This design comes from an exercise in tuning for small area and a short achievable clock period on the open sky130 flow, not from production work.
Only simulation tests tie the RTL to the original design; equivalence was not proved.
Not every run is shown, and edits may drop behaviour that the tests do not exercise.

$ cat flow/design.v
module fmul
  (
   input             clk,
   input             reset,
   input             req,
   input [31:0]      x,
   input [31:0]      y,
   output reg [31:0] rslt,
   output reg [4:0]  flag
   );
   integer           i;
   reg [31:0]        xh;
   wire [2:0]    br0 = {xh[1:0],1'b0};
   wire [2:0]    br1 = xh[3:1];
   wire [2:0]    br2 = xh[5:3];
   wire [2:0]    br3 = xh[15:13];
   wire [2:0]    br4 = xh[17:15];
   wire [2:0]    br5 = xh[19:17];
   wire [35:0]   by0, by1, by2;
   wire [35:0]   by3, by4, by5;
   wire          ng0 = (br0[2:1]==2'b10)|(br0[2:0]==3'b110);
   wire          ng1 = (br1[2:1]==2'b10)|(br1[2:0]==3'b110);
   reg           ng2;
   wire          ng3 = (br3[2:1]==2'b10)|(br3[2:0]==3'b110);
   wire          ng4 = (br4[2:1]==2'b10)|(br4[2:0]==3'b110);
   reg           ng5;
   wire [23:0]   fracy;
   booth booth0(.i(1'b0), .y_signed(1'b0), .br(br0), .y({fracy,8'h00}), .by(by0));
   booth booth1(.i(1'b1), .y_signed(1'b0), .br(br1), .y({fracy,8'h00}), .by(by1));
   booth booth2(.i(1'b1), .y_signed(1'b0), .br(br2), .y({fracy,8'h00}), .by(by2));
   booth booth3(.i(1'b1), .y_signed(1'b0), .br(br3), .y({fracy,8'h00}), .by(by3));
   booth booth4(.i(1'b1), .y_signed(1'b0), .br(br4), .y({fracy,8'h00}), .by(by4));
   booth booth5(.i(1'b1), .y_signed(1'b0), .br(br5), .y({fracy,8'h00}), .by(by5));
   reg [50:18]   ms;
   reg [64:0]    m;
   wire [7:0]    expx = (x[30:23]==8'h00) ? 8'h01 : x[30:23];
   wire [7:0]    expy = (y[30:23]==8'h00) ? 8'h01 : y[30:23];
   reg [9:0]     expr;
   reg           subn;
   wire          sgnr = x[31]^y[31];
   wire [23:0]   fracx = {(x[30:23]!=8'h00),x[22:0]};
   assign        fracy = {(y[30:23]!=8'h00),y[22:0]};
   wire [25:0]   fracr;
   wire [30:0]   guard;
   wire          rnd;
   wire [5:0]    nrmsft;                                         
   wire [56:0]   nrmi,nrm0,nrm1,nrm2,nrm3,nrm4,nrm5;
   wire [5:0]    snci;
   wire [4:0]    snc5;
   wire [3:0]    snc4;
   wire [2:0]    snc3;
   wire [1:0]    snc2;
   wire          snc1;
   assign nrmsft[5] = snci[5] & (~(|nrmi[56:24])|(&nrmi[56:24]));
   assign nrmsft[4] = snc5[4] & (~(|nrm5[56:40])|(&nrm5[56:40]));
   assign nrmsft[3] = snc4[3] & (~(|nrm4[56:48])|(&nrm4[56:48]));
   assign nrmsft[2] = snc3[2] & (~(|nrm3[56:52])|(&nrm3[56:52]));
   assign nrmsft[1] = snc2[1] & (~(|nrm2[56:54])|(&nrm2[56:54]));
   assign nrmsft[0] = snc1    & (~(|nrm1[56:55])|(&nrm1[56:55]));
   assign snci[5:0] = (expr[8:6]!=3'h0)    ? 6'h3f : expr[5:0];
   assign snc5[4:0] = (snci[5]&~nrmsft[5]) ? 5'h1f : snci[4:0];
   assign snc4[3:0] = (snc5[4]&~nrmsft[4]) ? 4'hf  : snc5[3:0];
   assign snc3[2:0] = (snc4[3]&~nrmsft[3]) ? 3'h7  : snc4[2:0];
   assign snc2[1:0] = (snc3[2]&~nrmsft[2]) ? 2'h3  : snc3[1:0];
   assign snc1      = (snc2[1]&~nrmsft[1]) ? 1'h1  : snc2[0];
   assign {fracr[25:0],guard[30:0]} = (subn) ? {1'b0,{26{1'b0}},m[55:28],(|m[27:0])}
                                             : {1'b0,m[55:2],|m[1:0]};
   assign nrmi = {fracr,guard};
   assign nrm5 = (~nrmsft[5]) ? nrmi : {nrmi[24:0], 32'h0000};
   assign nrm4 = (~nrmsft[4]) ? nrm5 : {nrm5[40:0], 16'h0000};
   assign nrm3 = (~nrmsft[3]) ? nrm4 : {nrm4[48:0], 8'h00};
   assign nrm2 = (~nrmsft[2]) ? nrm3 : {nrm3[52:0], 4'h0};
   assign nrm1 = (~nrmsft[1]) ? nrm2 : {nrm2[54:0], 2'b00};
   assign nrm0 = (~nrmsft[0]) ? nrm1 : {nrm1[55:0], 1'b0};
   wire [1:0] ssn = {nrm0[30],(|nrm0[29:0])};
   wire [2:0] grsn = {nrm0[32:31],(|ssn)};
   assign rnd = (grsn[1:0]==2'b11)|(grsn[2:1]==2'b11);
   wire [9:0]  expn = expr-nrmsft+(nrm0[56]^nrm0[55]);  
   always @ (posedge clk) begin
      if(req) begin
         subn <= 1'b0;
         expr <= expx + expy - 127 + 1;
         i<=5;
         xh<={8'h00,(x[30:23]!=8'h00),x[22:0]};
      end else if(i>=2) begin  
         ng2 <= (br2[2:1]==2'b10)|(br2[2:0]==3'b110);
         ng5 <= (br5[2:1]==2'b10)|(br5[2:0]==3'b110);
         case(i)
           5: begin
              ms[50:26] <= {3'b000,by0[35:14]}+{1'b0,by1[35:12]}+{1'b0,by2[33:10]};
              ms[25:18] <= 8'h00;
              m[64:8] <= {7'h00,by3[35:0],               by0[13:0]}+
                         {5'h00,by4[35:0],1'b0,ng3,      by1[11:0],1'b0,ng0}+
                         {3'h0 ,by5[35:0],1'b0,ng4,2'b00,by2[ 9:0],1'b0,ng1,2'b00};
              m[7:0]  <= 8'h00;
           end
           4,3: begin
              ms[50:26] <= {3'b000,ms[50],~ms[50],ms[49:30]}+{1'b0,by1[35:12]}+{1'b0,by2[33:10]};
              ms[25:18] <= ms[29:22];
              m[64:8] <= {3'b000, m[64], ~m[64], m[63:12]}+
                         {5'h00,by4[35:0],1'b0,ng5,      by1[11:0],1'b0,ng2}+
                         {3'h0 ,by5[33:0],1'b0,ng4,2'b00,by2[ 9:0],1'b0,ng1,2'b00};
              m[7:0]  <= m[11:4];
           end
           2: begin
              m[64:0] <= m[64:0]+
                         {1'b0,by4[35:0],1'b0,ng5,26'h0}+
                         {       ms[50], ~ms[50], ms[49:18],1'b0,ng2,12'h0000};
              if((expr==0)|expr[9])begin
                 expr <= expr+26;
                 subn <= 1'b1;
              end
           end
         endcase
         i<=i-1;
         xh<={4'h0,xh[31:4]};
      end
   end
   always @(*) begin
      rslt[31] = sgnr;
      flag = 0;
      if((x[30:23]==8'hff)&(x[22:0]!=0))begin
         rslt = x|32'h00400000;
         flag[4]=~x[22]|((y[30:23]==8'hff)&~y[22]&(y[21:0]!=0));
      end else if((y[30:23]==8'hff)&(y[22:0]!=0))begin
         rslt = y|32'h00400000;
         flag[4]=~y[22]|((x[30:23]==8'hff)&~x[22]&(x[21:0]!=0));
      end else if(x[30:23]==8'hff)begin
         if(y[30:0]==0)begin
            rslt = 32'hffc00000;
            flag[4] = 1'b1;
         end else begin
            rslt[31:0] = {x[31]^y[31],x[30:0]};
         end
      end else if(y[30:23]==8'hff)begin
         if(x[30:0]==0)begin
            rslt = 32'hffc00000;
            flag[4] = 1'b1;
         end else begin
            rslt[31:0] = {x[31]^y[31],y[30:0]};
         end
      end else if({fracr,guard}==0)begin
         rslt[30:0] = 31'h00000000;
      end else if(expn[9])begin
         rslt[30:0] = 31'h00000000;
         flag[0] = 1'b1;
         flag[1] = 1'b1;
      end else if((expn[8:0]>=9'h0ff)&(~expn[9]))begin
         rslt[30:0] = 31'h7f800000;
         flag[0] = 1'b1;
         flag[2] = 1'b1;
      end else begin
         rslt[30:0] = {expn[7:0],nrm0[54:32]}+rnd;
         flag[0]=|grsn[1:0];
         flag[1]=((rslt[30:23]==8'h00)|((expn[7:0]==8'h00)&~ssn[1]))&(flag[0]);
         flag[2]=(rslt[30:23]==8'hff);
      end
   end
endmodule
module booth
  (
   input             i,
   input             y_signed,
   input [2:0]       br,
   input [31:0]      y,
   output reg [35:0] by
   );
   wire              S = ((br==3'b000)|(br==3'b111)) ? 1'b0 : (y[31]&y_signed)^br[2] ;
   always @(*) begin
      case(br)
        3'b000: by[32:0] =  {33{1'b0}};
        3'b001: by[32:0] =  {y[31]&y_signed,y[31:0]};
        3'b010: by[32:0] =  {y[31]&y_signed,y[31:0]};
        3'b011: by[32:0] =  {y[31:0],1'b0};
        3'b100: by[32:0] = ~{y[31:0],1'b0};
        3'b101: by[32:0] = ~{y[31]&y_signed,y[31:0]};
        3'b110: by[32:0] = ~{y[31]&y_signed,y[31:0]};
        3'b111: by[32:0] =  {33{1'b0}};
      endcase
      if(i) by[35:33] = {2'b01,~S};
      else  by[35:33] = {~S,S,S};
   end
endmodule
$ cat flow/run.sh
#!/bin/bash
# synth_recipe.tcl (not shown) runs the flow's synth.tcl, then flattens the netlist and writes it again
# the make line also repeats each setting of config.mk as NAME=value (left out here)
make -C /OpenROAD-flow-scripts/flow DESIGN_CONFIG=/design/flow/config.mk WORK_HOME=/design/flow/orfs CLKGATE_MAP_FILE= SYNTH_SCRIPT=/design/flow/synth_recipe.tcl finish
$ cat flow/config.mk
export PLATFORM = sky130hd
export DESIGN_NAME = fmul
export DESIGN_NICKNAME = fmul
export VERILOG_FILES = /design/flow/design.v
export SDC_FILE = /design/flow/constraint.sdc
export NUM_CORES = 4
export LEC_CHECK = 0
export CAP_MARGIN = 20
export CORE_MARGIN = 2
export CORE_UTILIZATION = 40
export SLEW_MARGIN = 20
$ cat flow/constraint.sdc
create_clock -name core_clock -period 11.0 [get_ports {clk}]
set_input_delay 2.2000 -clock core_clock [delete_from_list [all_inputs] [get_ports {clk}]]
set_output_delay 2.2000 -clock core_clock [all_outputs]
set_load 0.01 [all_outputs]
Figure 1. M1 wires (run 1).
The bar under the picture is 100 um long. Supply wires on this layer in grey. Cells faint in the background.
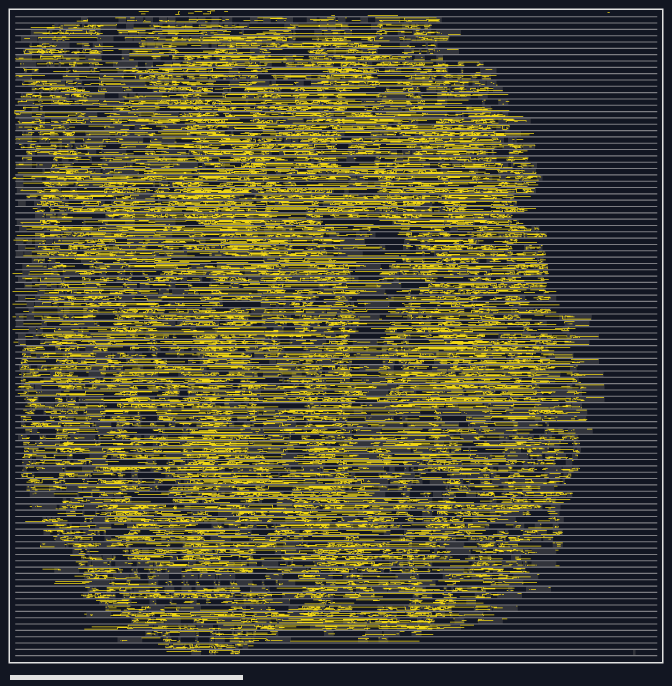
nets with wire on the layer: 4,198
longest straight run: 98.9 um
share of all routed wire: 45%
wire length on this layer: 49.8 mm

Figure 2. Met2 routing (run 1).
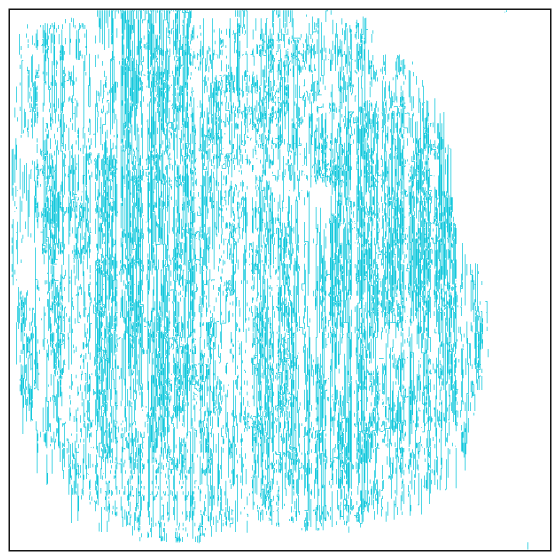
longest straight run: 102 um
wire length on this layer: 48.8 mm
share of all routed wire: 44%

Figure 3. M3 wires (run 1).
Cells faint in the background.
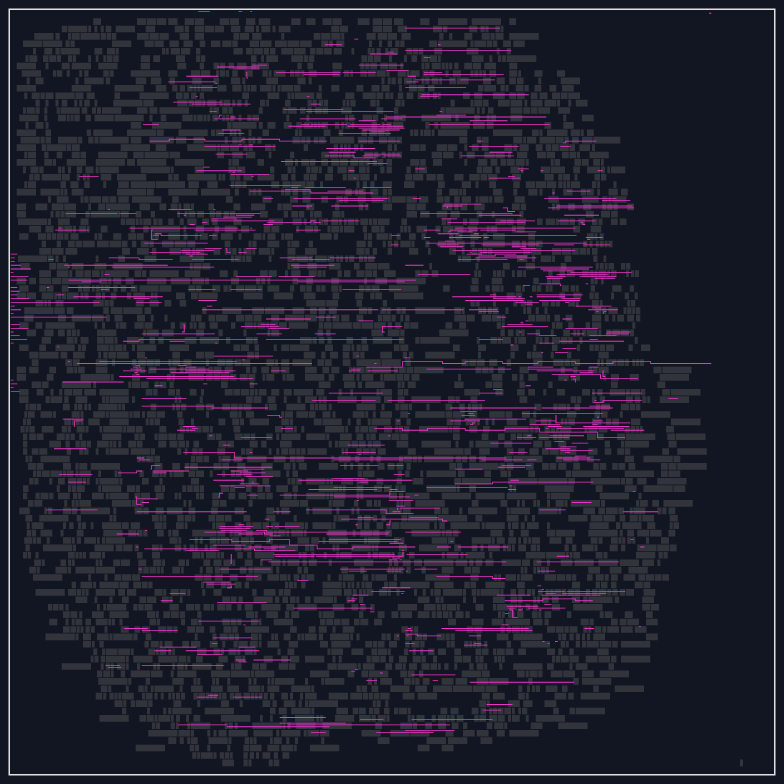
share of all routed wire: 7.1%
nets with wire on the layer: 418
wire length on this layer: 7,820 um
longest straight run: 127 um
main direction: horizontal

==> impl_metrics.py, run 1 <==
metrics = {
    "detailed_routing": {
        "drc": 0,
        "routedWlPerCell_um": 22.6,
        "viasPerCell": 6.03,
        "ant_nets": 0,
        "routed_wl_mm": 110,
        "vias": 29500,
        "drt_iter0_drc": 2946,
        "drt_first_pass_iters": 6,
    },
    "yosys": {
        "synthArstFlopShare_pct": 0,
        "synth_seq_cells": 167,
        "yosysUniqueCellTypes": 100,
        "synth_nets": 4346,
        "synth_most_common_cell": "inv_1",
        "synth_edf_count": 134,
        "syn_inst": 3856,
        "synth_top_area_share_pct": 13.2,
        "syn_avg_cell_area_um2": 7.92,
        "yosys-top-cells-count": "349 x inv_1, 319 x nor2_1, 281 x nand2_1",
        "synthTopCellsByArea": "edfxtp_1 13%, ha_1 11%, fa_1 9.9%",
        "syn_area_mm2": 0.0305,
        "ys_seq_area_share_pct": 15.3,
        "ys_warn_count": 2,
        "synthFlopType": "edfxtp_1",
        "synth.largest_area_cell": "edfxtp_1",
    },
    "floorplanning": {
        "fp-row-count": 101,
        "die_area_mm2": 0.0786,
        "core_area_mm2": 0.0758,
        "initial_core_util_pct": 40.3,
        "die_h_um": 280,
        "die_width_um": 280,
        "ios": 104,
    },
    "placement": {
        "io_buffers": 101,
        "hpwl_mm": 87.7,
        "place_ws_ps": 276,
        "gp_congestion": 0.978,
    },
    "timing": {
        "clock.fmax_mhz": 93.5,
        "tightest_slew_ps": 1190,
        "hold_ws_ps": 466,
        "layout_setup_ws_ps": 309,
        "fin_crit_sh_pct": 97.2,
        "rsz0062_at_grt": "yes",
        "hold_violations": 0,
        "setup_violations": 0,
        "clock_skew_ps": 24.9,
        "finalCriticalPeriod_ps": 10690,
        "slew_viol_final": 0,
        "maxSlewHeadroom_pct": 20.4,
    },
    "setup_path": {
        "max_stage_delay_ps": 610,
        "worst_ep_arrival_time_ps": 8490,
        "crit_family": "simple AND/OR/NAND/NOR gates",
        "crit_fanout": 28,
        "cp.required_ps": 8800,
        "path_class": "flip-flop to output port",
        "path_common_cell": "buf_4",
        "critPathLaunchType": "flip-flop",
        "slowest_stage": "clkdlybuf4s50_1",
        "path_buf_inv": 8,
        "endpoint_kind": "output port",
    },
    "clock_network": {
        "clk_pin_slew_ps": 80,
        "insertion_delay_ps": 500,
        "cts_buffers": 17,
        "cts_tree": "done",
        "cts.path.max_buffers": 2,
        "clkSinkCount": 167,
        "cts-htree-levels": 4,
        "root_buffer": "clkbuf_16",
    },
    "layout": {
        "layout-drive-gt1-share_pct": 8.67,
        "diodes": 0,
        "areaGrowthSynthToFinish_pct": 11.0,
        "num-nets-final": 4399,
    },
    "run": {
        "cap_violations": 0,
    },
    "min_path": {
        "hold_path.class": "flip-flop to flip-flop",
    },
    "global_route": {
        "first_global_vias": 27600,
        "antenna_found_initial": 4,
        "overflow": 0,
        "grt_pass1_wl_mm": 167,
        "grt_max_degree": 66,
        "grt_usage_pct": 27.8,
    },
    "status": {
        "status": "finished clean",
    },
}
==> run 1: layer usage <==
layer / up-vias / global-route usage [%] / wire length (um)
li1: 14000 / - / -
met1: 14200 / 39.1 / 49800
met2: 1187 / 43.4 / 48800
met3: 198 / 3.91 / 7820
met4: 4 / 9.58 / 4020
met5: - / 0 / 29
==> run 1: placed cells by master, fill, tap and decap left out, types with 109 or more instances in the layout <==
master / netlist / final
ha_1: 272 / 272
inv_1: 349 / 349
nor2_1: 319 / 316
fa_1: 151 / 151
nand2_1: 281 / 280
o21ai_0: 234 / 232
xor2_1: 109 / 109
a21oi_1: 238 / 232
edfxtp_1: 134 / 134
buf_4: 4 / 159
xnor2_1: 230 / 228
==> run 1: tightest hold or removal path: cells and delay by family, from the launching register on <==
family	cells	cell delay (ps)
flops	1	310
compound gates	2	110
==> run 1: area by class of cell <==
cell class              instances  area (um2)
multi-input cells            3103       23800
repair buffers                264        2260
inverters                     356        1340
flip-flops and latches        167        4690
fillers                      7581       41900
clock buffers                  18         429
well taps                     978        1220
clock inverters                14         153
==> run 1: cells by family (layout without fill, tap and decap cells) <==
group,after synthesis,in the layout,synth area share [%]
other cells,1,1,0.0123
buf+inv,586,652,7.33
simple gates,1081,1081,17.0
compound gates,1103,1103,24.2
xor+xnor,339,339,9.72
flops,167,167,15.3
mux,156,156,5.37
fa+ha+maj,423,423,21.0
==> run 1: timing repair <==
| item | in CTS | in global routing |
|---|---|---|
| hold buffers | 0 | 0 |
| pin swaps | 2 | 11 |
| cloned | 0 | 0 |
| setup buffers | 13 | 5 |
| endpoints found under the setup margin | 17 | 26 |
| gates resized for setup | 9 | 34 |
==> run 1: sequential cells by signal (all words and copies together), names as in the netlist <==
signal  cells
i          32
ng2         1
subn        1
xh         24
m          65
expr       10
ms         33
ng5         1
==> run 1: metrics by stage <==
stage	TNS (ps)	util, %	cells	cell area (um2)
after floorplan	0	-	3856	30500
after global placement	0	43.6	4850	33000
after detailed placement	0	43.6	4850	33000
after CTS	0	44.5	4895	33700
after global routing	-38.7	44.7	4900	33900
final	0	44.7	4900	33900
==> run 1: final timing paths <==
kind	startpoint	to	slack, ps	cells after the start
setup / recovery	m[48]	rslt[22]	310	30
hold / removal	i[19]	i[19]	470	2
setup reg to reg	xh[1]	m[61]	2240	23
hold reg to reg	i[19]	i[19]	470	2
==> run 2: a larger rewrite; changed files in full <==
==> flow/design.v <==
module fmul
  (
   input         clk,
   input         reset,
   input         req,
   input [31:0]  x,
   input [31:0]  y,
   output [31:0] rslt,
   output [4:0]  flag
   );
   reg [3:0]     st;             
   always @(posedge clk)
     st <= req ? 4'b0001 : {st[2:0], 1'b0};
   wire          xz = (x[30:23] == 8'h00);
   wire          yz = (y[30:23] == 8'h00);
   wire [23:0]   fx = {~xz, x[22:0]};
   wire [23:0]   fy = {~yz, y[22:0]};
   wire [8:0]    grp = req   ? {fx[7:0], 1'b0} :
                       st[0] ? fx[15:7] : fx[23:15];
   reg [3:0]     bneg, bone, btwo;
   reg           xt;             
   integer       k;
   always @(posedge clk) begin
      for (k = 0; k < 4; k = k + 1) begin
         bneg[k] <= grp[2*k+2] & ~(grp[2*k+1] & grp[2*k]);
         bone[k] <= grp[2*k+1] ^ grp[2*k];
         btwo[k] <= (grp[2*k+2] & ~grp[2*k+1] & ~grp[2*k]) | (~grp[2*k+2] & grp[2*k+1] & grp[2*k]);
      end
      xt <= st[1] & fx[23];
   end
   reg [23:0]    yr;             
   reg [24:0]    hr;             
   reg [2:0]     hc;             
   reg [23:0]    lr;             
   wire [24:0]   y2 = {yr, 1'b0};
   wire [24:0]   y1 = {1'b0, yr};
   wire [24:0]   pp0 = ((y1 & {25{bone[0]}}) | (y2 & {25{btwo[0]}})) ^ {25{bneg[0]}};
   wire [24:0]   pp1 = ((y1 & {25{bone[1]}}) | (y2 & {25{btwo[1]}})) ^ {25{bneg[1]}};
   wire [24:0]   pp2 = ((y1 & {25{bone[2]}}) | (y2 & {25{btwo[2]}})) ^ {25{bneg[2]}};
   wire [24:0]   pp3 = ((y1 & {25{bone[3]}}) | (y2 & {25{btwo[3]}})) ^ {25{bneg[3]}};
   wire [32:0]   r0 = {7'b1010101, ~bneg[0], pp0};
   wire [32:0]   r1 = {5'h00, ~bneg[1], pp1, 1'b0, bneg[0]};
   wire [32:0]   r2 = {3'h0, ~bneg[2], pp2, 1'b0, bneg[1], 2'b00};
   wire [32:0]   r3 = {1'b0, ~bneg[3], pp3, 1'b0, bneg[2], 4'h0};
   wire [32:0]   rh = {7'h00, ~hr[24], hr[24], hr[23:0]};
   wire [32:0]   rx = {1'b0, yr & {24{xt}}, 1'b0, bneg[3], 6'h00};
   function [65:0] csa(input [32:0] a, input [32:0] b, input [32:0] c);
      csa = {a ^ b ^ c, ((a & b) | (a & c) | (b & c)) << 1};
   endfunction
   wire [32:0]   s1, c1, s2, c2, s3, c3, s4, c4;
   assign {s1, c1} = csa(r0, r1, r2);
   assign {s2, c2} = csa(r3, rh, rx);
   assign {s3, c3} = csa(s1, c1, s2);
   assign {s4, c4} = csa(s3, c3, c2);
   wire [8:0]    b0 = {1'b0, s4[7:0]}   + {1'b0, c4[7:0]}   + {8'h00, hc[0] & ~st[0]};
   wire [8:0]    b1 = {1'b0, s4[15:8]}  + {1'b0, c4[15:8]}  + {8'h00, hc[1] & ~st[0]};
   wire [8:0]    b2 = {1'b0, s4[23:16]} + {1'b0, c4[23:16]} + {8'h00, hc[2] & ~st[0]};
   wire [8:0]    b3 = s4[32:24] + c4[32:24];
   always @(posedge clk) begin
      lr <= {b0[7:0], lr[23:8]};
      hr <= req ? 25'h0 : {b3, b2[7:0], b1[7:0]};
      hc <= {b2[8], b1[8], b0[8]};
   end
   function [4:0] lzc24(input [23:0] v);
      integer i;
      begin
         lzc24 = 5'd24;
         for (i = 0; i < 24; i = i + 1)
           if (v[i]) lzc24 = 5'd23 - i;
      end
   endfunction
   reg [9:0]     er;             
   reg [6:0]     qr;             
   reg           cok, nrmok;
   wire [7:0]    ex = xz ? 8'h01 : x[30:23];
   wire [7:0]    ey = yz ? 8'h01 : y[30:23];
   wire [9:0]    e0 = {2'b00, ex} + {2'b00, ey} - 10'd126;
   wire [5:0]    lz = {1'b0, lzc24(fx)} + {1'b0, lzc24(fy)};
   wire [9:0]    l1 = {4'h0, qr[5:0]} + 10'd1;
   wire [9:0]    e_l1 = er - l1;                 
   wire          e_ge = ~e_l1[9];                
   wire [9:0]    t0 = e_ge ? l1 : er;            
   wire [8:0]    h0 = {1'b0, hr[7:0]} + {8'h00, hc[0]};
   wire [8:0]    h1 = {1'b0, hr[15:8]} + {8'h00, hc[1]} + {8'h00, h0[8]};
   wire [7:0]    h2 = hr[23:16] + {7'h00, hc[2]} + {7'h00, h1[8]};
   wire [49:0]   v0 = {h2, h1[7:0], h0[7:0], lr, 2'b00};
   wire [49:0]   v1 = qr[5] ? {32'h0, v0[49:32]} : v0;
   wire          k1 = qr[5] & (|v0[31:0]);
   wire [41:0]   v2 = qr[4] ? {8'h00, v1[49:16]} : v1[41:0];
   wire          k2 = qr[4] & (|v1[15:0]);
   wire [33:0]   v3 = qr[3] ? v2[41:8] : v2[33:0];
   wire          k3 = qr[3] & (|v2[7:0]);
   wire [29:0]   v4 = qr[2] ? v3[33:4] : v3[29:0];
   wire          k4 = qr[2] & (|v3[3:0]);
   wire [27:0]   v5 = qr[1] ? v4[29:2] : v4[27:0];
   wire          k5 = qr[1] & (|v4[1:0]);
   wire [26:0]   w  = qr[0] ? v5[27:1] : v5[26:0];
   wire          k6 = qr[0] & v5[0];
   wire          stk0 = k1 | k2 | k3 | k4 | k5 | k6;
   wire          c = ~w[26];
   wire          sh = c & cok;
   wire [25:0]   nw = sh ? w[25:0] : w[26:1];
   wire          stk = stk0 | (~sh & w[0]);
   wire [22:0]   man = nw[24:2];
   wire          gb = nw[1];
   wire          rb = nw[0];
   wire          rnd = gb & (rb | stk | man[0]);
   wire          inx = gb | rb | stk;
   wire [9:0]    expn = c ? er - 10'd1 : er;     
   wire [7:0]    e8 = nrmok ? expn[7:0] : 8'h00;
   wire          ovf = nrmok & (expn[8:0] >= 9'h0ff);
   wire          xnan = (x[30:23] == 8'hff) & (x[22:0] != 0);
   wire          ynan = (y[30:23] == 8'hff) & (y[22:0] != 0);
   wire          xinf = (x[30:23] == 8'hff) & (x[22:0] == 0);
   wire          yinf = (y[30:23] == 8'hff) & (y[22:0] == 0);
   wire          xsn = xnan & ~x[22];
   wire          ysn = ynan & ~y[22];
   wire          xzero = (x[30:0] == 0);
   wire          yzero = (y[30:0] == 0);
   wire          flush = e0[9] & (e0 <= 10'd997);      
   reg           o_sgn, o_inc, o_f4, o_f2, o_f0, o_ufa, o_ufb, o_nm;
   reg [30:0]    o_v;
   always @(*) begin
      o_sgn = x[31] ^ y[31]; o_v = 31'h0; o_inc = 1'b0; o_f4 = 1'b0; o_f2 = 1'b0; o_f0 = 1'b0;
      o_ufa = 1'b0; o_ufb = 1'b0; o_nm = 1'b0;
      if (xnan) begin
         o_sgn = x[31]; o_v = x[30:0] | 31'h00400000;
         o_f4 = xsn | ysn;
      end else if (ynan) begin
         o_sgn = y[31]; o_v = y[30:0] | 31'h00400000;
         o_f4 = ysn;
      end else if ((xinf & yzero) | (yinf & xzero)) begin
         o_sgn = 1'b1; o_v = 31'h7fc00000; o_f4 = 1'b1;
      end else if (xinf | yinf) begin
         o_v = 31'h7f800000;
      end else if (xzero | yzero) begin
      end else if (flush) begin
         o_f0 = 1'b1; o_ufa = 1'b1; o_ufb = 1'b1;
      end else if (ovf) begin
         o_v = 31'h7f800000; o_f2 = 1'b1; o_f0 = 1'b1;
      end else begin
         o_v = {e8, man}; o_inc = rnd; o_f0 = inx; o_nm = 1'b1;
         o_ufa = inx & (e8 == 8'h00);
         o_ufb = inx & (e8 == 8'h00) & ~rb;
      end
   end
   always @(posedge clk) begin
      if (req)
        yr <= fy;
      else if (st[3])
        yr <= o_v[23:0];
      if (req)
        er <= e0;
      else if (st[1])
        er <= er - {4'h0, qr[5:0]};
      else if (st[3])
        er <= {o_f4, o_inc, o_sgn, o_v[30:24]};
      if (st[0])
        qr <= {1'b0, lz};
      else if (st[1])
        qr <= 7'd24 - t0[6:0];
      else if (st[3])
        qr <= {2'b00, o_nm, o_ufb, o_ufa, o_f2, o_f0};
      if (st[1]) begin
         cok <= e_ge & (e_l1 != 10'd0);
         nrmok <= e_ge;
      end
   end
   wire [30:0]   rv = {er[6:0], yr};
   wire          r_inc = er[8];
   wire          c23 = r_inc & (&rv[22:0]);
   assign rslt = {er[7], rv + {30'h0, r_inc}};
   assign flag = {er[9], 1'b0, qr[1] | (qr[4] & c23 & (rv[30:23] == 8'hfe)),
                  qr[3] | (qr[2] & ~c23), qr[0]};
endmodule
==> flow/config.mk <==
export PLATFORM = sky130hd
export DESIGN_NAME = fmul
export DESIGN_NICKNAME = fmul
export VERILOG_FILES = /design/flow/design.v
export SDC_FILE = /design/flow/constraint.sdc
export NUM_CORES = 4
export LEC_CHECK = 0
export ABC_CLOCK_PERIOD_IN_PS = 4000
export CAP_MARGIN = 20
export CORE_MARGIN = 2
export CORE_UTILIZATION = 55
export SETUP_SLACK_MARGIN = 5
export SLEW_MARGIN = 20
Figure 4. M3 wires (run 2).
Cells faint in the background.
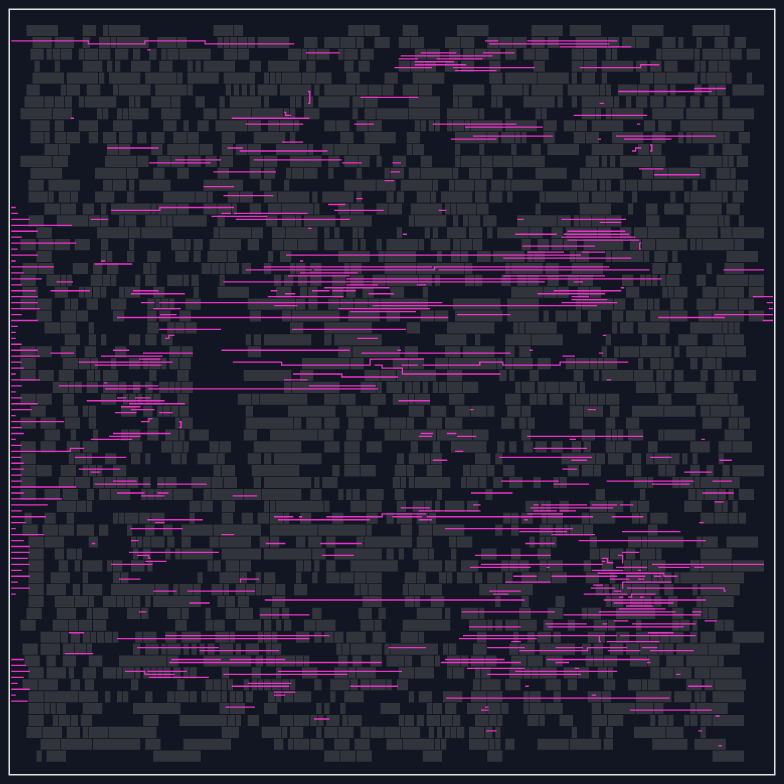
longest straight run: 75.4 um
wire length on this layer: 4,420 um
main direction: horizontal
nets with wire on the layer: 312
share of all routed wire: 8.6%

Figure 5. Met2 routing (run 2).
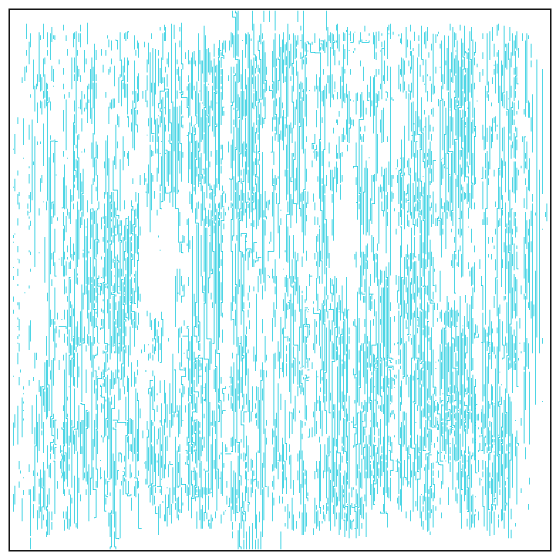
wire length on this layer: 23.4 mm
longest straight run: 89.8 um
share of all routed wire: 45%
main direction: vertical

==> run 2 against run 1 <==
Compared with the run above:
- still clean on timing, DRC and antenna
- fmax is 83% higher
- count of clock-buffer cells in the layout is 8 lower
- clock skew is 11 ps lower
- wire length is 53% lower
- hold slack worse by 85 ps
- critical path depth is 22 lower
==> impl_metrics.py, run 2 <==
metrics = {
    "detailed_routing": {
        "ant_nets": 0,
        "vias": 14700,
        "drt_iter0_drc": 1772,
        "drt_first_pass_iters": 6,
        "drc": 0,
        "viasPerCell": 6.35,
        "routedWlPerCell_um": 22.3,
    },
    "clock_network": {
        "insertion_delay_ps": 390,
        "clk_pin_slew_ps": 80,
        "holdBufCountCts": 0,
        "cts_tree": "done",
        "cts_buffers": 9,
        "root_buffer": "clkbuf_16",
        "cts-htree-levels": 3,
        "cts.path.max_buffers": 2,
        "clkSinkCount": 111,
    },
    "layout": {
        "layout_commonest_cell": "inv_1",
        "top_register": "hr",
        "layout-drive-gt1-share_pct": 6.89,
        "largest_reg_flops": 25,
        "reg_top3": "hr x25, lr x24, yr x24",
        "num-nets-final": 2192,
        "areaGrowthSynthToFinish_pct": 9.32,
        "diodes": 0,
        "most-common-layout-cells": "191 x inv_1, 169 x xnor2_1, 125 x nand2_1, 119 x a22oi_1, 115 x nor2_1",
    },
    "floorplanning": {
        "initial_core_util_pct": 55.8,
        "fp-row-count": 62,
        "die_width_um": 175,
        "core_area_mm2": 0.0287,
        "die_h_um": 175,
    },
    "global_route": {
        "first_global_vias": 14300,
        "grt_max_degree": 69,
        "grt_usage_pct": 34.2,
        "grt_pass1_wl_mm": 81.4,
        "overflow": 0,
        "antenna_found_initial": 1,
    },
    "timing": {
        "tightest_slew_ps": 924,
        "hold_violations": 0,
        "clock.fmax_mhz": 171,
        "fin_crit_sh_pct": 53.2,
        "clock_skew_ps": 14.3,
        "maxSlewHeadroom_pct": 38.3,
        "fin_tns_setup_ps": 0,
        "slew_viol_final": 0,
        "rsz0062_at_grt": "yes",
        "finalCriticalPeriod_ps": 5850,
        "layout_setup_ws_ps": 5150,
        "setup_violations": 0,
    },
    "placement": {
        "gp_congestion": 0.956,
        "place_ws_ps": 4040,
        "hpwl_mm": 39.9,
        "io_buffers": 101,
    },
    "setup_path": {
        "critPathLaunchType": "flip-flop",
        "path_class": "flip-flop to output port",
        "cp.required_ps": 8800,
        "crit_fanout": 14,
        "worst_ep_arrival_time_ps": 3650,
        "endpoint_kind": "output port",
    },
    "yosys": {
        "yosys-top-cells-count": "191 x inv_1, 170 x xnor2_1, 127 x nand2_1",
        "synth_top_area_share_pct": 13.0,
        "syn_area_mm2": 0.0160,
        "syn_inst": 1923,
        "synth_most_common_cell": "inv_1",
        "synthTopCellsByArea": "fa_1 13%, xnor2_1 9.3%, dfxtp_1 8.6%",
        "synth_nets": 2190,
        "synth_edf_count": 42,
        "synth.largest_area_cell": "fa_1",
        "synth_seq_cells": 111,
        "yosysUniqueCellTypes": 86,
        "ys_warn_count": 1,
        "synthFlopType": "dfxtp_1",
        "ys_seq_area_share_pct": 16.5,
        "synthArstFlopShare_pct": 0,
        "syn_avg_cell_area_um2": 8.33,
    },
    "min_path": {
        "hold_path.class": "flip-flop to flip-flop",
    },
    "run": {
        "cap_violations": 0,
    },
    "status": {
        "status": "finished clean",
    },
}
Figure 6. Met4 routing (run 2).
The bar under the picture is 50 um long. Supply wires on this layer in grey.
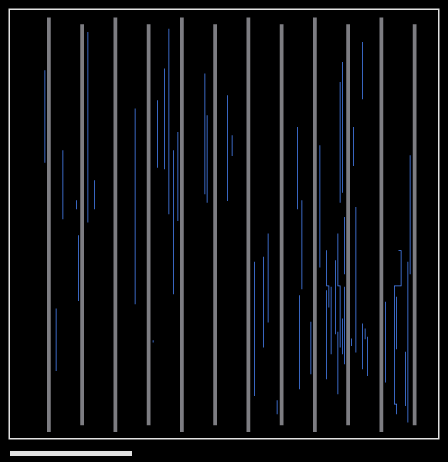
nets with wire on the layer: 47
main direction: vertical
wire length on this layer: 1,730 um
share of all routed wire: 3.4%

Figure 7. The whole layout, all layers (run 2).
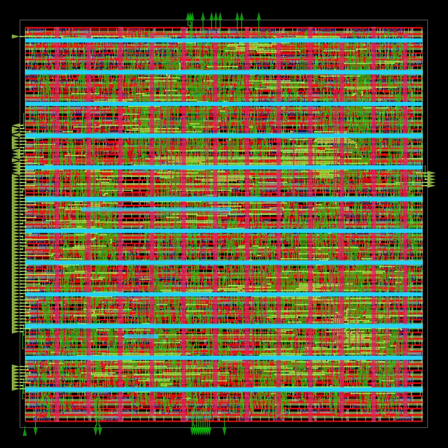
die area: 0.0305 mm2
final instance area: 0.0175 mm2
final wirelength: 51.6 mm
Ports: 104

-- run 2: cell count changes after synthesis, moves of 145 or more --
cell,change
ha_1,-176
o21ai_0,-175
inv_1,-158
nand2_1,-154
a21oi_1,-145
nor2_1,-202
-- run 2: worst max-delay path: stages, from the launching register on --
cell and delay, ps:
edfxtp_1 700, ha_1 280, nand3_1 320, or2_2 500, nor3_2 410, nand2_1 180, nor2_1 150, xor2_1 150
clkdlybuf4s50_1 570
-- run 2: path summary, 6_finish.rpt --
check,startpoint,end,slack (ps),depth (start not counted)
setup / recovery,yr[1],rslt[30],5150,8
hold / removal,lr[9],lr[1],380,0
setup reg to reg,hr[0],yr[1],5420,20
hold reg to reg,lr[9],lr[1],380,0
-- run 2: kinds of logic after synthesis --
group | share of synthesized area (%)
AOI/OAI and AO/OA | 20.6
xor gates and xnor gates | 10.9
adders and majority gates | 20.5
buffers and inverters | 8.27
DFF | 16.5
muxes | 8.32
other | 0.0234
and+or+nand+nor | 14.9
-- run 2: through the flow --
| stage | area [um2] | cells | utilization (%) | hold WS [ps] |
|---|---|---|---|---|
| after floorplan | 16000 | 1923 | - | 348 |
| after global placement | 17100 | 2292 | 59.5 | 362 |
| after detailed placement | 17100 | 2292 | 59.5 | 368 |
| after CTS | 17400 | 2312 | 60.7 | 381 |
| after global routing | 17500 | 2314 | 61.0 | 394 |
| final | 17500 | 2314 | 61.0 | 381 |
-- run 2: cell type report --
class	instances	area, um2
Timing Repair Buffer	127	1200
Clock buffer	10	229
Multi-Input combinational cell	1481	12200
Sequential cell	111	2640
Inverter	195	732
Fill cell	2567	11200
Tap cell	384	480
Clock inverter	6	52.6
-- run 2: metal layers --
layer  global-route usage, %  routed length, um
met4                    11.9               1730
met3                    6.66               4420
met5                    1.60                 75
met1                    47.1              22000
met2                    53.6              23400
-- run 2: repair_timing --
action,in CTS,in global routing
hold endpoints to repair,0,0
setup buffers,4,2
resized for setup,10,13
pin swaps,1,2
endpoints found under the setup margin,42,37
==> run 2 -> run 3 <==
--- a/flow/design.v
+++ b/flow/design.v
@@ -54,5 +54,8 @@
    assign {s4, c4} = csa(s3, c3, c2);
-   wire [8:0]    b0 = {1'b0, s4[7:0]}   + {1'b0, c4[7:0]}   + {8'h00, hc[0] & ~st[0]};
-   wire [8:0]    b1 = {1'b0, s4[15:8]}  + {1'b0, c4[15:8]}  + {8'h00, hc[1] & ~st[0]};
-   wire [8:0]    b2 = {1'b0, s4[23:16]} + {1'b0, c4[23:16]} + {8'h00, hc[2] & ~st[0]};
+   wire [9:0]    a0 = {1'b0, s4[7:0], 1'b1}   + {1'b0, c4[7:0], hc[0] & ~st[0]};
+   wire [9:0]    a1 = {1'b0, s4[15:8], 1'b1}  + {1'b0, c4[15:8], hc[1] & ~st[0]};
+   wire [9:0]    a2 = {1'b0, s4[23:16], 1'b1} + {1'b0, c4[23:16], hc[2] & ~st[0]};
+   wire [8:0]    b0 = a0[9:1];
+   wire [8:0]    b1 = a1[9:1];
+   wire [8:0]    b2 = a2[9:1];
    wire [8:0]    b3 = s4[32:24] + c4[32:24];
@@ -73,15 +76,13 @@
    reg [6:0]     qr;             
-   reg           cok, nrmok;
-   wire [7:0]    ex = xz ? 8'h01 : x[30:23];
-   wire [7:0]    ey = yz ? 8'h01 : y[30:23];
-   wire [9:0]    e0 = {2'b00, ex} + {2'b00, ey} - 10'd126;
-   wire [5:0]    lz = {1'b0, lzc24(fx)} + {1'b0, lzc24(fy)};
-   wire [9:0]    l1 = {4'h0, qr[5:0]} + 10'd1;
-   wire [9:0]    e_l1 = er - l1;                 
-   wire          e_ge = ~e_l1[9];                
-   wire [9:0]    t0 = e_ge ? l1 : er;            
-   wire [8:0]    h0 = {1'b0, hr[7:0]} + {8'h00, hc[0]};
-   wire [8:0]    h1 = {1'b0, hr[15:8]} + {8'h00, hc[1]} + {8'h00, h0[8]};
-   wire [7:0]    h2 = hr[23:16] + {7'h00, hc[2]} + {7'h00, h1[8]};
-   wire [49:0]   v0 = {h2, h1[7:0], h0[7:0], lr, 2'b00};
+   reg           cok, nrmok, flush;
+   wire [7:0]    ex = {x[30:24], x[23] | xz};
+   wire [7:0]    ey = {y[30:24], y[23] | yz};
+   wire [8:0]    sxy = {1'b0, ex} + {1'b0, ey};
+   wire [4:0]    lz = lzc24(xz ? fx : fy);
+   wire [9:0]    sm = {1'b0, er[8:0]} - {5'h00, qr[4:0]};    
+   wire [9:0]    e_l1 = sm - 10'd127;                       
+   wire          e_ge = ~e_l1[9];                           
+   wire [5:0]    shv = e_ge ? 6'd23 - {1'b0, qr[4:0]} : 6'd22 - er[5:0];   
+   wire [23:0]   hf = hr[23:0] + {7'h00, hc[2], 7'h00, hc[1], 7'h00, hc[0]};
+   wire [49:0]   v0 = {hf, lr, 2'b00};
    wire [49:0]   v1 = qr[5] ? {32'h0, v0[49:32]} : v0;
@@ -119,3 +120,2 @@
    wire          yzero = (y[30:0] == 0);
-   wire          flush = e0[9] & (e0 <= 10'd997);      
    reg           o_sgn, o_inc, o_f4, o_f2, o_f0, o_ufa, o_ufb, o_nm;
@@ -152,5 +152,5 @@
       if (req)
-        er <= e0;
+        er <= {1'b0, sxy};
       else if (st[1])
-        er <= er - {4'h0, qr[5:0]};
+        er <= sm - 10'd126;
       else if (st[3])
@@ -158,5 +158,5 @@
       if (st[0])
-        qr <= {1'b0, lz};
+        qr <= {2'b00, lz};
       else if (st[1])
-        qr <= 7'd24 - t0[6:0];
+        qr <= {1'b0, shv};
       else if (st[3])
@@ -166,2 +166,3 @@
          nrmok <= e_ge;
+         flush <= (er[8:0] <= 9'd99);           
       end
==> flow/flow/run.sh (new file) <==
#!/bin/bash
export SETUP_SLACK_MARGIN=${SETUP_SLACK_MARGIN_OVERRIDE:-7}
bash standard.sh > standard_flow.log 2>&1
==> flow/standard.sh (new file) <==
#!/bin/bash
# synth_recipe.tcl (not shown) runs the flow's synth.tcl, then flattens the netlist and writes it again
# the make line also repeats each setting of config.mk as NAME=value (left out here)
make -C /OpenROAD-flow-scripts/flow DESIGN_CONFIG=/design/flow/config.mk WORK_HOME=/design/flow/orfs CLKGATE_MAP_FILE= SYNTH_SCRIPT=/design/flow/synth_recipe.tcl "${@:-finish}"
--- a/flow/config.mk
+++ b/flow/config.mk
@@ -11,3 +11,2 @@
 export CORE_UTILIZATION = 55
-export SETUP_SLACK_MARGIN = 5
 export SLEW_MARGIN = 20
removed: flow/run.sh
Figure 8. Met2 routing (run 3).
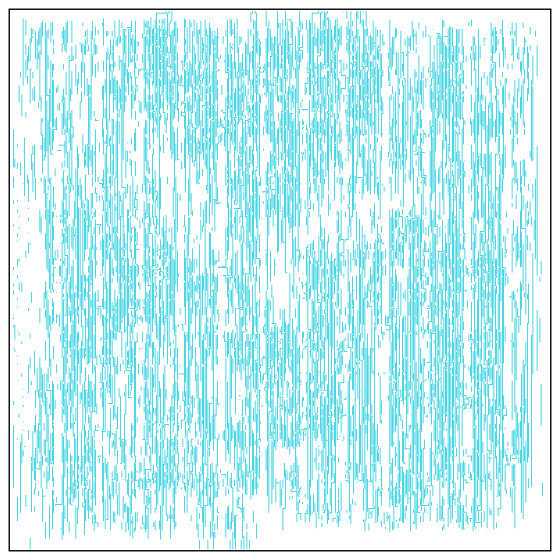
nets with wire on the layer: 2,197
wire length on this layer: 30.1 mm
share of all routed wire: 45%
main direction: vertical

Figure 9. Met4 routing (run 3).
The bar under the picture is 50 um long. Supply wires on this layer in grey.
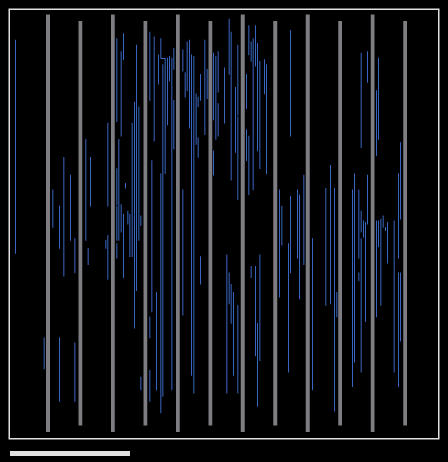
main direction: vertical
longest straight run: 141 um

==> run 3 against run 2 <==
Compared with the run above:
- global-route usage up 5.3 points
- count of clock-buffer cells in the layout did not move
- die area up 4.8%
- first-iteration DRC count rose by 20%
- worst setup slack better by 1200 ps
- sequential share of layout area shrank 2.7 points
- final cell count rose by 15%
- register-to-register slack gained 1100 ps
- still clean
==> impl_metrics.py, run 3 <==
metrics = {
    "layout": {
        "areaGrowthSynthToFinish_pct": 28.6,
        "layout_commonest_cell": "inv_1",
        "diodes": 0,
        "layout-drive-gt1-share_pct": 28.5,
        "reg_top3": "hr x25, lr x24, yr x24",
    },
    "setup_path": {
        "cp-startpoint": "yr[3]",
        "worst_ep_arrival_time_ps": 2460,
        "path_class": "flip-flop to output port",
        "cp.required_ps": 8800,
        "endpoint_kind": "output port",
    },
    "detailed_routing": {
        "drc": 0,
        "viasPerCell": 6.78,
        "ant_nets": 0,
    },
    "timing": {
        "finalCriticalPeriod_ps": 4660,
        "fin_tns_setup_ps": 0,
        "setup_violations": 0,
    },
    "clock_network": {
        "clk_pin_slew_ps": 90,
        "root_buffer": "clkbuf_16",
        "insertion_delay_ps": 380,
        "cts_buffers": 9,
        "clkSinkCount": 112,
        "cts.path.max_buffers": 2,
    },
    "global_route": {
        "grt_max_degree": 73,
        "antenna_found_initial": 0,
        "grtUsageMet2_pct": 61.7,
        "grt_pass1_wl_mm": 96.4,
    },
    "yosys": {
        "synth_top_family_by_area": "compound AO/OA/AOI/OAI gates",
        "yosysUniqueCellTypes": 105,
        "syn_area_mm2": 0.0168,
        "synthFlopType": "dfxtp_1",
        "synth_compound_area_share_pct": 24.3,
        "yosys-top-cells-count": "174 x inv_1, 165 x xnor2_1, 157 x nor2_1",
        "yosys.area_share.simple_pct": 18.3,
        "synth_seq_cells": 112,
        "synth_top_area_share_pct": 11.7,
    },
    "floorplanning": {
        "core_area_mm2": 0.0303,
    },
    "run": {
        "cap_violations": 0,
    },
    "status": {
        "status": "finished clean",
    },
}
Figure 10. The whole layout, all layers (run 3).
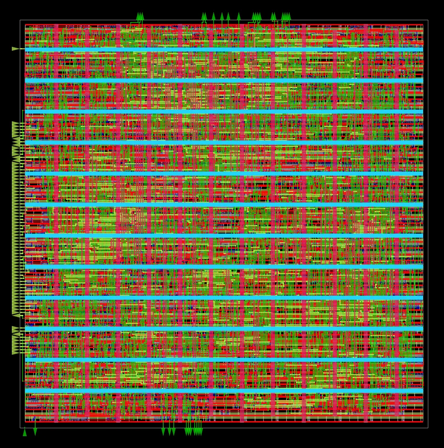
die width: 179 um
Die Ht: 179 um

Figure 11. M1 wires (run 3).
The bar under the picture is 50 um long. Supply wires on this layer in grey. Cells faint in the background.
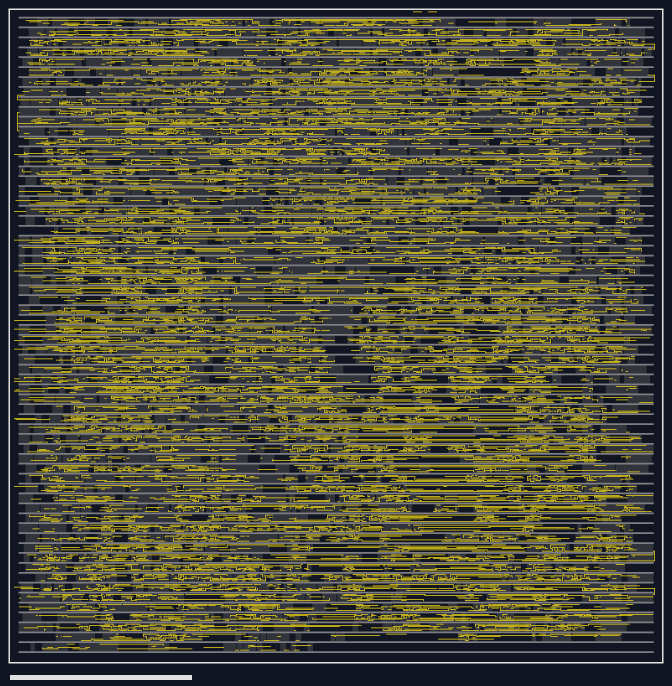
main direction: horizontal
share of all routed wire: 39%
wire length on this layer: 26.1 mm
longest straight run: 60.3 um

## run 3: changes by cell type after synthesis, sizes merged, moves of 12 or more
cell,previous run,this run
ha,96,78
nor2,117,158
inv,194,176
a31oi,9,24
nand2,127,139
mux2i,86,66
a21oi,94,71
nor3,39,54
buf,41,56
## run 3: worst max-delay path: stages, from the launching register on
cell,delay (ps)
edfxtp_1,500
and2_4,200
nand4_1,220
nor2_4,220
and3_4,280
and3_4,240
nand3_2,100
xnor2_2,170
buf_2,150
## run 3: worst min-delay path by stage
stage	from	end	slack, ps	cells after the start
after detailed placement	lr[10]	lr[2]	360	0
final	lr[11]	lr[3]	370	0
after global placement	lr[11]	lr[3]	360	0
after CTS	lr[11]	lr[3]	370	0
after floorplan	lr[10]	lr[2]	340	0
after global routing	lr[11]	lr[3]	370	0
## run 3: logic make-up after synthesis
logic type      count (synthesis)
flops                         112
fa+ha+maj                     176
simple gates                  603
buf+inv                       337
other cells                     1
xor+xnor                      192
mux                            94
compound gates                561
## run 3: final cells by class
type,count,area (um2)
inverter,180,697
sequential,112,2680
clock buffer,10,250
tap,396,495
clock inverter,6,72.6
fill,2249,8720
timing repair buffer,321,2870
multi-input combinational,1628,14600
## run 3: repair_timing
item,CTS,global route
setup endpoints to repair,100,88
gates resized for setup,513,177
buffers inserted,134,56
gates cloned,6,0
pin swaps,130,141
## run 3: metal layers
layer	wire, um	up-vias
met5	0	-
met2	30100	1188
met3	5930	287
li1	-	7849
met1	26100	8661
met4	4380	0
## run 3: per-stage QoR
| stage | instance area (um2) | util (%) |
|---|---|---|
| floorplan | 17300 | - |
| global placement | 18000 | 59.5 |
| detailed placement | 18000 | 59.5 |
| CTS | 20500 | 67.4 |
| global route | 21600 | 71.3 |
| finish | 21600 | 71.3 |
==> run 3 -> run 4 <==
==> flow/run.sh (new file) <==
#!/bin/bash
# synth_recipe.tcl (not shown) runs the flow's synth.tcl, then flattens the netlist and writes it again
# the make line also repeats each setting of config.mk as NAME=value (left out here)
make -C /OpenROAD-flow-scripts/flow DESIGN_CONFIG=/design/flow/config.mk WORK_HOME=/design/flow/orfs CLKGATE_MAP_FILE= SYNTH_SCRIPT=/design/flow/synth_recipe.tcl finish
--- a/flow/config.mk
+++ b/flow/config.mk
@@ -11,2 +11,3 @@
 export CORE_UTILIZATION = 55
+export SETUP_SLACK_MARGIN = 5
 export SLEW_MARGIN = 20
removed: flow/flow/run.sh
removed: flow/standard.sh
Figure 12. Met4 routing (run 4).
The bar under the picture is 50 um long. Supply wires on this layer in grey.
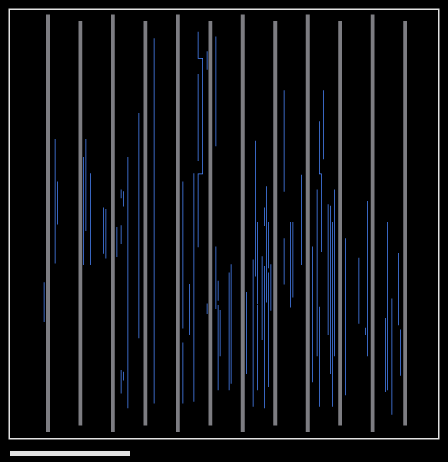
longest straight run: 152 um
nets with wire on the layer: 64

Figure 13. Met2 routing (run 4).
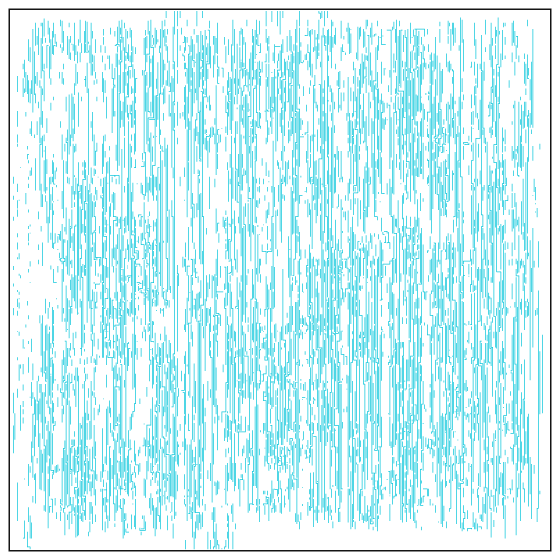
nets with wire on the layer: 1,928
wire length on this layer: 26.2 mm
longest straight run: 88.1 um
main direction: vertical
share of all routed wire: 45%

Figure 14. M3 wires (run 4).
Cells faint in the background.
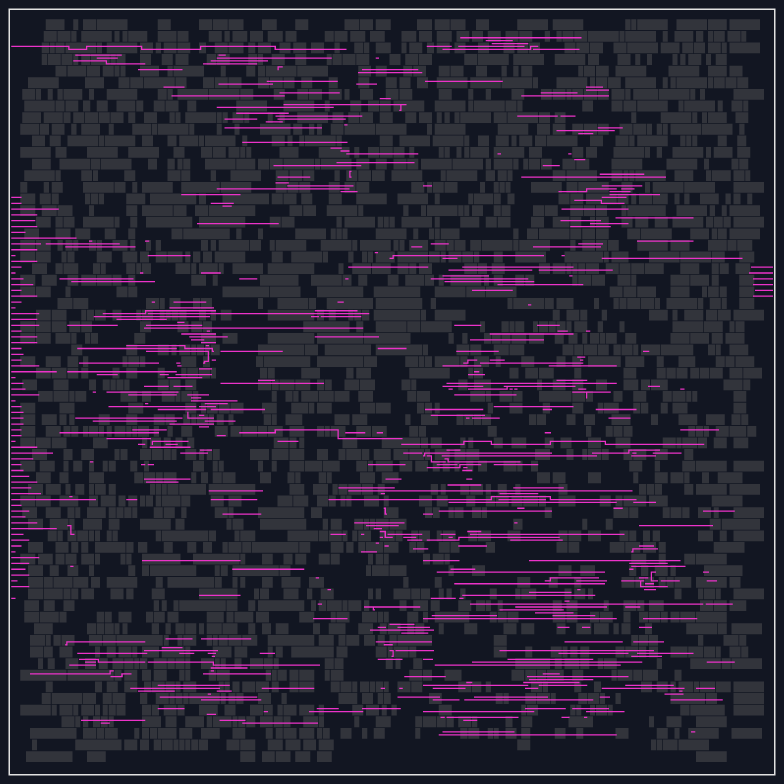
share of all routed wire: 8.5%
nets with wire on the layer: 354
longest straight run: 66.2 um
main direction: horizontal
wire length on this layer: 4,980 um

Figure 15. The whole layout, all layers (run 4).
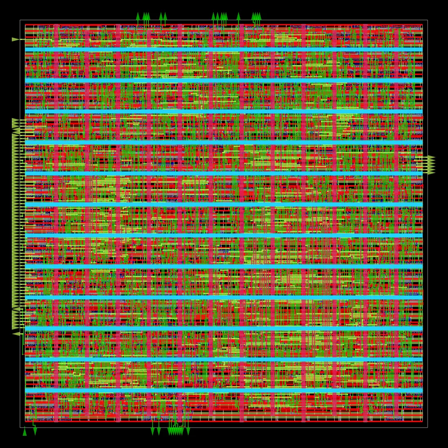
die area: 0.0320 mm2
post-route insts no fill: 2,458
final core occ: 59.8%
final wirelength: 58.3 mm
cell row count: 64

==> run 4 against run 3 <==
Compared with the run above:
- still clean on timing, DRC and antenna
- non-clock buffer count decreased by 194
- register-to-register slack got worse by 1000 ps
- worst setup slack got worse by 1200 ps
- largest cell class unchanged
==> impl_metrics.py, run 4 <==
metrics = {
    "clock_network": {
        "insertion_delay_ps": 390,
        "holdBufCountCts": 0,
        "clkSinkCount": 112,
        "cts_tree": "done",
        "cts-htree-levels": 3,
    },
    "yosys": {
        "synthTopCellsByArea": "fa_1 12%, xnor2_1 8.6%, dfxtp_1 8.5%",
        "yosysUniqueCellTypes": 105,
        "synth.largest_area_cell": "fa_1",
        "syn_inst": 2076,
        "syn_avg_cell_area_um2": 8.10,
        "ys_warn_count": 1,
        "syn_area_mm2": 0.0168,
        "synth_seq_cells": 112,
        "synth_most_common_cell": "inv_1",
        "synth_edf_count": 41,
        "synthFlopType": "dfxtp_1",
        "synthArstFlopShare_pct": 0,
    },
    "detailed_routing": {
        "viasPerCell": 6.65,
        "drt_iter0_drc": 1986,
        "ant_nets": 0,
        "drt_first_pass_iters": 8,
        "vias": 16300,
    },
    "setup_path": {
        "path_common_cell": "and3_1",
        "slowest_stage": "edfxtp_1",
        "path_class": "flip-flop to output port",
        "crit_fanout": 13,
        "cp_cell_sequence": "and2_1, nand4_1, nor2_1, and3_1, and3_1, nand3_1, xnor2_1, clkdlybuf4s50_1",
        "endpoint_kind": "output port",
    },
    "timing": {
        "clock.fmax_mhz": 172,
        "finalCriticalPeriod_ps": 5820,
        "fin_crit_sh_pct": 52.9,
        "fin_tns_setup_ps": 0,
        "slew_viol_final": 0,
        "maxSlewHeadroom_pct": 17.2,
        "rsz0062_at_grt": "no",
        "hold_violations": 0,
        "tightest_slew_ps": 1230,
        "setup_violations": 0,
    },
    "layout": {
        "layout_commonest_cell": "inv_1",
        "largest_reg_flops": 25,
        "areaGrowthSynthToFinish_pct": 7.92,
        "most-common-layout-cells": "174 x inv_1, 165 x xnor2_1, 156 x nor2_1, 137 x nand2_1, 122 x a22oi_1",
        "layout-drive-gt1-share_pct": 6.26,
        "top_register": "hr",
        "num-nets-final": 2300,
    },
    "placement": {
        "dpl.cell_count": 2442,
        "hpwl_mm": 45.3,
        "io_buffers": 101,
        "gp_congestion": 0.980,
    },
    "global_route": {
        "grt_usage_pct": 36.3,
        "gr-usage-met1_pct": 50.7,
        "met3_usage_pct": 4.96,
        "first_global_vias": 14900,
        "antenna_found_initial": 0,
        "overflow": 0,
        "grt_pass1_wl_mm": 88.3,
        "busiest_layer": "met2",
        "grtUsageMet2_pct": 55.8,
        "grt_max_degree": 73,
    },
    "status": {
        "status": "finished clean",
    },
    "min_path": {
        "hold_path.class": "flip-flop to flip-flop",
    },
    "floorplanning": {
        "initial_core_util_pct": 55.4,
        "die_h_um": 179,
        "die_width_um": 179,
        "core_area_mm2": 0.0303,
    },
}
==> run 4: routing by layer <==
metal	share of wire [%]	up-vias
li1	-	7466
met1	42	7825
met2	45	910
met3	8.5	143
met4	4.7	0
met5	0	-
==> run 4: cell type report <==
type,count,area (um2)
clock inverters,7,73.8
clock buffers,9,225
inverters,180,676
flip-flops and latches,112,2650
multi-input cells,1627,12800
well taps,396,495
repair buffers,127,1200
fillers,2715,12200
==> run 4: timing repair <==
item	in CTS	in global routing
gates resized for setup	1	1
setup buffers	0	0
endpoints found under the setup margin	1	2
==> run 4: through the flow <==
stage               setup slack (ps)  hold slack [ps]  utilization [%]  instance area (um2)
global placement                5020              358             58.8                17800
detailed placement              5010              362             58.8                17800
global route                    5020              372             59.8                18200
CTS                             5150              363             59.8                18100
finish                          5180              367             59.8                18200
floorplan                       6030              344                -                16800
==> run 4: path summary, 6_finish.rpt <==
| check | from | end | cells past startpoint | slack (ps) |
|---|---|---|---|---|
| worst max-delay path | yr[3] | rslt[29] | 8 | 5180 |
| worst min-delay path | lr[11] | lr[3] | 0 | 370 |
| worst max register to register | hr[0] | qr[3] | 12 | 5510 |
| worst min register to register | lr[11] | lr[3] | 0 | 370 |
==> run 4: kinds of logic after synthesis <==
kind of cell / after synthesis / share of synthesized area [%]
AND/OR/NAND/NOR: 603 / 18.3
AO/OA/AOI/OAI: 561 / 24.3
buffers and inverters: 337 / 7.99
XOR/XNOR: 192 / 10.0
adder cells (fa/ha/maj): 176 / 17.5
flip-flops: 112 / 15.8
multiplexers: 94 / 6.14
other: 1 / 0.0223
==> run 4: worst max-delay path: cells and delay by family (launching register included) <==
family	cells	cell delay, ps
flops	1	700
buf+inv	1	560
xor+xnor	1	190
simple gates	6	1780
--- run 5 (changed files replaced; the others as in run 4) ---
==> flow/design.v <==
module fmul
  (
   input         clk,
   input         reset,
   input         req,
   input [31:0]  x,
   input [31:0]  y,
   output [31:0] rslt,
   output [4:0]  flag
   );
   reg [3:0]     st;             
   always @(posedge clk)
     st <= req ? 4'b0001 : {st[2:0], 1'b0};
   wire          xz = (x[30:23] == 8'h00);
   wire          yz = (y[30:23] == 8'h00);
   wire [23:0]   fx = {~xz, x[22:0]};
   wire [23:0]   fy = {~yz, y[22:0]};
   wire [8:0]    grp = req   ? {fx[7:0], 1'b0} :
                       st[0] ? fx[15:7] : fx[23:15];
   reg [3:0]     bneg, bone, btwo, bneh, bonh, btwh;
   reg           xt;             
   integer       k;
   always @(posedge clk) begin
      for (k = 0; k < 4; k = k + 1) begin
         bneg[k] <= grp[2*k+2] & ~(grp[2*k+1] & grp[2*k]);
         bone[k] <= grp[2*k+1] ^ grp[2*k];
         btwo[k] <= (grp[2*k+2] & ~grp[2*k+1] & ~grp[2*k]) | (~grp[2*k+2] & grp[2*k+1] & grp[2*k]);
         bneh[k] <= grp[2*k+2] & ~(grp[2*k+1] & grp[2*k]);
         bonh[k] <= grp[2*k+1] ^ grp[2*k];
         btwh[k] <= (grp[2*k+2] & ~grp[2*k+1] & ~grp[2*k]) | (~grp[2*k+2] & grp[2*k+1] & grp[2*k]);
      end
      xt <= fx[23];
   end
   reg [23:0]    yr;             
   reg [24:0]    hr;             
   reg [23:0]    lr;             
   wire [24:0]   y2 = {yr, 1'b0};
   wire [24:0]   y1 = {1'b0, yr};
   wire [24:0]   pp0 = {((y1[24:12] & {13{bonh[0]}}) | (y2[24:12] & {13{btwh[0]}})) ^ {13{bneh[0]}},
                         ((y1[11:0] & {12{bone[0]}}) | (y2[11:0] & {12{btwo[0]}})) ^ {12{bneg[0]}}};
   wire [24:0]   pp1 = {((y1[24:12] & {13{bonh[1]}}) | (y2[24:12] & {13{btwh[1]}})) ^ {13{bneh[1]}},
                         ((y1[11:0] & {12{bone[1]}}) | (y2[11:0] & {12{btwo[1]}})) ^ {12{bneg[1]}}};
   wire [24:0]   pp2 = {((y1[24:12] & {13{bonh[2]}}) | (y2[24:12] & {13{btwh[2]}})) ^ {13{bneh[2]}},
                         ((y1[11:0] & {12{bone[2]}}) | (y2[11:0] & {12{btwo[2]}})) ^ {12{bneg[2]}}};
   wire [24:0]   pp3 = {((y1[24:12] & {13{bonh[3]}}) | (y2[24:12] & {13{btwh[3]}})) ^ {13{bneh[3]}},
                         ((y1[11:0] & {12{bone[3]}}) | (y2[11:0] & {12{btwo[3]}})) ^ {12{bneg[3]}}};
   wire [32:0]   r0 = {7'b1010101, ~bneg[0], pp0};
   wire [32:0]   r1 = {5'h00, ~bneg[1], pp1, 1'b0, bneg[0]};
   wire [32:0]   r2 = {3'h0, ~bneg[2], pp2, 1'b0, bneg[1], 2'b00};
   wire [32:0]   r3 = {1'b0, ~bneg[3], pp3, 1'b0, bneg[2], 4'h0};
   wire [32:0]   rh = {7'h00, ~hr[24], hr[24], hr[23:0]};
   wire [32:0]   rx = {1'b0, yr & {24{xt & st[2]}}, 1'b0, bneg[3], 6'h00};
   function [65:0] csa(input [32:0] a, input [32:0] b, input [32:0] c);
      csa = {a ^ b ^ c, ((a & b) | (a & c) | (b & c)) << 1};
   endfunction
   wire [32:0]   s1, c1, s2, c2, s3, c3, s4, c4;
   assign {s1, c1} = csa(r0, r1, r2);
   assign {s2, c2} = csa(r3, rh, rx);
   assign {s3, c3} = csa(s1, c1, s2);
   assign {s4, c4} = csa(s3, c3, c2);
   wire [32:0]   tot = s4 + c4;
   always @(posedge clk) begin
      lr <= {tot[7:0], lr[23:8]};
      hr <= req ? 25'h0 : tot[32:8];
   end
   function [4:0] lzc24(input [23:0] v);
      integer i;
      begin
         lzc24 = 5'd24;
         for (i = 0; i < 24; i = i + 1)
           if (v[i]) lzc24 = 5'd23 - i;
      end
   endfunction
   reg [9:0]     er;             
   reg [6:0]     qr;             
   reg           cok, nrmok, flush;
   wire [8:0]    sxy = {1'b0, x[30:23]} + {1'b0, y[30:23]};
   wire [9:0]    sxz = {1'b0, er[8:0]} + {9'h000, ~xt} + {9'h000, ~yr[23]};
   wire [4:0]    lz = lzc24(xz ? fx : fy);
   wire [9:0]    sm = sxz - {5'h00, qr[4:0]};                
   wire [9:0]    e_l1 = sm - 10'd127;                       
   wire          e_ge = ~e_l1[9];                           
   wire [5:0]    shv = e_ge ? 6'd23 - {1'b0, qr[4:0]} : 6'd22 - sxz[5:0];   
   wire [49:0]   v0 = {hr[23:0], lr, 2'b00};
   wire [49:0]   v1 = qr[5] ? {32'h0, v0[49:32]} : v0;
   wire          k1 = qr[5] & (|v0[31:0]);
   wire [41:0]   v2 = qr[4] ? {8'h00, v1[49:16]} : v1[41:0];
   wire          k2 = qr[4] & (|v1[15:0]);
   wire [33:0]   v3 = qr[3] ? v2[41:8] : v2[33:0];
   wire          k3 = qr[3] & (|v2[7:0]);
   wire [29:0]   v4 = qr[2] ? v3[33:4] : v3[29:0];
   wire          k4 = qr[2] & (|v3[3:0]);
   wire [27:0]   v5 = qr[1] ? v4[29:2] : v4[27:0];
   wire          k5 = qr[1] & (|v4[1:0]);
   wire [26:0]   w  = qr[0] ? v5[27:1] : v5[26:0];
   wire          k6 = qr[0] & v5[0];
   wire          stk0 = k1 | k2 | k3 | k4 | k5 | k6;
   wire          c = ~w[26];
   wire          sh = c & cok;
   wire [25:0]   nw = sh ? w[25:0] : w[26:1];
   wire          stk = stk0 | (~sh & w[0]);
   wire [22:0]   man = nw[24:2];
   wire          gb = nw[1];
   wire          rb = nw[0];
   wire          rnd = gb & (rb | stk | man[0]);
   wire          inx = gb | rb | stk;
   wire [9:0]    expn = c ? er - 10'd1 : er;     
   wire [7:0]    e8 = nrmok ? expn[7:0] : 8'h00;
   wire          ovf = nrmok & (expn[8:0] >= 9'h0ff);
   wire          xnan = (x[30:23] == 8'hff) & (x[22:0] != 0);
   wire          ynan = (y[30:23] == 8'hff) & (y[22:0] != 0);
   wire          xinf = (x[30:23] == 8'hff) & (x[22:0] == 0);
   wire          yinf = (y[30:23] == 8'hff) & (y[22:0] == 0);
   wire          xsn = xnan & ~x[22];
   wire          ysn = ynan & ~y[22];
   wire          xzero = (x[30:0] == 0);
   wire          yzero = (y[30:0] == 0);
   wire [30:0]   nv = {e8, man};
   wire          all1 = &man;
   wire [30:0]   nr = nv + {30'h0, rnd};
   wire          c23 = rnd & all1;                       
   wire          uf = inx & (e8 == 8'h00) & (~c23 | ~rb);   
   wire          of = c23 & (e8 == 8'hfe);
   reg [31:0]    o_r;
   reg [4:0]     o_f;
   always @(*) begin
      o_r = {x[31] ^ y[31], 31'h0}; o_f = 5'h00;
      if (xnan) begin
         o_r = x | 32'h00400000;
         o_f[4] = xsn | ysn;
      end else if (ynan) begin
         o_r = y | 32'h00400000;
         o_f[4] = ysn;
      end else if ((xinf & yzero) | (yinf & xzero)) begin
         o_r = 32'hffc00000; o_f[4] = 1'b1;
      end else if (xinf | yinf) begin
         o_r[30:0] = 31'h7f800000;
      end else if (xzero | yzero) begin
      end else if (flush) begin
         o_f[1:0] = 2'b11;
      end else if (ovf) begin
         o_r[30:0] = 31'h7f800000; o_f[2] = 1'b1; o_f[0] = 1'b1;
      end else begin
         o_r[30:0] = nr;
         o_f[2:0] = {of, uf, inx};
      end
   end
   always @(posedge clk) begin
      if (req)
        yr <= fy;
      else if (st[3])
        yr <= o_r[23:0];
      if (req)
        er <= {1'b0, sxy};
      else if (st[1])
        er <= sm - 10'd126;
      else if (st[3])
        er <= {2'b00, o_r[31:24]};
      if (st[0])
        qr <= {2'b00, lz};
      else if (st[1])
        qr <= {1'b0, shv};
      else if (st[3])
        qr <= {2'b00, o_f};
      if (st[1]) begin
         cok <= e_ge & (e_l1 != 10'd0);
         nrmok <= e_ge;
         flush <= (sxz[8:0] <= 9'd99);          
      end
   end
   assign rslt = {er[7:0], yr};
   assign flag = qr[4:0];
endmodule
==> flow/config.mk <==
export PLATFORM = sky130hd
export DESIGN_NAME = fmul
export DESIGN_NICKNAME = fmul
export VERILOG_FILES = /design/flow/design.v
export SDC_FILE = /design/flow/constraint.sdc
export NUM_CORES = 4
export LEC_CHECK = 0
export ABC_AREA = 1
export CAP_MARGIN = 20
export CORE_MARGIN = 2
export CORE_UTILIZATION = 65
export SETUP_SLACK_MARGIN = 5
export SLEW_MARGIN = 20
==> run 5 against run 4 <==
Compared with the run above:
- wire length fell by 2.9%
- die area shrank 18%
- non-clock buffer count increased by 12
- register-to-register slack lost 310 ps
- count of clock-buffer cells in the layout is 1 higher
- critical path depth grew 18
- clock skew increased by 1.1 ps
- sequential share of layout area about the same
- fmax grew 0.37%
- global-route usage increased by 4.9 points
==> impl_metrics.py, run 5 <==
metrics = {
    "timing": {
        "clock.fmax_mhz": 173,
        "tightest_slew_ps": 1080,
        "fin_crit_sh_pct": 52.7,
        "hold_violations": 0,
        "slew_viol_final": 0,
        "setup_violations": 0,
        "fin_tns_setup_ps": 0,
        "clock_skew_ps": 14.5,
        "finalCriticalPeriod_ps": 5800,
        "maxSlewHeadroom_pct": 28.1,
        "rsz0062_at_grt": "no",
    },
    "yosys": {
        "ys_seq_area_share_pct": 15.8,
        "synth_top_family_by_area": "simple AND/OR/NAND/NOR gates",
        "synth_xor_area_share_pct": 7.60,
        "syn_avg_cell_area_um2": 6.58,
        "synth_most_common_cell": "nand2_1",
        "yosysUniqueCellTypes": 58,
        "synth.mux.area_fraction_pct": 0.308,
        "synth_top_area_share_pct": 15.0,
        "synthFlopType": "dfxtp_1",
        "synth.largest_area_cell": "nand2_1",
        "syn_area_mm2": 0.0162,
        "yosys.area_share.simple_pct": 30.6,
        "synth_fa_ha_area_share_pct": 17.6,
        "synthArstFlopShare_pct": 0,
        "synth_compound_area_share_pct": 15.6,
        "yosys-top-cells-count": "648 x nand2_1, 336 x inv_1, 218 x nand3_1",
        "synthTopCellsByArea": "nand2_1 15%, fa_1 12%, dfxtp_1 8.3%",
        "synth_edf_count": 41,
        "syn_inst": 2470,
        "synth_nets": 2707,
    },
    "setup_path": {
        "endpoint_kind": "flip-flop",
        "cp-startpoint": "btwh[1]",
        "rr_startpoint": "btwh[1]",
        "critPathLaunchType": "flip-flop",
        "path_class": "flip-flop to flip-flop",
        "crit_fanout": 7,
        "cp.required_ps": 11250,
    },
    "clock_network": {
        "cts_buffers": 9,
        "cts-htree-levels": 3,
        "clk_pin_slew_ps": 70,
        "cts.path.max_buffers": 2,
        "holdBufCountCts": 0,
        "clkSinkCount": 108,
        "root_buffer": "clkbuf_16",
        "insertion_delay_ps": 370,
    },
    "global_route": {
        "antenna_found_initial": 0,
        "first_global_vias": 16600,
        "grt_max_degree": 60,
        "grt_pass1_wl_mm": 85.6,
        "overflow": 0,
        "grt_usage_pct": 41.2,
    },
    "detailed_routing": {
        "ant_nets": 0,
        "vias": 17700,
        "routedWlPerCell_um": 20.0,
        "drc": 0,
        "routed_wl_mm": 56.6,
        "viasPerCell": 6.25,
        "drt_first_pass_iters": 6,
        "drt_iter0_drc": 2678,
    },
    "placement": {
        "hpwl_mm": 43.8,
        "gp_congestion": 1.03,
        "dpl.cell_count": 2796,
        "io_buffers": 102,
    },
    "floorplanning": {
        "core_area_mm2": 0.0244,
        "initial_core_util_pct": 66.6,
        "die_h_um": 162,
        "die_width_um": 162,
        "ios": 104,
        "fp-row-count": 57,
    },
    "layout": {
        "num-nets-final": 2746,
        "layout-drive-gt1-share_pct": 6.32,
        "areaGrowthSynthToFinish_pct": 8.74,
        "diodes": 0,
        "layout_commonest_cell": "nand2_1",
        "most-common-layout-cells": "648 x nand2_1, 330 x inv_1, 218 x nand3_1, 130 x o21ai_0, 129 x xor2_1",
        "reg_top3": "hr x25, lr x24, yr x24",
        "largest_reg_flops": 25,
        "final_cells": 2838,
        "top_register": "hr",
    },
    "min_path": {
        "hold_path.class": "flip-flop to flip-flop",
        "min_from": "lr[8]",
    },
    "run": {
        "cap_violations": 0,
    },
    "status": {
        "status": "finished clean",
    },
}
## run 5: cell count changes after synthesis, moves of 29 or more
cell | before | now
a22oi_1 | 122 | 3
clkbuf_1 | 101 | 45
inv_1 | 174 | 336
mux2i_1 | 66 | 5
nand2_1 | 137 | 648
nand3_1 | 45 | 218
nor2_1 | 157 | 128
nor3_1 | 52 | 22
o21ai_0 | 77 | 131
o22ai_1 | 9 | 99
xnor2_1 | 165 | 12
xor2_1 | 27 | 129
## run 5: per-stage QoR
step                hold slack [ps]  instance area, um2  setup WS [ps]
finish                          377               17700           5200
global route                    378               17700           4850
CTS                             371               17400           5030
detailed placement              361               17100           5060
global placement                356               17100           5290
floorplan                       347               16200           6070
## run 5: routing by layer
metal,global-route usage [%],routed length [um],vias to the layer above,share of wire (%)
met5,0,0,-,0
met4,22.8,3950,0,7.0
met3,7.35,6140,278,11
met2,69.1,25800,1214,46
met1,50.2,20700,8096,37
li1,-,-,8144,-
## run 5: final timing paths
path	end	slack (ps)	depth (start not counted)
worst max register to register	hr[22]	5200	26
worst min-delay path	lr[0]	380	0
worst min register to register	lr[0]	380	0
worst max-delay path	hr[22]	5200	26
## run 5: timing repair
action / in CTS / in global routing
resized for setup: 0 / 13
setup buffers: 0 / 19
setup endpoints to repair: 0 / 7
hold endpoints to repair: 0 / 0
## run 5: layout make-up
| type | instances | area (um2) |
|---|---|---|
| timing repair buffer | 139 | 1330 |
| sequential | 108 | 2570 |
| timing repair inverter | 6 | 30.0 |
| tap | 324 | 405 |
| clock buffer | 10 | 229 |
| clock inverter | 6 | 57.6 |
| multi-input combinational | 1888 | 11700 |
| inverter | 357 | 1380 |
| fill | 1957 | 6730 |
## run 5: kinds of logic (layout without fill, tap and decap cells)
kind of cell    Yosys count  count (layout)
mux                       5               5
simple gates           1138            1138
flops                   108             108
xor+xnor                141             141
fa+ha+maj               170             170
compound gates          434             434
buf+inv                 474             518
## run 5: critical path, cell delays in order, from the launching register on
cell and delay (ps):
dfxtp_1 510, clkinvlp_4 280, buf_4 230, o22ai_1 220, xor2_1 240, fa_1 470
fa_1 380, inv_1 90, fa_1 430, inv_1 80, ha_1 270, a21oi_1 150
a21boi_1 300, o21ai_0 220, nand3_1 130, nand2_1 100, nand2_1 90, nand2_1 110
a21oi_1 150, inv_1 80, a21o_1 190, a21oi_1 290, o21ai_1 200, a21oi_1 230
nand2_1 90, nand2_1 80, nor2_1 50
Figure 16. M3 wires (run 5).
Cells faint in the background.
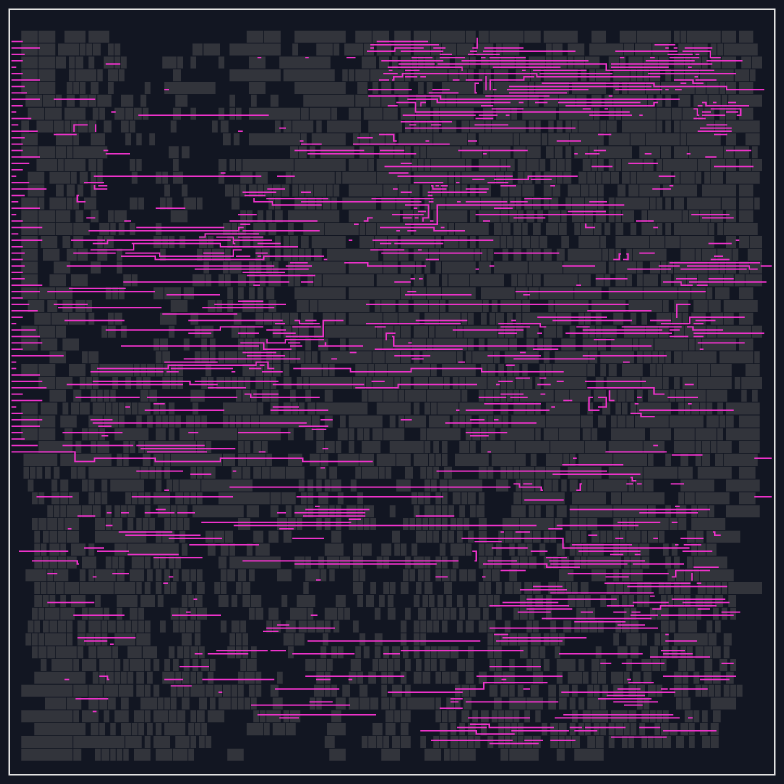
nets with wire on the layer: 434
wire length on this layer: 6,140 um
longest straight run: 63.9 um

Figure 17. Met2 routing (run 5).
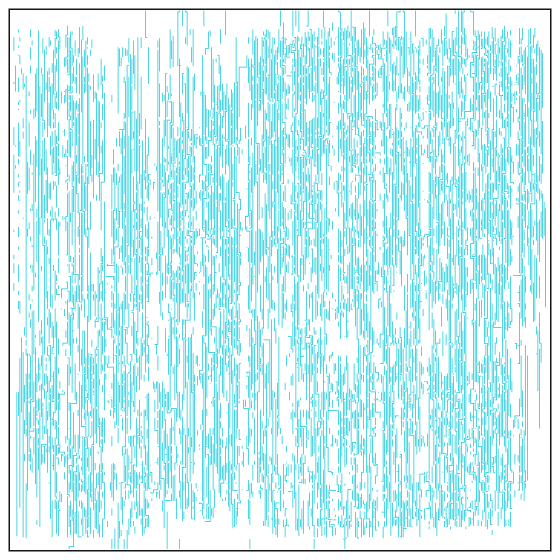
main direction: vertical
longest straight run: 87.4 um
nets with wire on the layer: 2,312
wire length on this layer: 25.8 mm

Figure 18. Met4 routing (run 5).
The bar under the picture is 50 um long. Supply wires on this layer in grey.
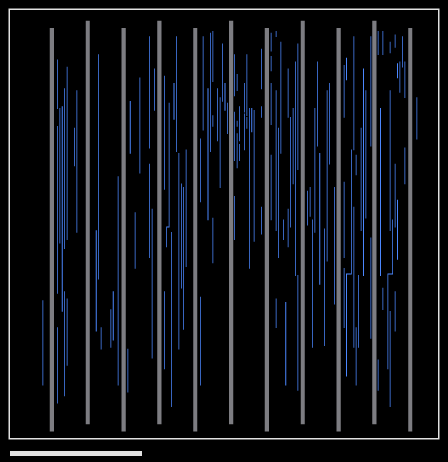
longest straight run: 85.0 um
nets with wire on the layer: 115
wire length on this layer: 3,950 um
share of all routed wire: 7.0%
main direction: vertical

Figure 19. The whole layout, all layers (run 5).
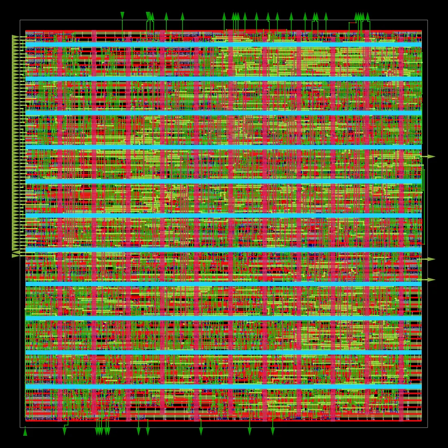
die area: 0.0263 mm2
final instance area: 0.0177 mm2
final core occ: 72.4%

Figure 20. M1 wires (run 5).
The bar under the picture is 50 um long. Supply wires on this layer in grey. Cells faint in the background.
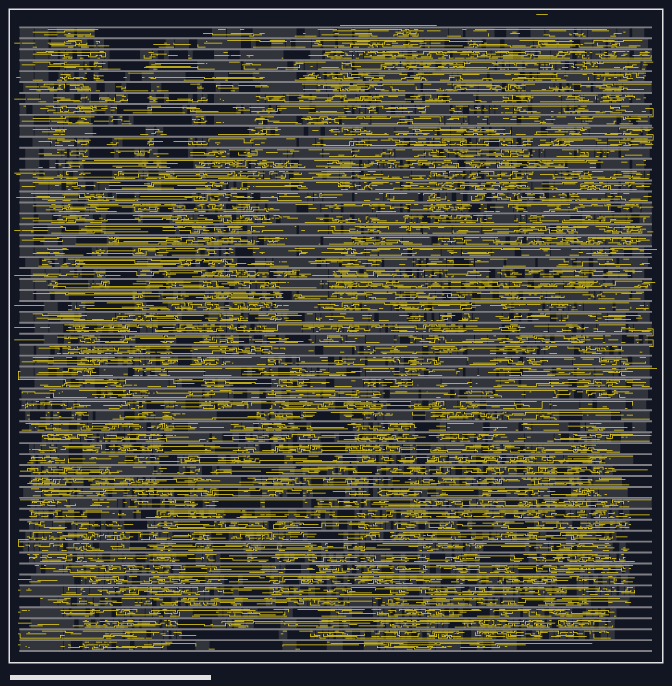

==> run 5 -> run 6 <==
==> flow/flow/run.sh (new file) <==
#!/bin/bash
export SETUP_SLACK_MARGIN=${SETUP_SLACK_MARGIN_OVERRIDE:-6}
bash standard.sh > standard_flow.log 2>&1
==> flow/standard.sh (new file) <==
#!/bin/bash
# synth_recipe.tcl (not shown) runs the flow's synth.tcl, then flattens the netlist and writes it again
# the make line also repeats each setting of config.mk as NAME=value (left out here)
make -C /OpenROAD-flow-scripts/flow DESIGN_CONFIG=/design/flow/config.mk WORK_HOME=/design/flow/orfs CLKGATE_MAP_FILE= SYNTH_SCRIPT=/design/flow/synth_recipe.tcl "${@:-finish}"
--- a/flow/config.mk
+++ b/flow/config.mk
@@ -10,4 +10,3 @@
 export CORE_MARGIN = 2
-export CORE_UTILIZATION = 65
-export SETUP_SLACK_MARGIN = 5
+export CORE_UTILIZATION = 50
 export SLEW_MARGIN = 20
removed: flow/run.sh
Figure 21. M1 wires (run 6).
The bar under the picture is 50 um long. Supply wires on this layer in grey. Cells faint in the background.
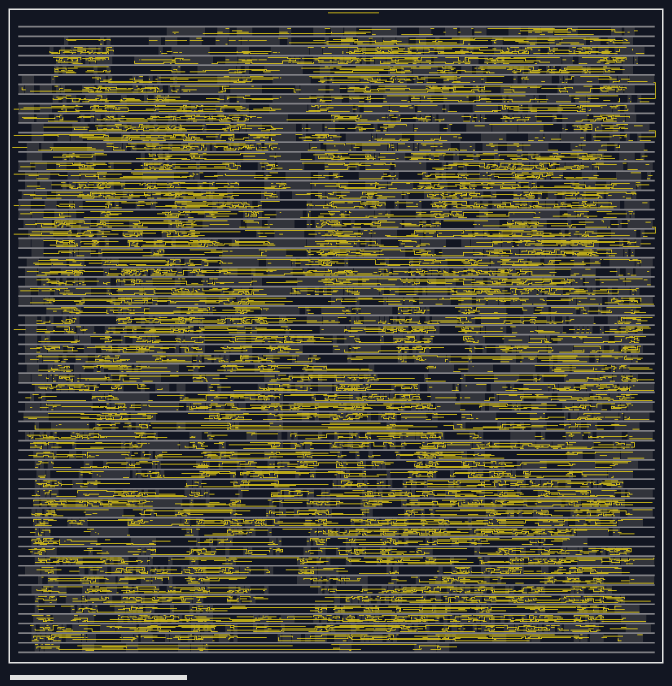
wire length on this layer: 23.4 mm
main direction: horizontal
longest straight run: 85.3 um
nets with wire on the layer: 2,576
share of all routed wire: 40%

Figure 22. M3 wires (run 6).
Cells faint in the background.
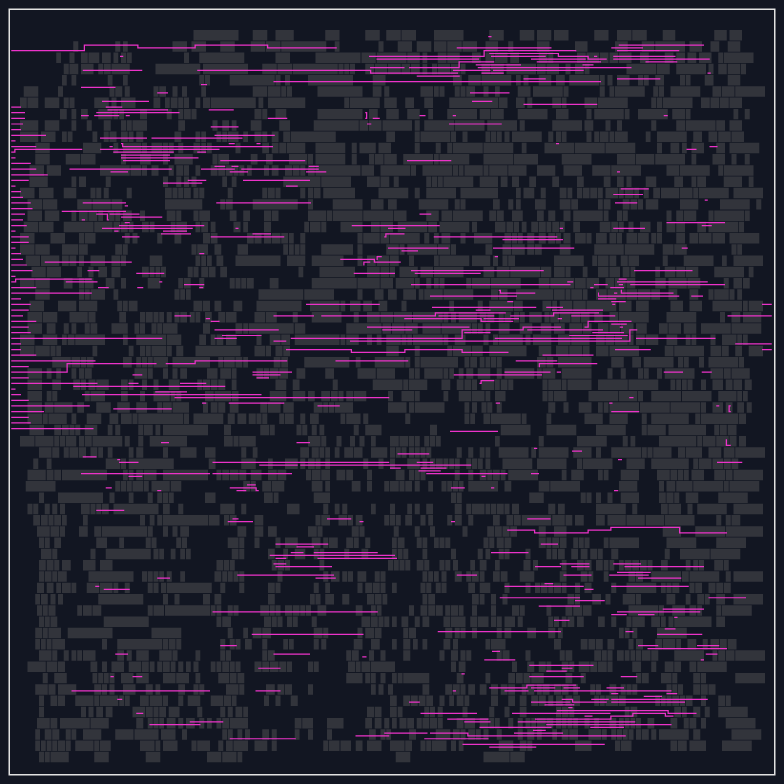
main direction: horizontal
longest straight run: 78.7 um

Figure 23. Met4 routing (run 6).
The bar under the picture is 50 um long. Supply wires on this layer in grey.
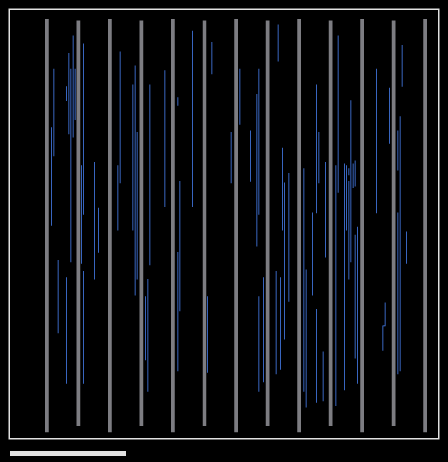
longest straight run: 110 um
share of all routed wire: 5.4%
main direction: vertical

Figure 24. The whole layout, all layers (run 6).
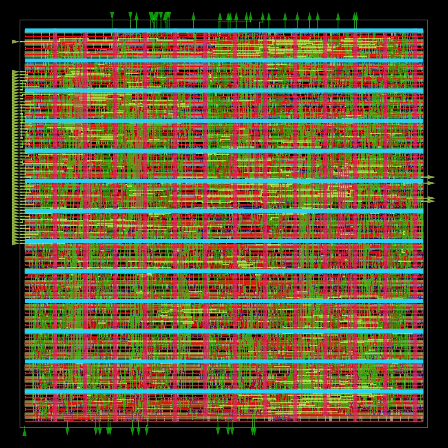
Die Ht: 184 um
die width: 184 um
final wirelength: 58.3 mm
cell row count: 65

==> run 6 against run 5 <==
Compared with the run above:
- still clean on timing, DRC and antenna
- final cell count up 4.7%
- count of clock-buffer cells in the layout down 1
- via count shrank 3.9%
- synthesized area is the same
- wire length up 2.9%
- critical path depth is the same
- critical path type unchanged
==> impl_metrics.py, run 6 <==
metrics = {
    "setup_path": {
        "crit_fanout": 5,
        "cp.required_ps": 11270,
        "path_class": "flip-flop to flip-flop",
        "endpoint_kind": "flip-flop",
        "worst_ep_arrival_time_ps": 5220,
        "critPathLaunchType": "flip-flop",
        "r2r_slack_ps": 6050,
    },
    "detailed_routing": {
        "routedWlPerCell_um": 19.6,
        "drc": 0,
        "ant_nets": 0,
        "drt_first_pass_iters": 6,
        "viasPerCell": 5.74,
        "vias": 17000,
        "drt_iter0_drc": 1635,
    },
    "global_route": {
        "grt_usage_pct": 33.7,
        "antenna_found_initial": 0,
        "overflow": 0,
        "grt_max_degree": 49,
        "first_global_vias": 16000,
        "grt_pass1_wl_mm": 87.6,
    },
    "placement": {
        "gp_congestion": 0.988,
        "placed_cell_area_mm2": 0.0173,
        "io_buffers": 102,
        "hpwl_mm": 45.7,
    },
    "clock_network": {
        "root_buffer": "clkbuf_16",
        "clk_pin_slew_ps": 90,
        "clkSinkCount": 108,
        "cts.path.max_buffers": 2,
        "insertion_delay_ps": 380,
        "cts_tree": "done",
        "cts-htree-levels": 3,
        "cts_buffers": 9,
    },
    "layout": {
        "diodes": 0,
        "fin_area_mm2": 0.0184,
        "layout_commonest_cell": "nand2_1",
        "reg_top3": "hr x25, lr x24, yr x24",
        "areaGrowthSynthToFinish_pct": 13.5,
        "most-common-layout-cells": "638 x nand2_1, 322 x inv_1, 218 x nand3_1, 126 x xor2_1, 124 x nor2_1",
        "num-nets-final": 2767,
        "n_fill_cell": 3158,
        "layout-drive-gt1-share_pct": 9.66,
        "top_register": "hr",
        "largest_reg_flops": 25,
    },
    "yosys": {
        "syn_avg_cell_area_um2": 6.58,
        "synth_seq_cells": 108,
        "synthTopCellsByArea": "nand2_1 15%, fa_1 12%, dfxtp_1 8.3%",
        "synthFlopType": "dfxtp_1",
        "yosysUniqueCellTypes": 58,
        "synth_edf_count": 41,
        "ys_seq_area_share_pct": 15.8,
        "syn_inst": 2470,
        "synth.largest_area_cell": "nand2_1",
        "ys_warn_count": 1,
        "yosys-top-cells-count": "648 x nand2_1, 336 x inv_1, 218 x nand3_1",
        "synth_nets": 2707,
        "syn_area_mm2": 0.0162,
        "synthArstFlopShare_pct": 0,
        "synth_most_common_cell": "nand2_1",
        "synth_top_area_share_pct": 15.0,
    },
    "timing": {
        "slew_viol_final": 0,
        "fin_crit_sh_pct": 45.0,
        "clock_skew_ps": 16.5,
        "finalCriticalPeriod_ps": 4950,
        "tightest_slew_ps": 937,
        "fin_tns_setup_ps": 0,
        "rsz0062_at_grt": "no",
        "setup_violations": 0,
        "hold_violations": 0,
        "clock.fmax_mhz": 202,
        "maxSlewHeadroom_pct": 36.7,
    },
    "min_path": {
        "hold_path.class": "flip-flop to flip-flop",
    },
    "floorplanning": {
        "die_area_mm2": 0.0339,
        "initial_core_util_pct": 51.1,
        "core_area_mm2": 0.0318,
        "ios": 104,
    },
    "status": {
        "status": "finished clean",
    },
    "run": {
        "cap_violations": 0,
    },
}
[run 6: worst max-delay path, cell delays in order (launching register included)]
cell and delay [ps]:
edfxtp_1 510, inv_2 170, buf_4 130, o22ai_2 70, xor2_1 190, fa_1 520
inv_1 50, fa_1 450, fa_1 500, inv_1 70, ha_4 260, a21oi_1 110
a21boi_2 220, o21ai_2 100, nand3_1 110, nand2_2 100, nand2_2 80, nand2_2 90
a21oi_2 130, inv_1 70, a21o_1 230, a21oi_4 210, o21ai_4 100, a21oi_2 180
nand2_1 80, nand2_1 60, nor2_1 50
[run 6: metrics by stage]
stage | hold WS [ps] | setup slack [ps] | instances | util, %
floorplan | 347 | 6070 | 2470 | -
global placement | 360 | 5200 | 2911 | 54.4
detailed placement | 363 | 5120 | 2911 | 54.4
CTS | 373 | 5980 | 2946 | 56.4
global route | 383 | 5880 | 2970 | 57.9
finish | 375 | 6050 | 2970 | 57.9
[run 6: layout make-up]
cell class,count,area (um2),area share (%)
tap,435,544,2.95
timing repair inverter,3,20.0,0.109
inverter,357,1390,7.54
timing repair buffer,163,1620,8.81
multi-input combinational,1888,12000,65.0
clock inverter,7,66.3,0.360
clock buffer,9,225,1.22
sequential,108,2580,14.0
[run 6: kinds of logic (layout without fill, tap and decap cells)]
logic type,after synthesis,in the layout,share of synthesized area (%)
simple gates,1138,1138,30.6
buf+inv,474,539,12.4
compound gates,434,434,15.6
fa+ha+maj,170,170,17.6
xor+xnor,141,141,7.60
flops,108,108,15.8
mux,5,5,0.308
[run 6: routing by layer]
layer	vias to the layer above	track usage [%]	routed length [um]
met3	146	6.05	4470
met1	7962	41.2	23400
met2	745	56.3	27300
met5	-	0	0
li1	8186	-	-
met4	0	18.5	3120
[run 6: path summary, 6_finish.rpt]
check / from / to / cells past startpoint
worst max-delay path: yr[4] / hr[24] / 26
worst min-delay path: lr[18] / lr[10] / 0
worst max register to register: yr[4] / hr[24] / 26
worst min register to register: lr[18] / lr[10] / 0
[run 6: repair_timing]
item                                    4_1_cts  5_1_grt
cloned                                        4        2
pin swaps                                     4       21
hold buffers                                  0        0
endpoints found under the setup margin       50       37
gates resized for setup                      55       69
setup buffers                                15       22
==> run 6 -> run 7 <==
--- a/flow/design.v
+++ b/flow/design.v
@@ -60,3 +60,17 @@
    assign {s4, c4} = csa(s3, c3, c2);
-   wire [32:0]   tot = s4 + c4;
+   wire [32:0]   ap = s4 ^ c4;
+   wire [32:0]   ag = s4 & c4;
+   reg [32:0]    pg, pp_;
+   integer       l, m, j;
+   always @(*) begin
+      pg = ag; pp_ = ap;
+      for (l = 0; l < 6; l = l + 1)
+        for (m = 0; m < 33; m = m + 1)
+          if ((m >> l) & 1) begin
+             j = ((m >> l) << l) - 1;
+             pg[m] = pg[m] | (pp_[m] & pg[j]);
+             pp_[m] = pp_[m] & pp_[j];
+          end
+   end
+   wire [32:0]   tot = ap ^ {pg[31:0], 1'b0};
    always @(posedge clk) begin
==> run 7 against run 6 <==
Compared with the run above:
- still clean on timing, DRC and antenna
- non-clock buffer count rose by 33
- hold slack got worse by 2.9 ps
- global-route usage rose by 1.8 points
- first-iteration DRC count fell by 9.8%
- critical path type unchanged
- largest cell class unchanged
==> impl_metrics.py, run 7 <==
metrics = {
    "yosys": {
        "synth_top_area_share_pct": 13.5,
        "yosysUniqueCellTypes": 60,
        "synth_nets": 2655,
        "ys_warn_count": 1,
        "synthFlopType": "dfxtp_1",
        "synth_edf_count": 41,
        "synth_most_common_cell": "nand2_1",
        "ys_seq_area_share_pct": 16.2,
        "synthArstFlopShare_pct": 0,
        "syn_inst": 2416,
    },
    "detailed_routing": {
        "routed_wl_mm": 59.2,
        "drc": 0,
        "drt_first_pass_iters": 7,
        "vias": 17100,
        "routedWlPerCell_um": 20.3,
        "drt_iter0_drc": 1475,
        "ant_nets": 0,
    },
    "setup_path": {
        "crit_fanout": 6,
        "critPathLaunchType": "flip-flop",
        "worst_ep_arrival_time_ps": 5280,
        "cp-startpoint": "yr[0]",
        "path_class": "flip-flop to flip-flop",
        "cp.required_ps": 11280,
        "timing.rr.end": "hr[24]",
    },
    "placement": {
        "hpwl_mm": 45.4,
        "io_buffers": 102,
        "dpl.cell_count": 2828,
        "place_ws_ps": 4890,
    },
    "clock_network": {
        "insertion_delay_ps": 390,
        "clk_pin_slew_ps": 80,
        "holdBufCountCts": 0,
        "cts-htree-levels": 3,
        "root_buffer": "clkbuf_16",
        "cts.path.max_buffers": 2,
        "clkSinkCount": 108,
        "cts_buffers": 9,
    },
    "layout": {
        "areaGrowthSynthToFinish_pct": 16.1,
        "largest_reg_flops": 25,
        "most-common-layout-cells": "563 x nand2_1, 328 x inv_1, 220 x nand3_1, 182 x nor2_1",
        "reg_top3": "hr x25, lr x24, yr x24",
        "layout_commonest_cell": "nand2_1",
        "top_register": "hr",
        "diodes": 0,
        "num-nets-final": 2753,
        "final_cells": 2921,
    },
    "global_route": {
        "grt_pass1_wl_mm": 90.9,
        "overflow": 0,
        "grt_max_degree": 62,
        "antenna_found_initial": 0,
        "first_global_vias": 16100,
    },
    "floorplanning": {
        "die_width_um": 182,
        "initial_core_util_pct": 50.6,
        "die_area_mm2": 0.0333,
        "ios": 104,
    },
    "timing": {
        "slew_viol_final": 0,
        "rsz0062_at_grt": "yes",
        "layout_setup_ws_ps": 6000,
        "clock.fmax_mhz": 200,
        "hold_violations": 0,
        "setup_violations": 0,
        "fin_crit_sh_pct": 45.4,
        "fin_tns_setup_ps": 0,
    },
    "min_path": {
        "hold_path.class": "flip-flop to flip-flop",
        "hold_depth": 0,
    },
    "run": {
        "cap_violations": 0,
    },
    "status": {
        "status": "finished clean",
    },
}
==> run 7: layout make-up <==
class | instances | area [um2]
Sequential cell | 108 | 2610
Inverter | 367 | 1450
Fill cell | 3121 | 13000
Clock inverter | 6 | 57.6
Clock buffer | 10 | 229
Tap cell | 402 | 503
Timing Repair Buffer | 196 | 1920
Timing Repair inverter | 5 | 37.5
Multi-Input combinational cell | 1827 | 11700
==> run 7: logic make-up after synthesis <==
group                      synth area share [%]
muxes                                     0.189
DFF                                        16.2
and+or+nand+nor                            30.6
AOI/OAI and AO/OA                          14.5
adders and majority gates                  18.2
buffers and inverters                      12.5
xor gates and xnor gates                   7.81
==> run 7: worst min path at each step <==
stage / to / from / slack, ps
after floorplan: lr[7] / lr[15] / 350
after global placement: lr[0] / lr[8] / 360
after detailed placement: lr[0] / lr[8] / 360
after CTS: lr[0] / lr[8] / 370
after global routing: lr[0] / lr[8] / 380
final: lr[0] / lr[8] / 370
==> run 7: critical path, cell delays in order, from the launching register on <==
cell and delay [ps]:
edfxtp_1 510, buf_4 200, nand2_1 90, xor2_2 180, inv_1 100, fa_2 470
fa_1 470, fa_1 560, ha_4 220, a21oi_2 120, nand2_1 90, a21oi_2 170
o21bai_2 110, a21boi_2 190, nor2_2 70, nor2_2 150, nor2_4 70, o21ai_2 120
nand2_2 90, nand2_2 100, nand2_4 80, a21oi_4 250, buf_6 150, inv_6 40
nand4_1 90, nand3_1 80, nand2_1 70, nor2_1 40
==> run 7: metrics by stage <==
step / hold slack (ps) / cell area [um2] / utilization, %
finish: 372 / 18500 / 58.7
global route: 381 / 18500 / 58.7
CTS: 371 / 17900 / 56.8
detailed placement: 360 / 17000 / 54.0
global placement: 362 / 17000 / 54.0
floorplan: 346 / 15900 / -
==> run 7: routing by layer <==
metal	global-route usage [%]	vias up	wire length (um)
met5	0	-	0
met4	13.1	0	2210
met3	5.11	133	4360
met2	58.1	796	27200
met1	47.9	8061	25500
li1	-	8064	-
==> run 7: what timing repair did <==
item,in CTS,in global routing
hold endpoints to repair,0,0
cloned,8,2
pin swaps,7,36
endpoints found under the setup margin,35,36
setup buffers,31,36
gates resized for setup,68,87
Figure 25. The whole layout, all layers (run 7).
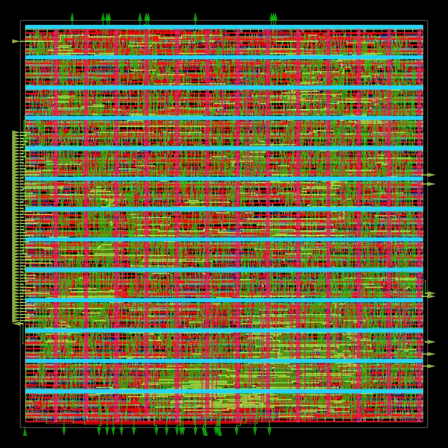
final core occ: 58.7%
final instance area: 0.0185 mm2
Die Ht: 182 um

Figure 26. M3 wires (run 7).
Cells faint in the background.
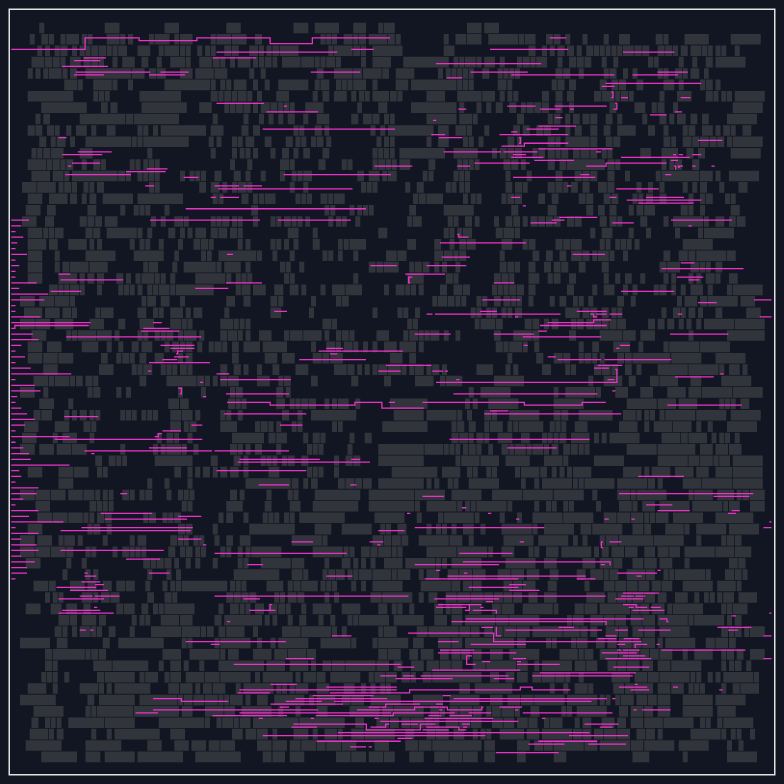
wire length on this layer: 4,360 um
nets with wire on the layer: 328
main direction: horizontal
share of all routed wire: 7.4%

Figure 27. Met4 routing (run 7).
The bar under the picture is 50 um long. Supply wires on this layer in grey.
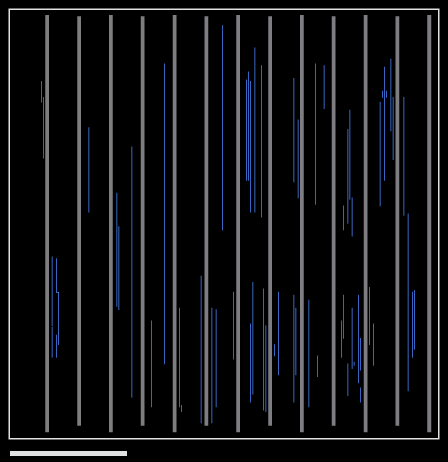
wire length on this layer: 2,210 um
longest straight run: 128 um
nets with wire on the layer: 58
main direction: vertical

Figure 28. M1 wires (run 7).
The bar under the picture is 50 um long. Supply wires on this layer in grey. Cells faint in the background.
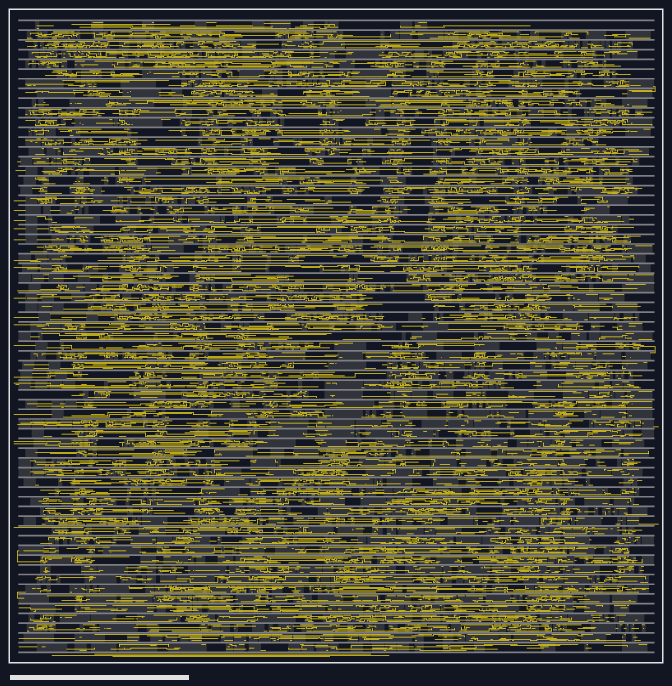
nets with wire on the layer: 2,595
longest straight run: 94.3 um

==> run 7 -> run 8 <==
==> flow/flow/run.sh (replaced) <==
#!/bin/bash
export SETUP_SLACK_MARGIN=${SETUP_SLACK_MARGIN_OVERRIDE:-6.5}
bash standard.sh > standard_flow.log 2>&1
Figure 29. Met2 routing (run 8).
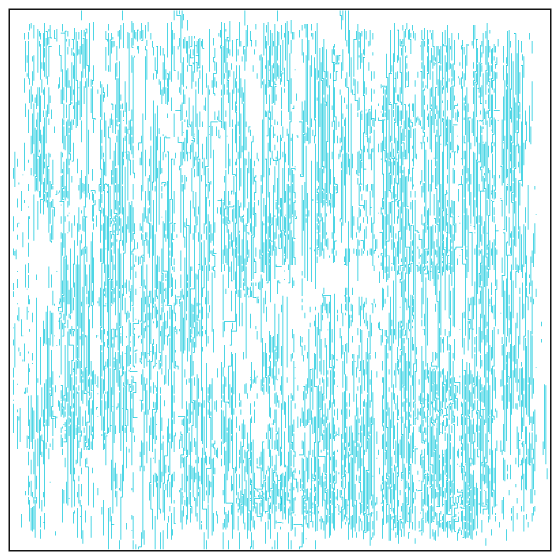
main direction: vertical
nets with wire on the layer: 2,347

Figure 30. Met4 routing (run 8).
The bar under the picture is 50 um long. Supply wires on this layer in grey.
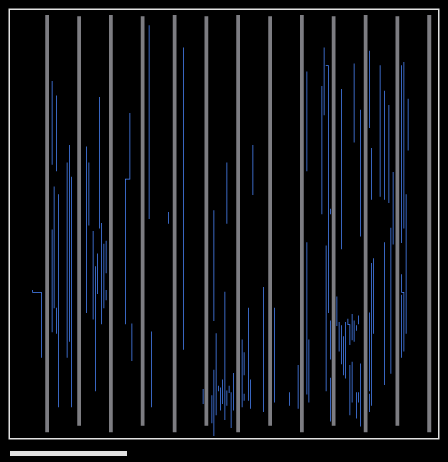
main direction: vertical
share of all routed wire: 5.4%
longest straight run: 129 um
wire length on this layer: 3,310 um
nets with wire on the layer: 83

==> run 8 against run 7 <==
Compared with the run above:
- synthesized area is the same
- design area up 5.5%
- die area unchanged
- sequential share of layout area decreased by 0.72 points
- final cell count rose by 2.0%
==> impl_metrics.py, run 8 <==
metrics = {
    "yosys": {
        "synth_nets": 2655,
        "synth_edf_count": 41,
        "ys_seq_area_share_pct": 16.2,
        "yosys-top-cells-count": "573 x nand2_1, 351 x inv_1, 222 x nand3_1",
        "syn_avg_cell_area_um2": 6.59,
        "ys_warn_count": 1,
        "synthFlopType": "dfxtp_1",
        "syn_inst": 2416,
        "synth_seq_cells": 108,
        "synthTopCellsByArea": "nand2_1 14%, fa_1 13%, dfxtp_1 8.4%",
        "synthArstFlopShare_pct": 0,
        "synth_most_common_cell": "nand2_1",
        "yosysUniqueCellTypes": 60,
        "syn_area_mm2": 0.0159,
        "synth.largest_area_cell": "nand2_1",
    },
    "floorplanning": {
        "initial_core_util_pct": 50.6,
        "fp-row-count": 65,
        "die_h_um": 182,
        "die_width_um": 182,
        "ios": 104,
        "core_area_mm2": 0.0315,
    },
    "clock_network": {
        "clkSinkCount": 108,
        "cts.path.max_buffers": 2,
        "insertion_delay_ps": 400,
        "cts_buffers": 9,
        "clk_pin_slew_ps": 90,
        "root_buffer": "clkbuf_16",
        "cts_tree": "done",
        "cts-htree-levels": 3,
        "holdBufCountCts": 0,
    },
    "detailed_routing": {
        "vias": 17500,
        "ant_nets": 0,
        "routed_wl_mm": 61.2,
        "wl_met3_mm": 5.26,
        "wirelength_met1_mm": 25.1,
        "drt_iter0_drc": 1759,
        "top_layer": "met5",
        "viasPerCell": 5.89,
        "drt_first_pass_iters": 6,
        "drc": 0,
        "routedWlPerCell_um": 20.5,
        "dr_wl_met2_mm": 27.5,
    },
    "timing": {
        "clock_skew_ps": 18.8,
        "fin_tns_setup_ps": 0,
        "rsz0062_at_grt": "yes",
        "clock.fmax_mhz": 200,
        "hold_violations": 0,
        "setup_violations": 0,
        "finalCriticalPeriod_ps": 5010,
        "tightest_slew_ps": 742,
        "fin_crit_sh_pct": 45.5,
        "slew_viol_final": 0,
    },
    "global_route": {
        "antenna_found_initial": 0,
        "grt_pass1_wl_mm": 92.3,
        "grt_usage_pct": 36.0,
        "overflow": 0,
        "first_global_vias": 16500,
        "grt_max_degree": 62,
    },
    "setup_path": {
        "worst_ep_arrival_time_ps": 5290,
        "path_class": "flip-flop to flip-flop",
        "cp.required_ps": 11280,
        "r2r_slack_ps": 5990,
        "critPathLaunchType": "flip-flop",
        "crit_fanout": 7,
    },
    "layout": {
        "layout_commonest_cell": "nand2_1",
        "largest_reg_flops": 25,
        "areaGrowthSynthToFinish_pct": 22.5,
        "diodes": 0,
        "fin_area_mm2": 0.0195,
        "top_register": "hr",
        "most-common-layout-cells": "560 x nand2_1, 312 x inv_1, 211 x nand3_1, 170 x nor2_1, 124 x buf_4",
        "layout-drive-gt1-share_pct": 16.1,
        "reg_top3": "hr x25, lr x24, yr x24",
        "num-nets-final": 2812,
    },
    "placement": {
        "io_buffers": 102,
        "gp_congestion": 0.996,
        "placed_cell_area_mm2": 0.0171,
        "hpwl_mm": 45.3,
    },
    "run": {
        "cap_violations": 0,
    },
    "min_path": {
        "hold_path.class": "flip-flop to flip-flop",
    },
    "status": {
        "status": "finished clean",
    },
}
Figure 31. M3 wires (run 8).
Cells faint in the background.
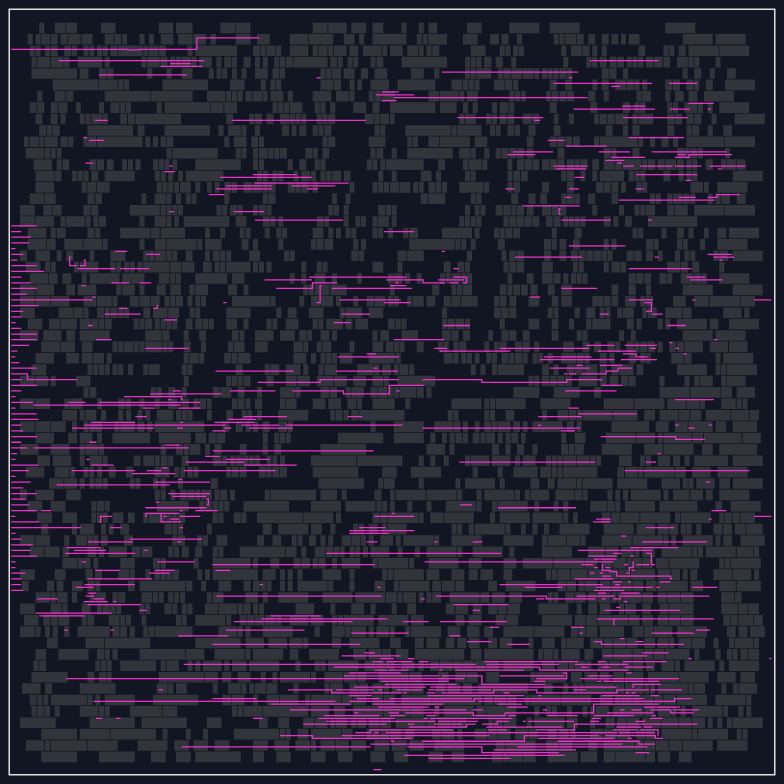
nets with wire on the layer: 364
share of all routed wire: 8.6%
longest straight run: 94.8 um
wire length on this layer: 5,260 um

Figure 32. The whole layout, all layers (run 8).
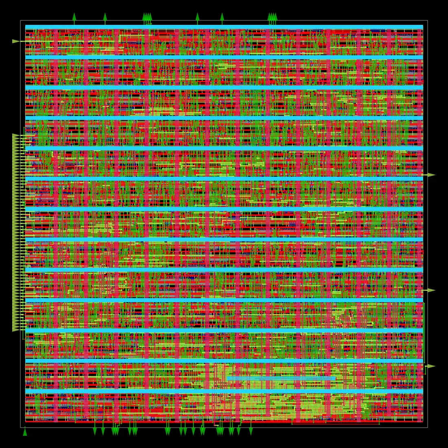
die area: 0.0333 mm2
final core occ: 61.9%
post-route insts no fill: 2,980

[run 8: area by class of cell]
type                            instances  area (um2)
Clock buffer                            9         225
Clock inverter                          7        91.3
Fill cell                            2949       12000
Inverter                              367        1440
Multi-Input combinational cell       1829       12100
Sequential cell                       108        2610
Tap cell                              402         503
Timing Repair Buffer                  253        2480
Timing Repair inverter                  5        37.5
[run 8: final timing paths]
path / from / end / cells past startpoint
worst max-delay path: bone[1] / hr[23] / 25
worst min-delay path: lr[8] / lr[0] / 0
worst max register to register: bone[1] / hr[23] / 25
worst min register to register: lr[8] / lr[0] / 0
[run 8: cell families (layout without fill, tap and decap cells)]
| family | after synthesis | after routing | share of synthesized area [%] |
|---|---|---|---|
| buffers and inverters | 481 | 641 | 12.5 |
| muxes | 3 | 3 | 0.189 |
| AOI/OAI and AO/OA | 389 | 389 | 14.5 |
| adders and majority gates | 172 | 172 | 18.2 |
| DFF | 108 | 108 | 16.2 |
| xor gates and xnor gates | 142 | 142 | 7.81 |
| and+or+nand+nor | 1121 | 1123 | 30.6 |
[run 8: per-stage QoR]
stage / hold slack (ps) / setup slack, ps / instances
after CTS: 377 / 6060 / 2935
after global placement: 361 / 5260 / 2828
after floorplan: 346 / 6490 / 2416
final: 377 / 5990 / 2980
after global routing: 385 / 5800 / 2980
after detailed placement: 365 / 5270 / 2828
[run 8: critical path: stages (launching register included)]
cell        delay (ps)
dfxtp_4            410
clkinvlp_4         270
o22ai_4            210
xor2_2             110
fa_1               650
inv_2               60
fa_1               470
fa_1               550
ha_4               230
a21oi_4            120
nand2_2             90
a21oi_4            180
o21bai_4            80
a21boi_2           190
nor2_2              70
nor2_2              90
nor2_2              60
o21ai_2            120
nand2_2            100
nand2_2             90
nand2_4             90
a21oi_4            260
buf_6              160
o21ai_2             50
o21ai_1            110
a21oi_1             60
[run 8: per-layer routing]
layer,track usage (%),vias to the layer above
li1,-,8176
met1,46.7,8256
met2,58.3,894
met3,7.16,211
met4,16.2,2
met5,0,-
[run 8: repair_timing]
action,CTS,global route
buffers inserted,79,43
gates cloned,12,2
setup endpoints to repair,63,59
pin swaps,35,73
hold endpoints to repair,0,0
resized for setup,132,150
## Run 9: large edit since run 8, in outline
flow/design.v: 187 -> 184 lines; modules unchanged: 0
  fmul: edited, 187 -> 184 lines
==> flow/flow/run.sh (replaced) <==
#!/bin/bash
export SETUP_SLACK_MARGIN=${SETUP_SLACK_MARGIN_OVERRIDE:-6}
bash standard.sh > standard_flow.log 2>&1
==> run 9 against run 8 <==
Compared with the run above:
- global-route usage down 1.7 points
- first-iteration DRC count increased by 2.9%
- wire length is 6.0% lower
- clock skew grew 1.4 ps
- worst setup slack better by 120 ps
- utilization decreased by 4.8 points
- sequential share of layout area grew 0.90 points
- register-to-register slack better by 120 ps
- count of clock-buffer cells in the layout is 2 higher
==> impl_metrics.py, run 9 <==
metrics = {
    "status": {
        "status": "finished clean",
    },
    "clock_network": {
        "cts-htree-levels": 3,
        "cts_buffers": 9,
        "clkSinkCount": 108,
    },
    "floorplanning": {
        "die_h_um": 184,
        "core_area_mm2": 0.0317,
    },
    "setup_path": {
        "reg2reg_depth": 18,
        "r2r_slack_ps": 6110,
        "rr_startpoint": "btwo[3]",
    },
    "yosys": {
        "syn_area_mm2": 0.0162,
        "syn_inst": 2474,
    },
    "layout": {
        "n_fill_cell": 3210,
        "top_register": "hr",
        "fin_area_mm2": 0.0181,
        "largest_reg_flops": 25,
        "final_cells": 2937,
    },
    "detailed_routing": {
        "dr_wl_met2_mm": 26.0,
        "drt_iter0_drc": 1810,
        "wirelength_met1_mm": 24.7,
        "vias": 17000,
    },
    "min_path": {
        "hold_end": "lr[2]",
        "hold_depth": 0,
        "min_from": "lr[10]",
    },
    "placement": {
        "gp_congestion": 0.974,
        "placed_cell_area_mm2": 0.0173,
        "place_ws_ps": 5040,
        "io_buffers": 102,
    },
    "global_route": {
        "overflow": 0,
        "grt_pass1_wl_mm": 89.1,
        "first_global_vias": 16300,
        "antenna_found_initial": 5,
    },
    "timing": {
        "hold_ws_ps": 369,
        "maxSlewHeadroom_pct": 28.9,
    },
}
-- run 9: cell types whose count changed after synthesis, moves of 11 or more --
cell,delta
nand3_1,+123
nand2_1,+79
o21ai_0,-58
nor2_1,-37
inv_1,-21
a21oi_1,-12
xor2_1,+11
-- run 9: logic make-up after synthesis --
family / share of synthesized area [%]
compound gates: 10.2
xor+xnor: 8.38
simple gates: 35.5
flops: 15.9
fa+ha+maj: 17.9
buf+inv: 12.1
mux: 0.0618
-- run 9: what timing repair did --
item | 4_1_cts | 5_1_grt
resized for setup | 28 | 51
hold buffers | 0 | 0
pin swaps | 2 | 18
setup buffers | 12 | 17
cloned | 4 | 0
endpoints found under the setup margin | 20 | 35
-- run 9: worst max-delay path, cell delays in order, from the launching register on --
cell        delay [ps]
dfxtp_2            420
clkinvlp_2         550
o22ai_1            390
xor2_1             110
fa_1               490
inv_1               60
fa_1               550
inv_1               50
fa_1               470
inv_1               40
ha_1               340
a21oi_1            150
inv_1               70
a21oi_1            170
o21ai_2            130
nand2_2            100
nand2_4            100
fa_1               440
xor2_1             150
-- run 9: layout make-up --
| type | count | area (um2) | area share [%] |
|---|---|---|---|
| Antenna cell | 1 | 2.50 | 0.0138 |
| Sequential cell | 108 | 2590 | 14.3 |
| Clock inverter | 5 | 42.5 | 0.235 |
| Timing Repair inverter | 4 | 22.5 | 0.124 |
| Tap cell | 402 | 503 | 2.78 |
| Multi-Input combinational cell | 1903 | 11900 | 65.6 |
| Inverter | 350 | 1350 | 7.45 |
| Clock buffer | 11 | 254 | 1.40 |
| Timing Repair Buffer | 153 | 1480 | 8.15 |
Figure 33. Met2 routing (run 9).
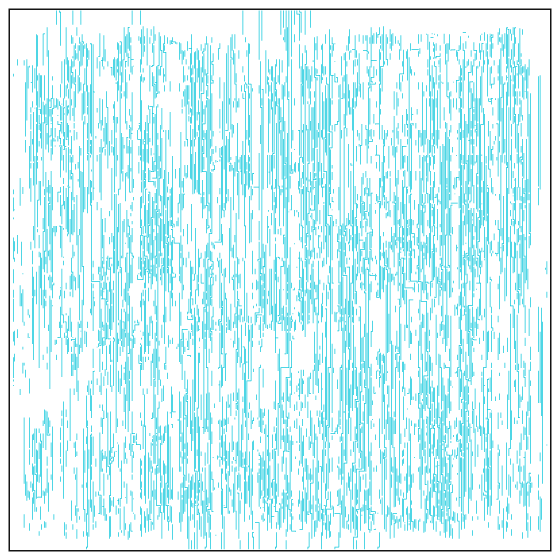
wire length on this layer: 26.0 mm
longest straight run: 81.3 um
share of all routed wire: 45%
nets with wire on the layer: 2,290
main direction: vertical

Figure 34. M3 wires (run 9).
Cells faint in the background.
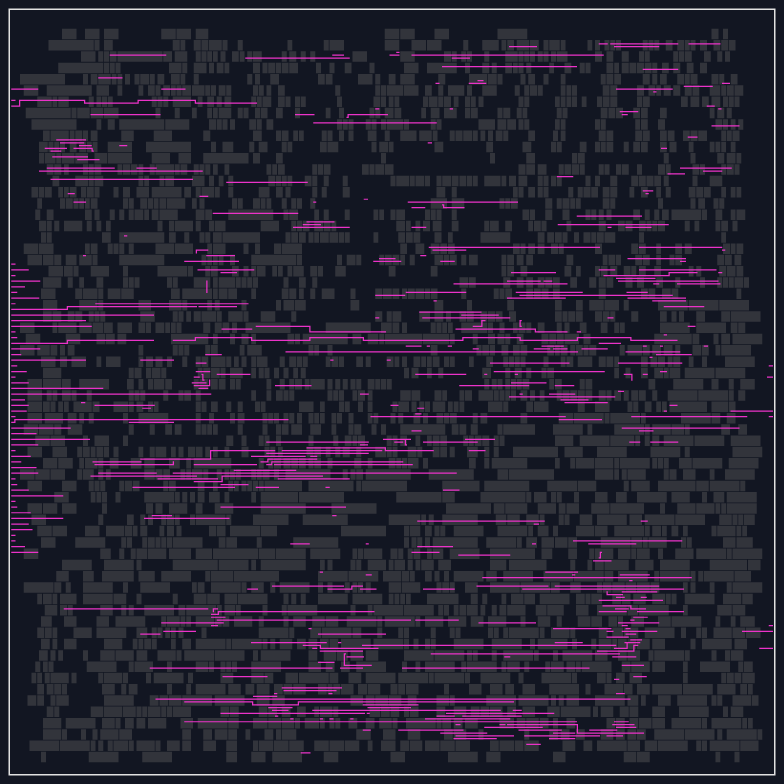
nets with wire on the layer: 277
wire length on this layer: 4,550 um
longest straight run: 114 um
main direction: horizontal

Figure 35. M1 wires (run 9).
The bar under the picture is 50 um long. Supply wires on this layer in grey. Cells faint in the background.
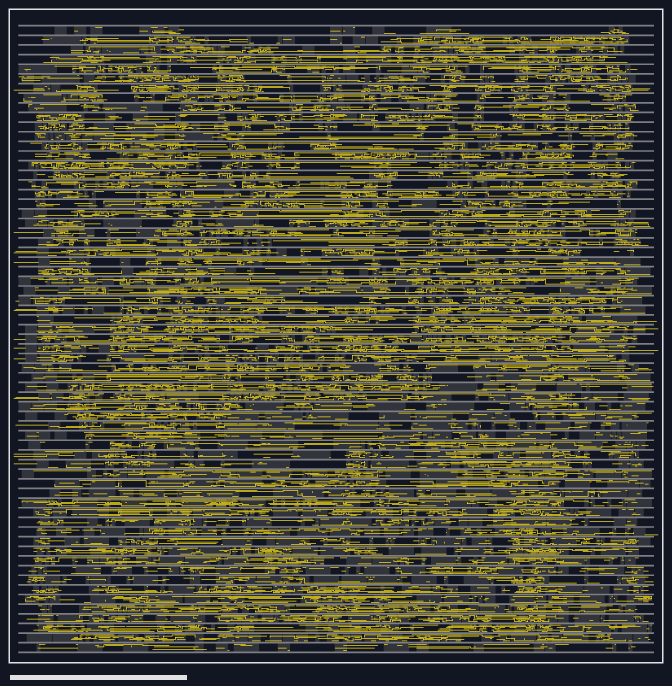
nets with wire on the layer: 2,595
share of all routed wire: 43%
main direction: horizontal
longest straight run: 69.9 um
wire length on this layer: 24.7 mm

Figure 36. Met4 routing (run 9).
The bar under the picture is 50 um long. Supply wires on this layer in grey.
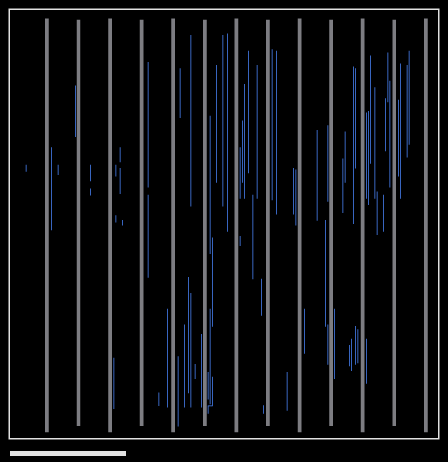
main direction: vertical
share of all routed wire: 3.9%


## Gallery

M1 wires.
The bar under the picture is 50 um long. Supply wires on this layer in grey. Cells faint in the background.
Plate I
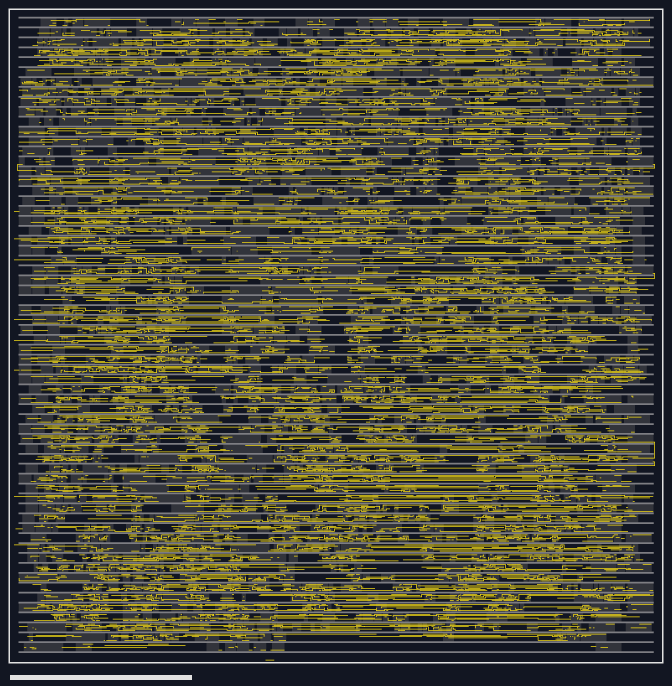
Plate II
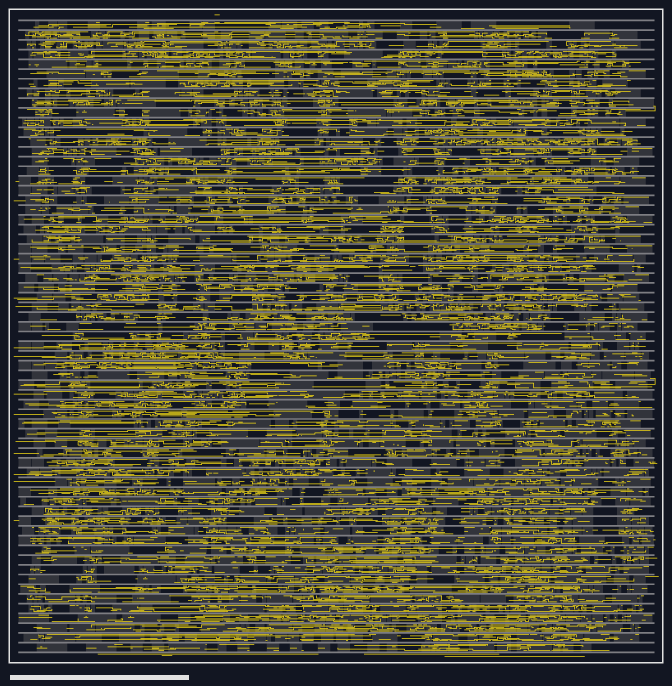
Plate III
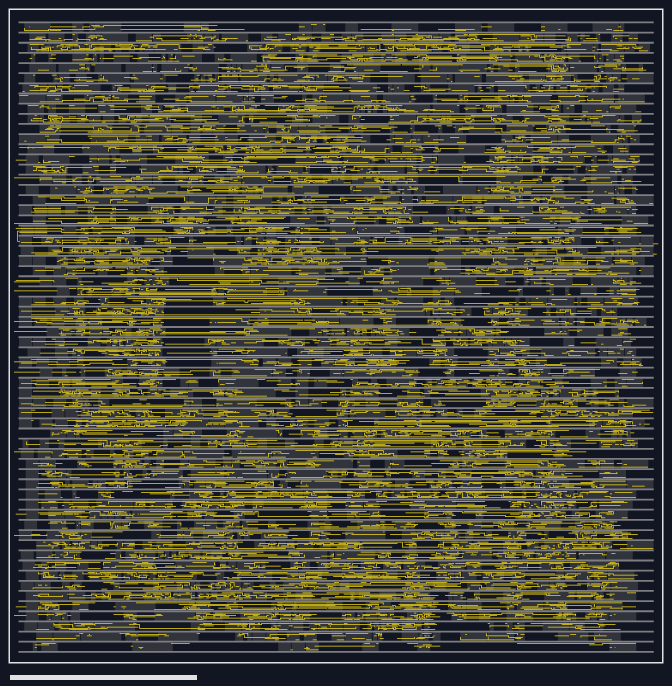
| picture | from |
|---|---|
| Plate I | run 4 |
| Plate II | run 8 |
| Plate III | run 2 |

separate check: timing with driven ports:
How much do the figures lean on ideal ports? The routed layouts below were timed once more, with nothing changed but the port constraints.
Step 1, drivers: a clkbuf_16 drives clk and a buf_2 each remaining input, both assumed.
Step 2, shift: input delay + t, output delay - t, t = (earliest + latest rising clock arrival at the registers) / 2. This alone moves slack from input paths to output paths.
Three values: ideal, step 1, step 2; two values: the first two.
| run | shift t [ns] | slack for setup (ns) | hold WS [ns] | worst slew at a driven data input, ns | pins driven straight from the clock port |
|---|---|---|---|---|---|
| run 1 | 0.554 | 0.309 / 0.245 / 0.800 | 0.466 / 0.466 / 0.466 | 0.07 | 1 |
| run 2 | 0.438 | 5.147 / 5.094 / 4.834 | 0.381 / 0.381 / 0.381 | 0.04 | 1 |
| run 3 | 0.427 | 6.338 / 6.284 / 6.210 | 0.366 / 0.366 / 0.366 | 0.06 | 1 |
| run 4 | 0.438 | 5.182 / 5.127 / 4.971 | 0.367 / 0.367 / 0.367 | 0.05 | 1 |
| run 5 | 0.402 | 5.203 / 5.203 / 5.122 | 0.377 / 0.377 / 0.377 | 0.05 | 1 |
| run 6 | 0.424 | 6.049 / 6.049 / 5.731 | 0.375 / 0.375 / 0.375 | 0.06 | 1 |
| run 7 | 0.438 | 6.003 / 6.003 / 5.657 | 0.372 / 0.372 / 0.372 | 0.04 | 1 |
| run 8 | 0.446 | 5.990 / 5.990 / 5.990 | 0.377 / 0.377 / 0.377 | 0.04 | 1 |
| run 9 | 0.424 | 6.108 / 6.108 / 5.834 | 0.369 / 0.369 / 0.369 | 0.10 | 1 |
After both steps setup and hold are still met in every run listed. The setup slack of run 7, which loses most, moves by 0.000 ns with the drivers and by -0.346 ns with both steps.
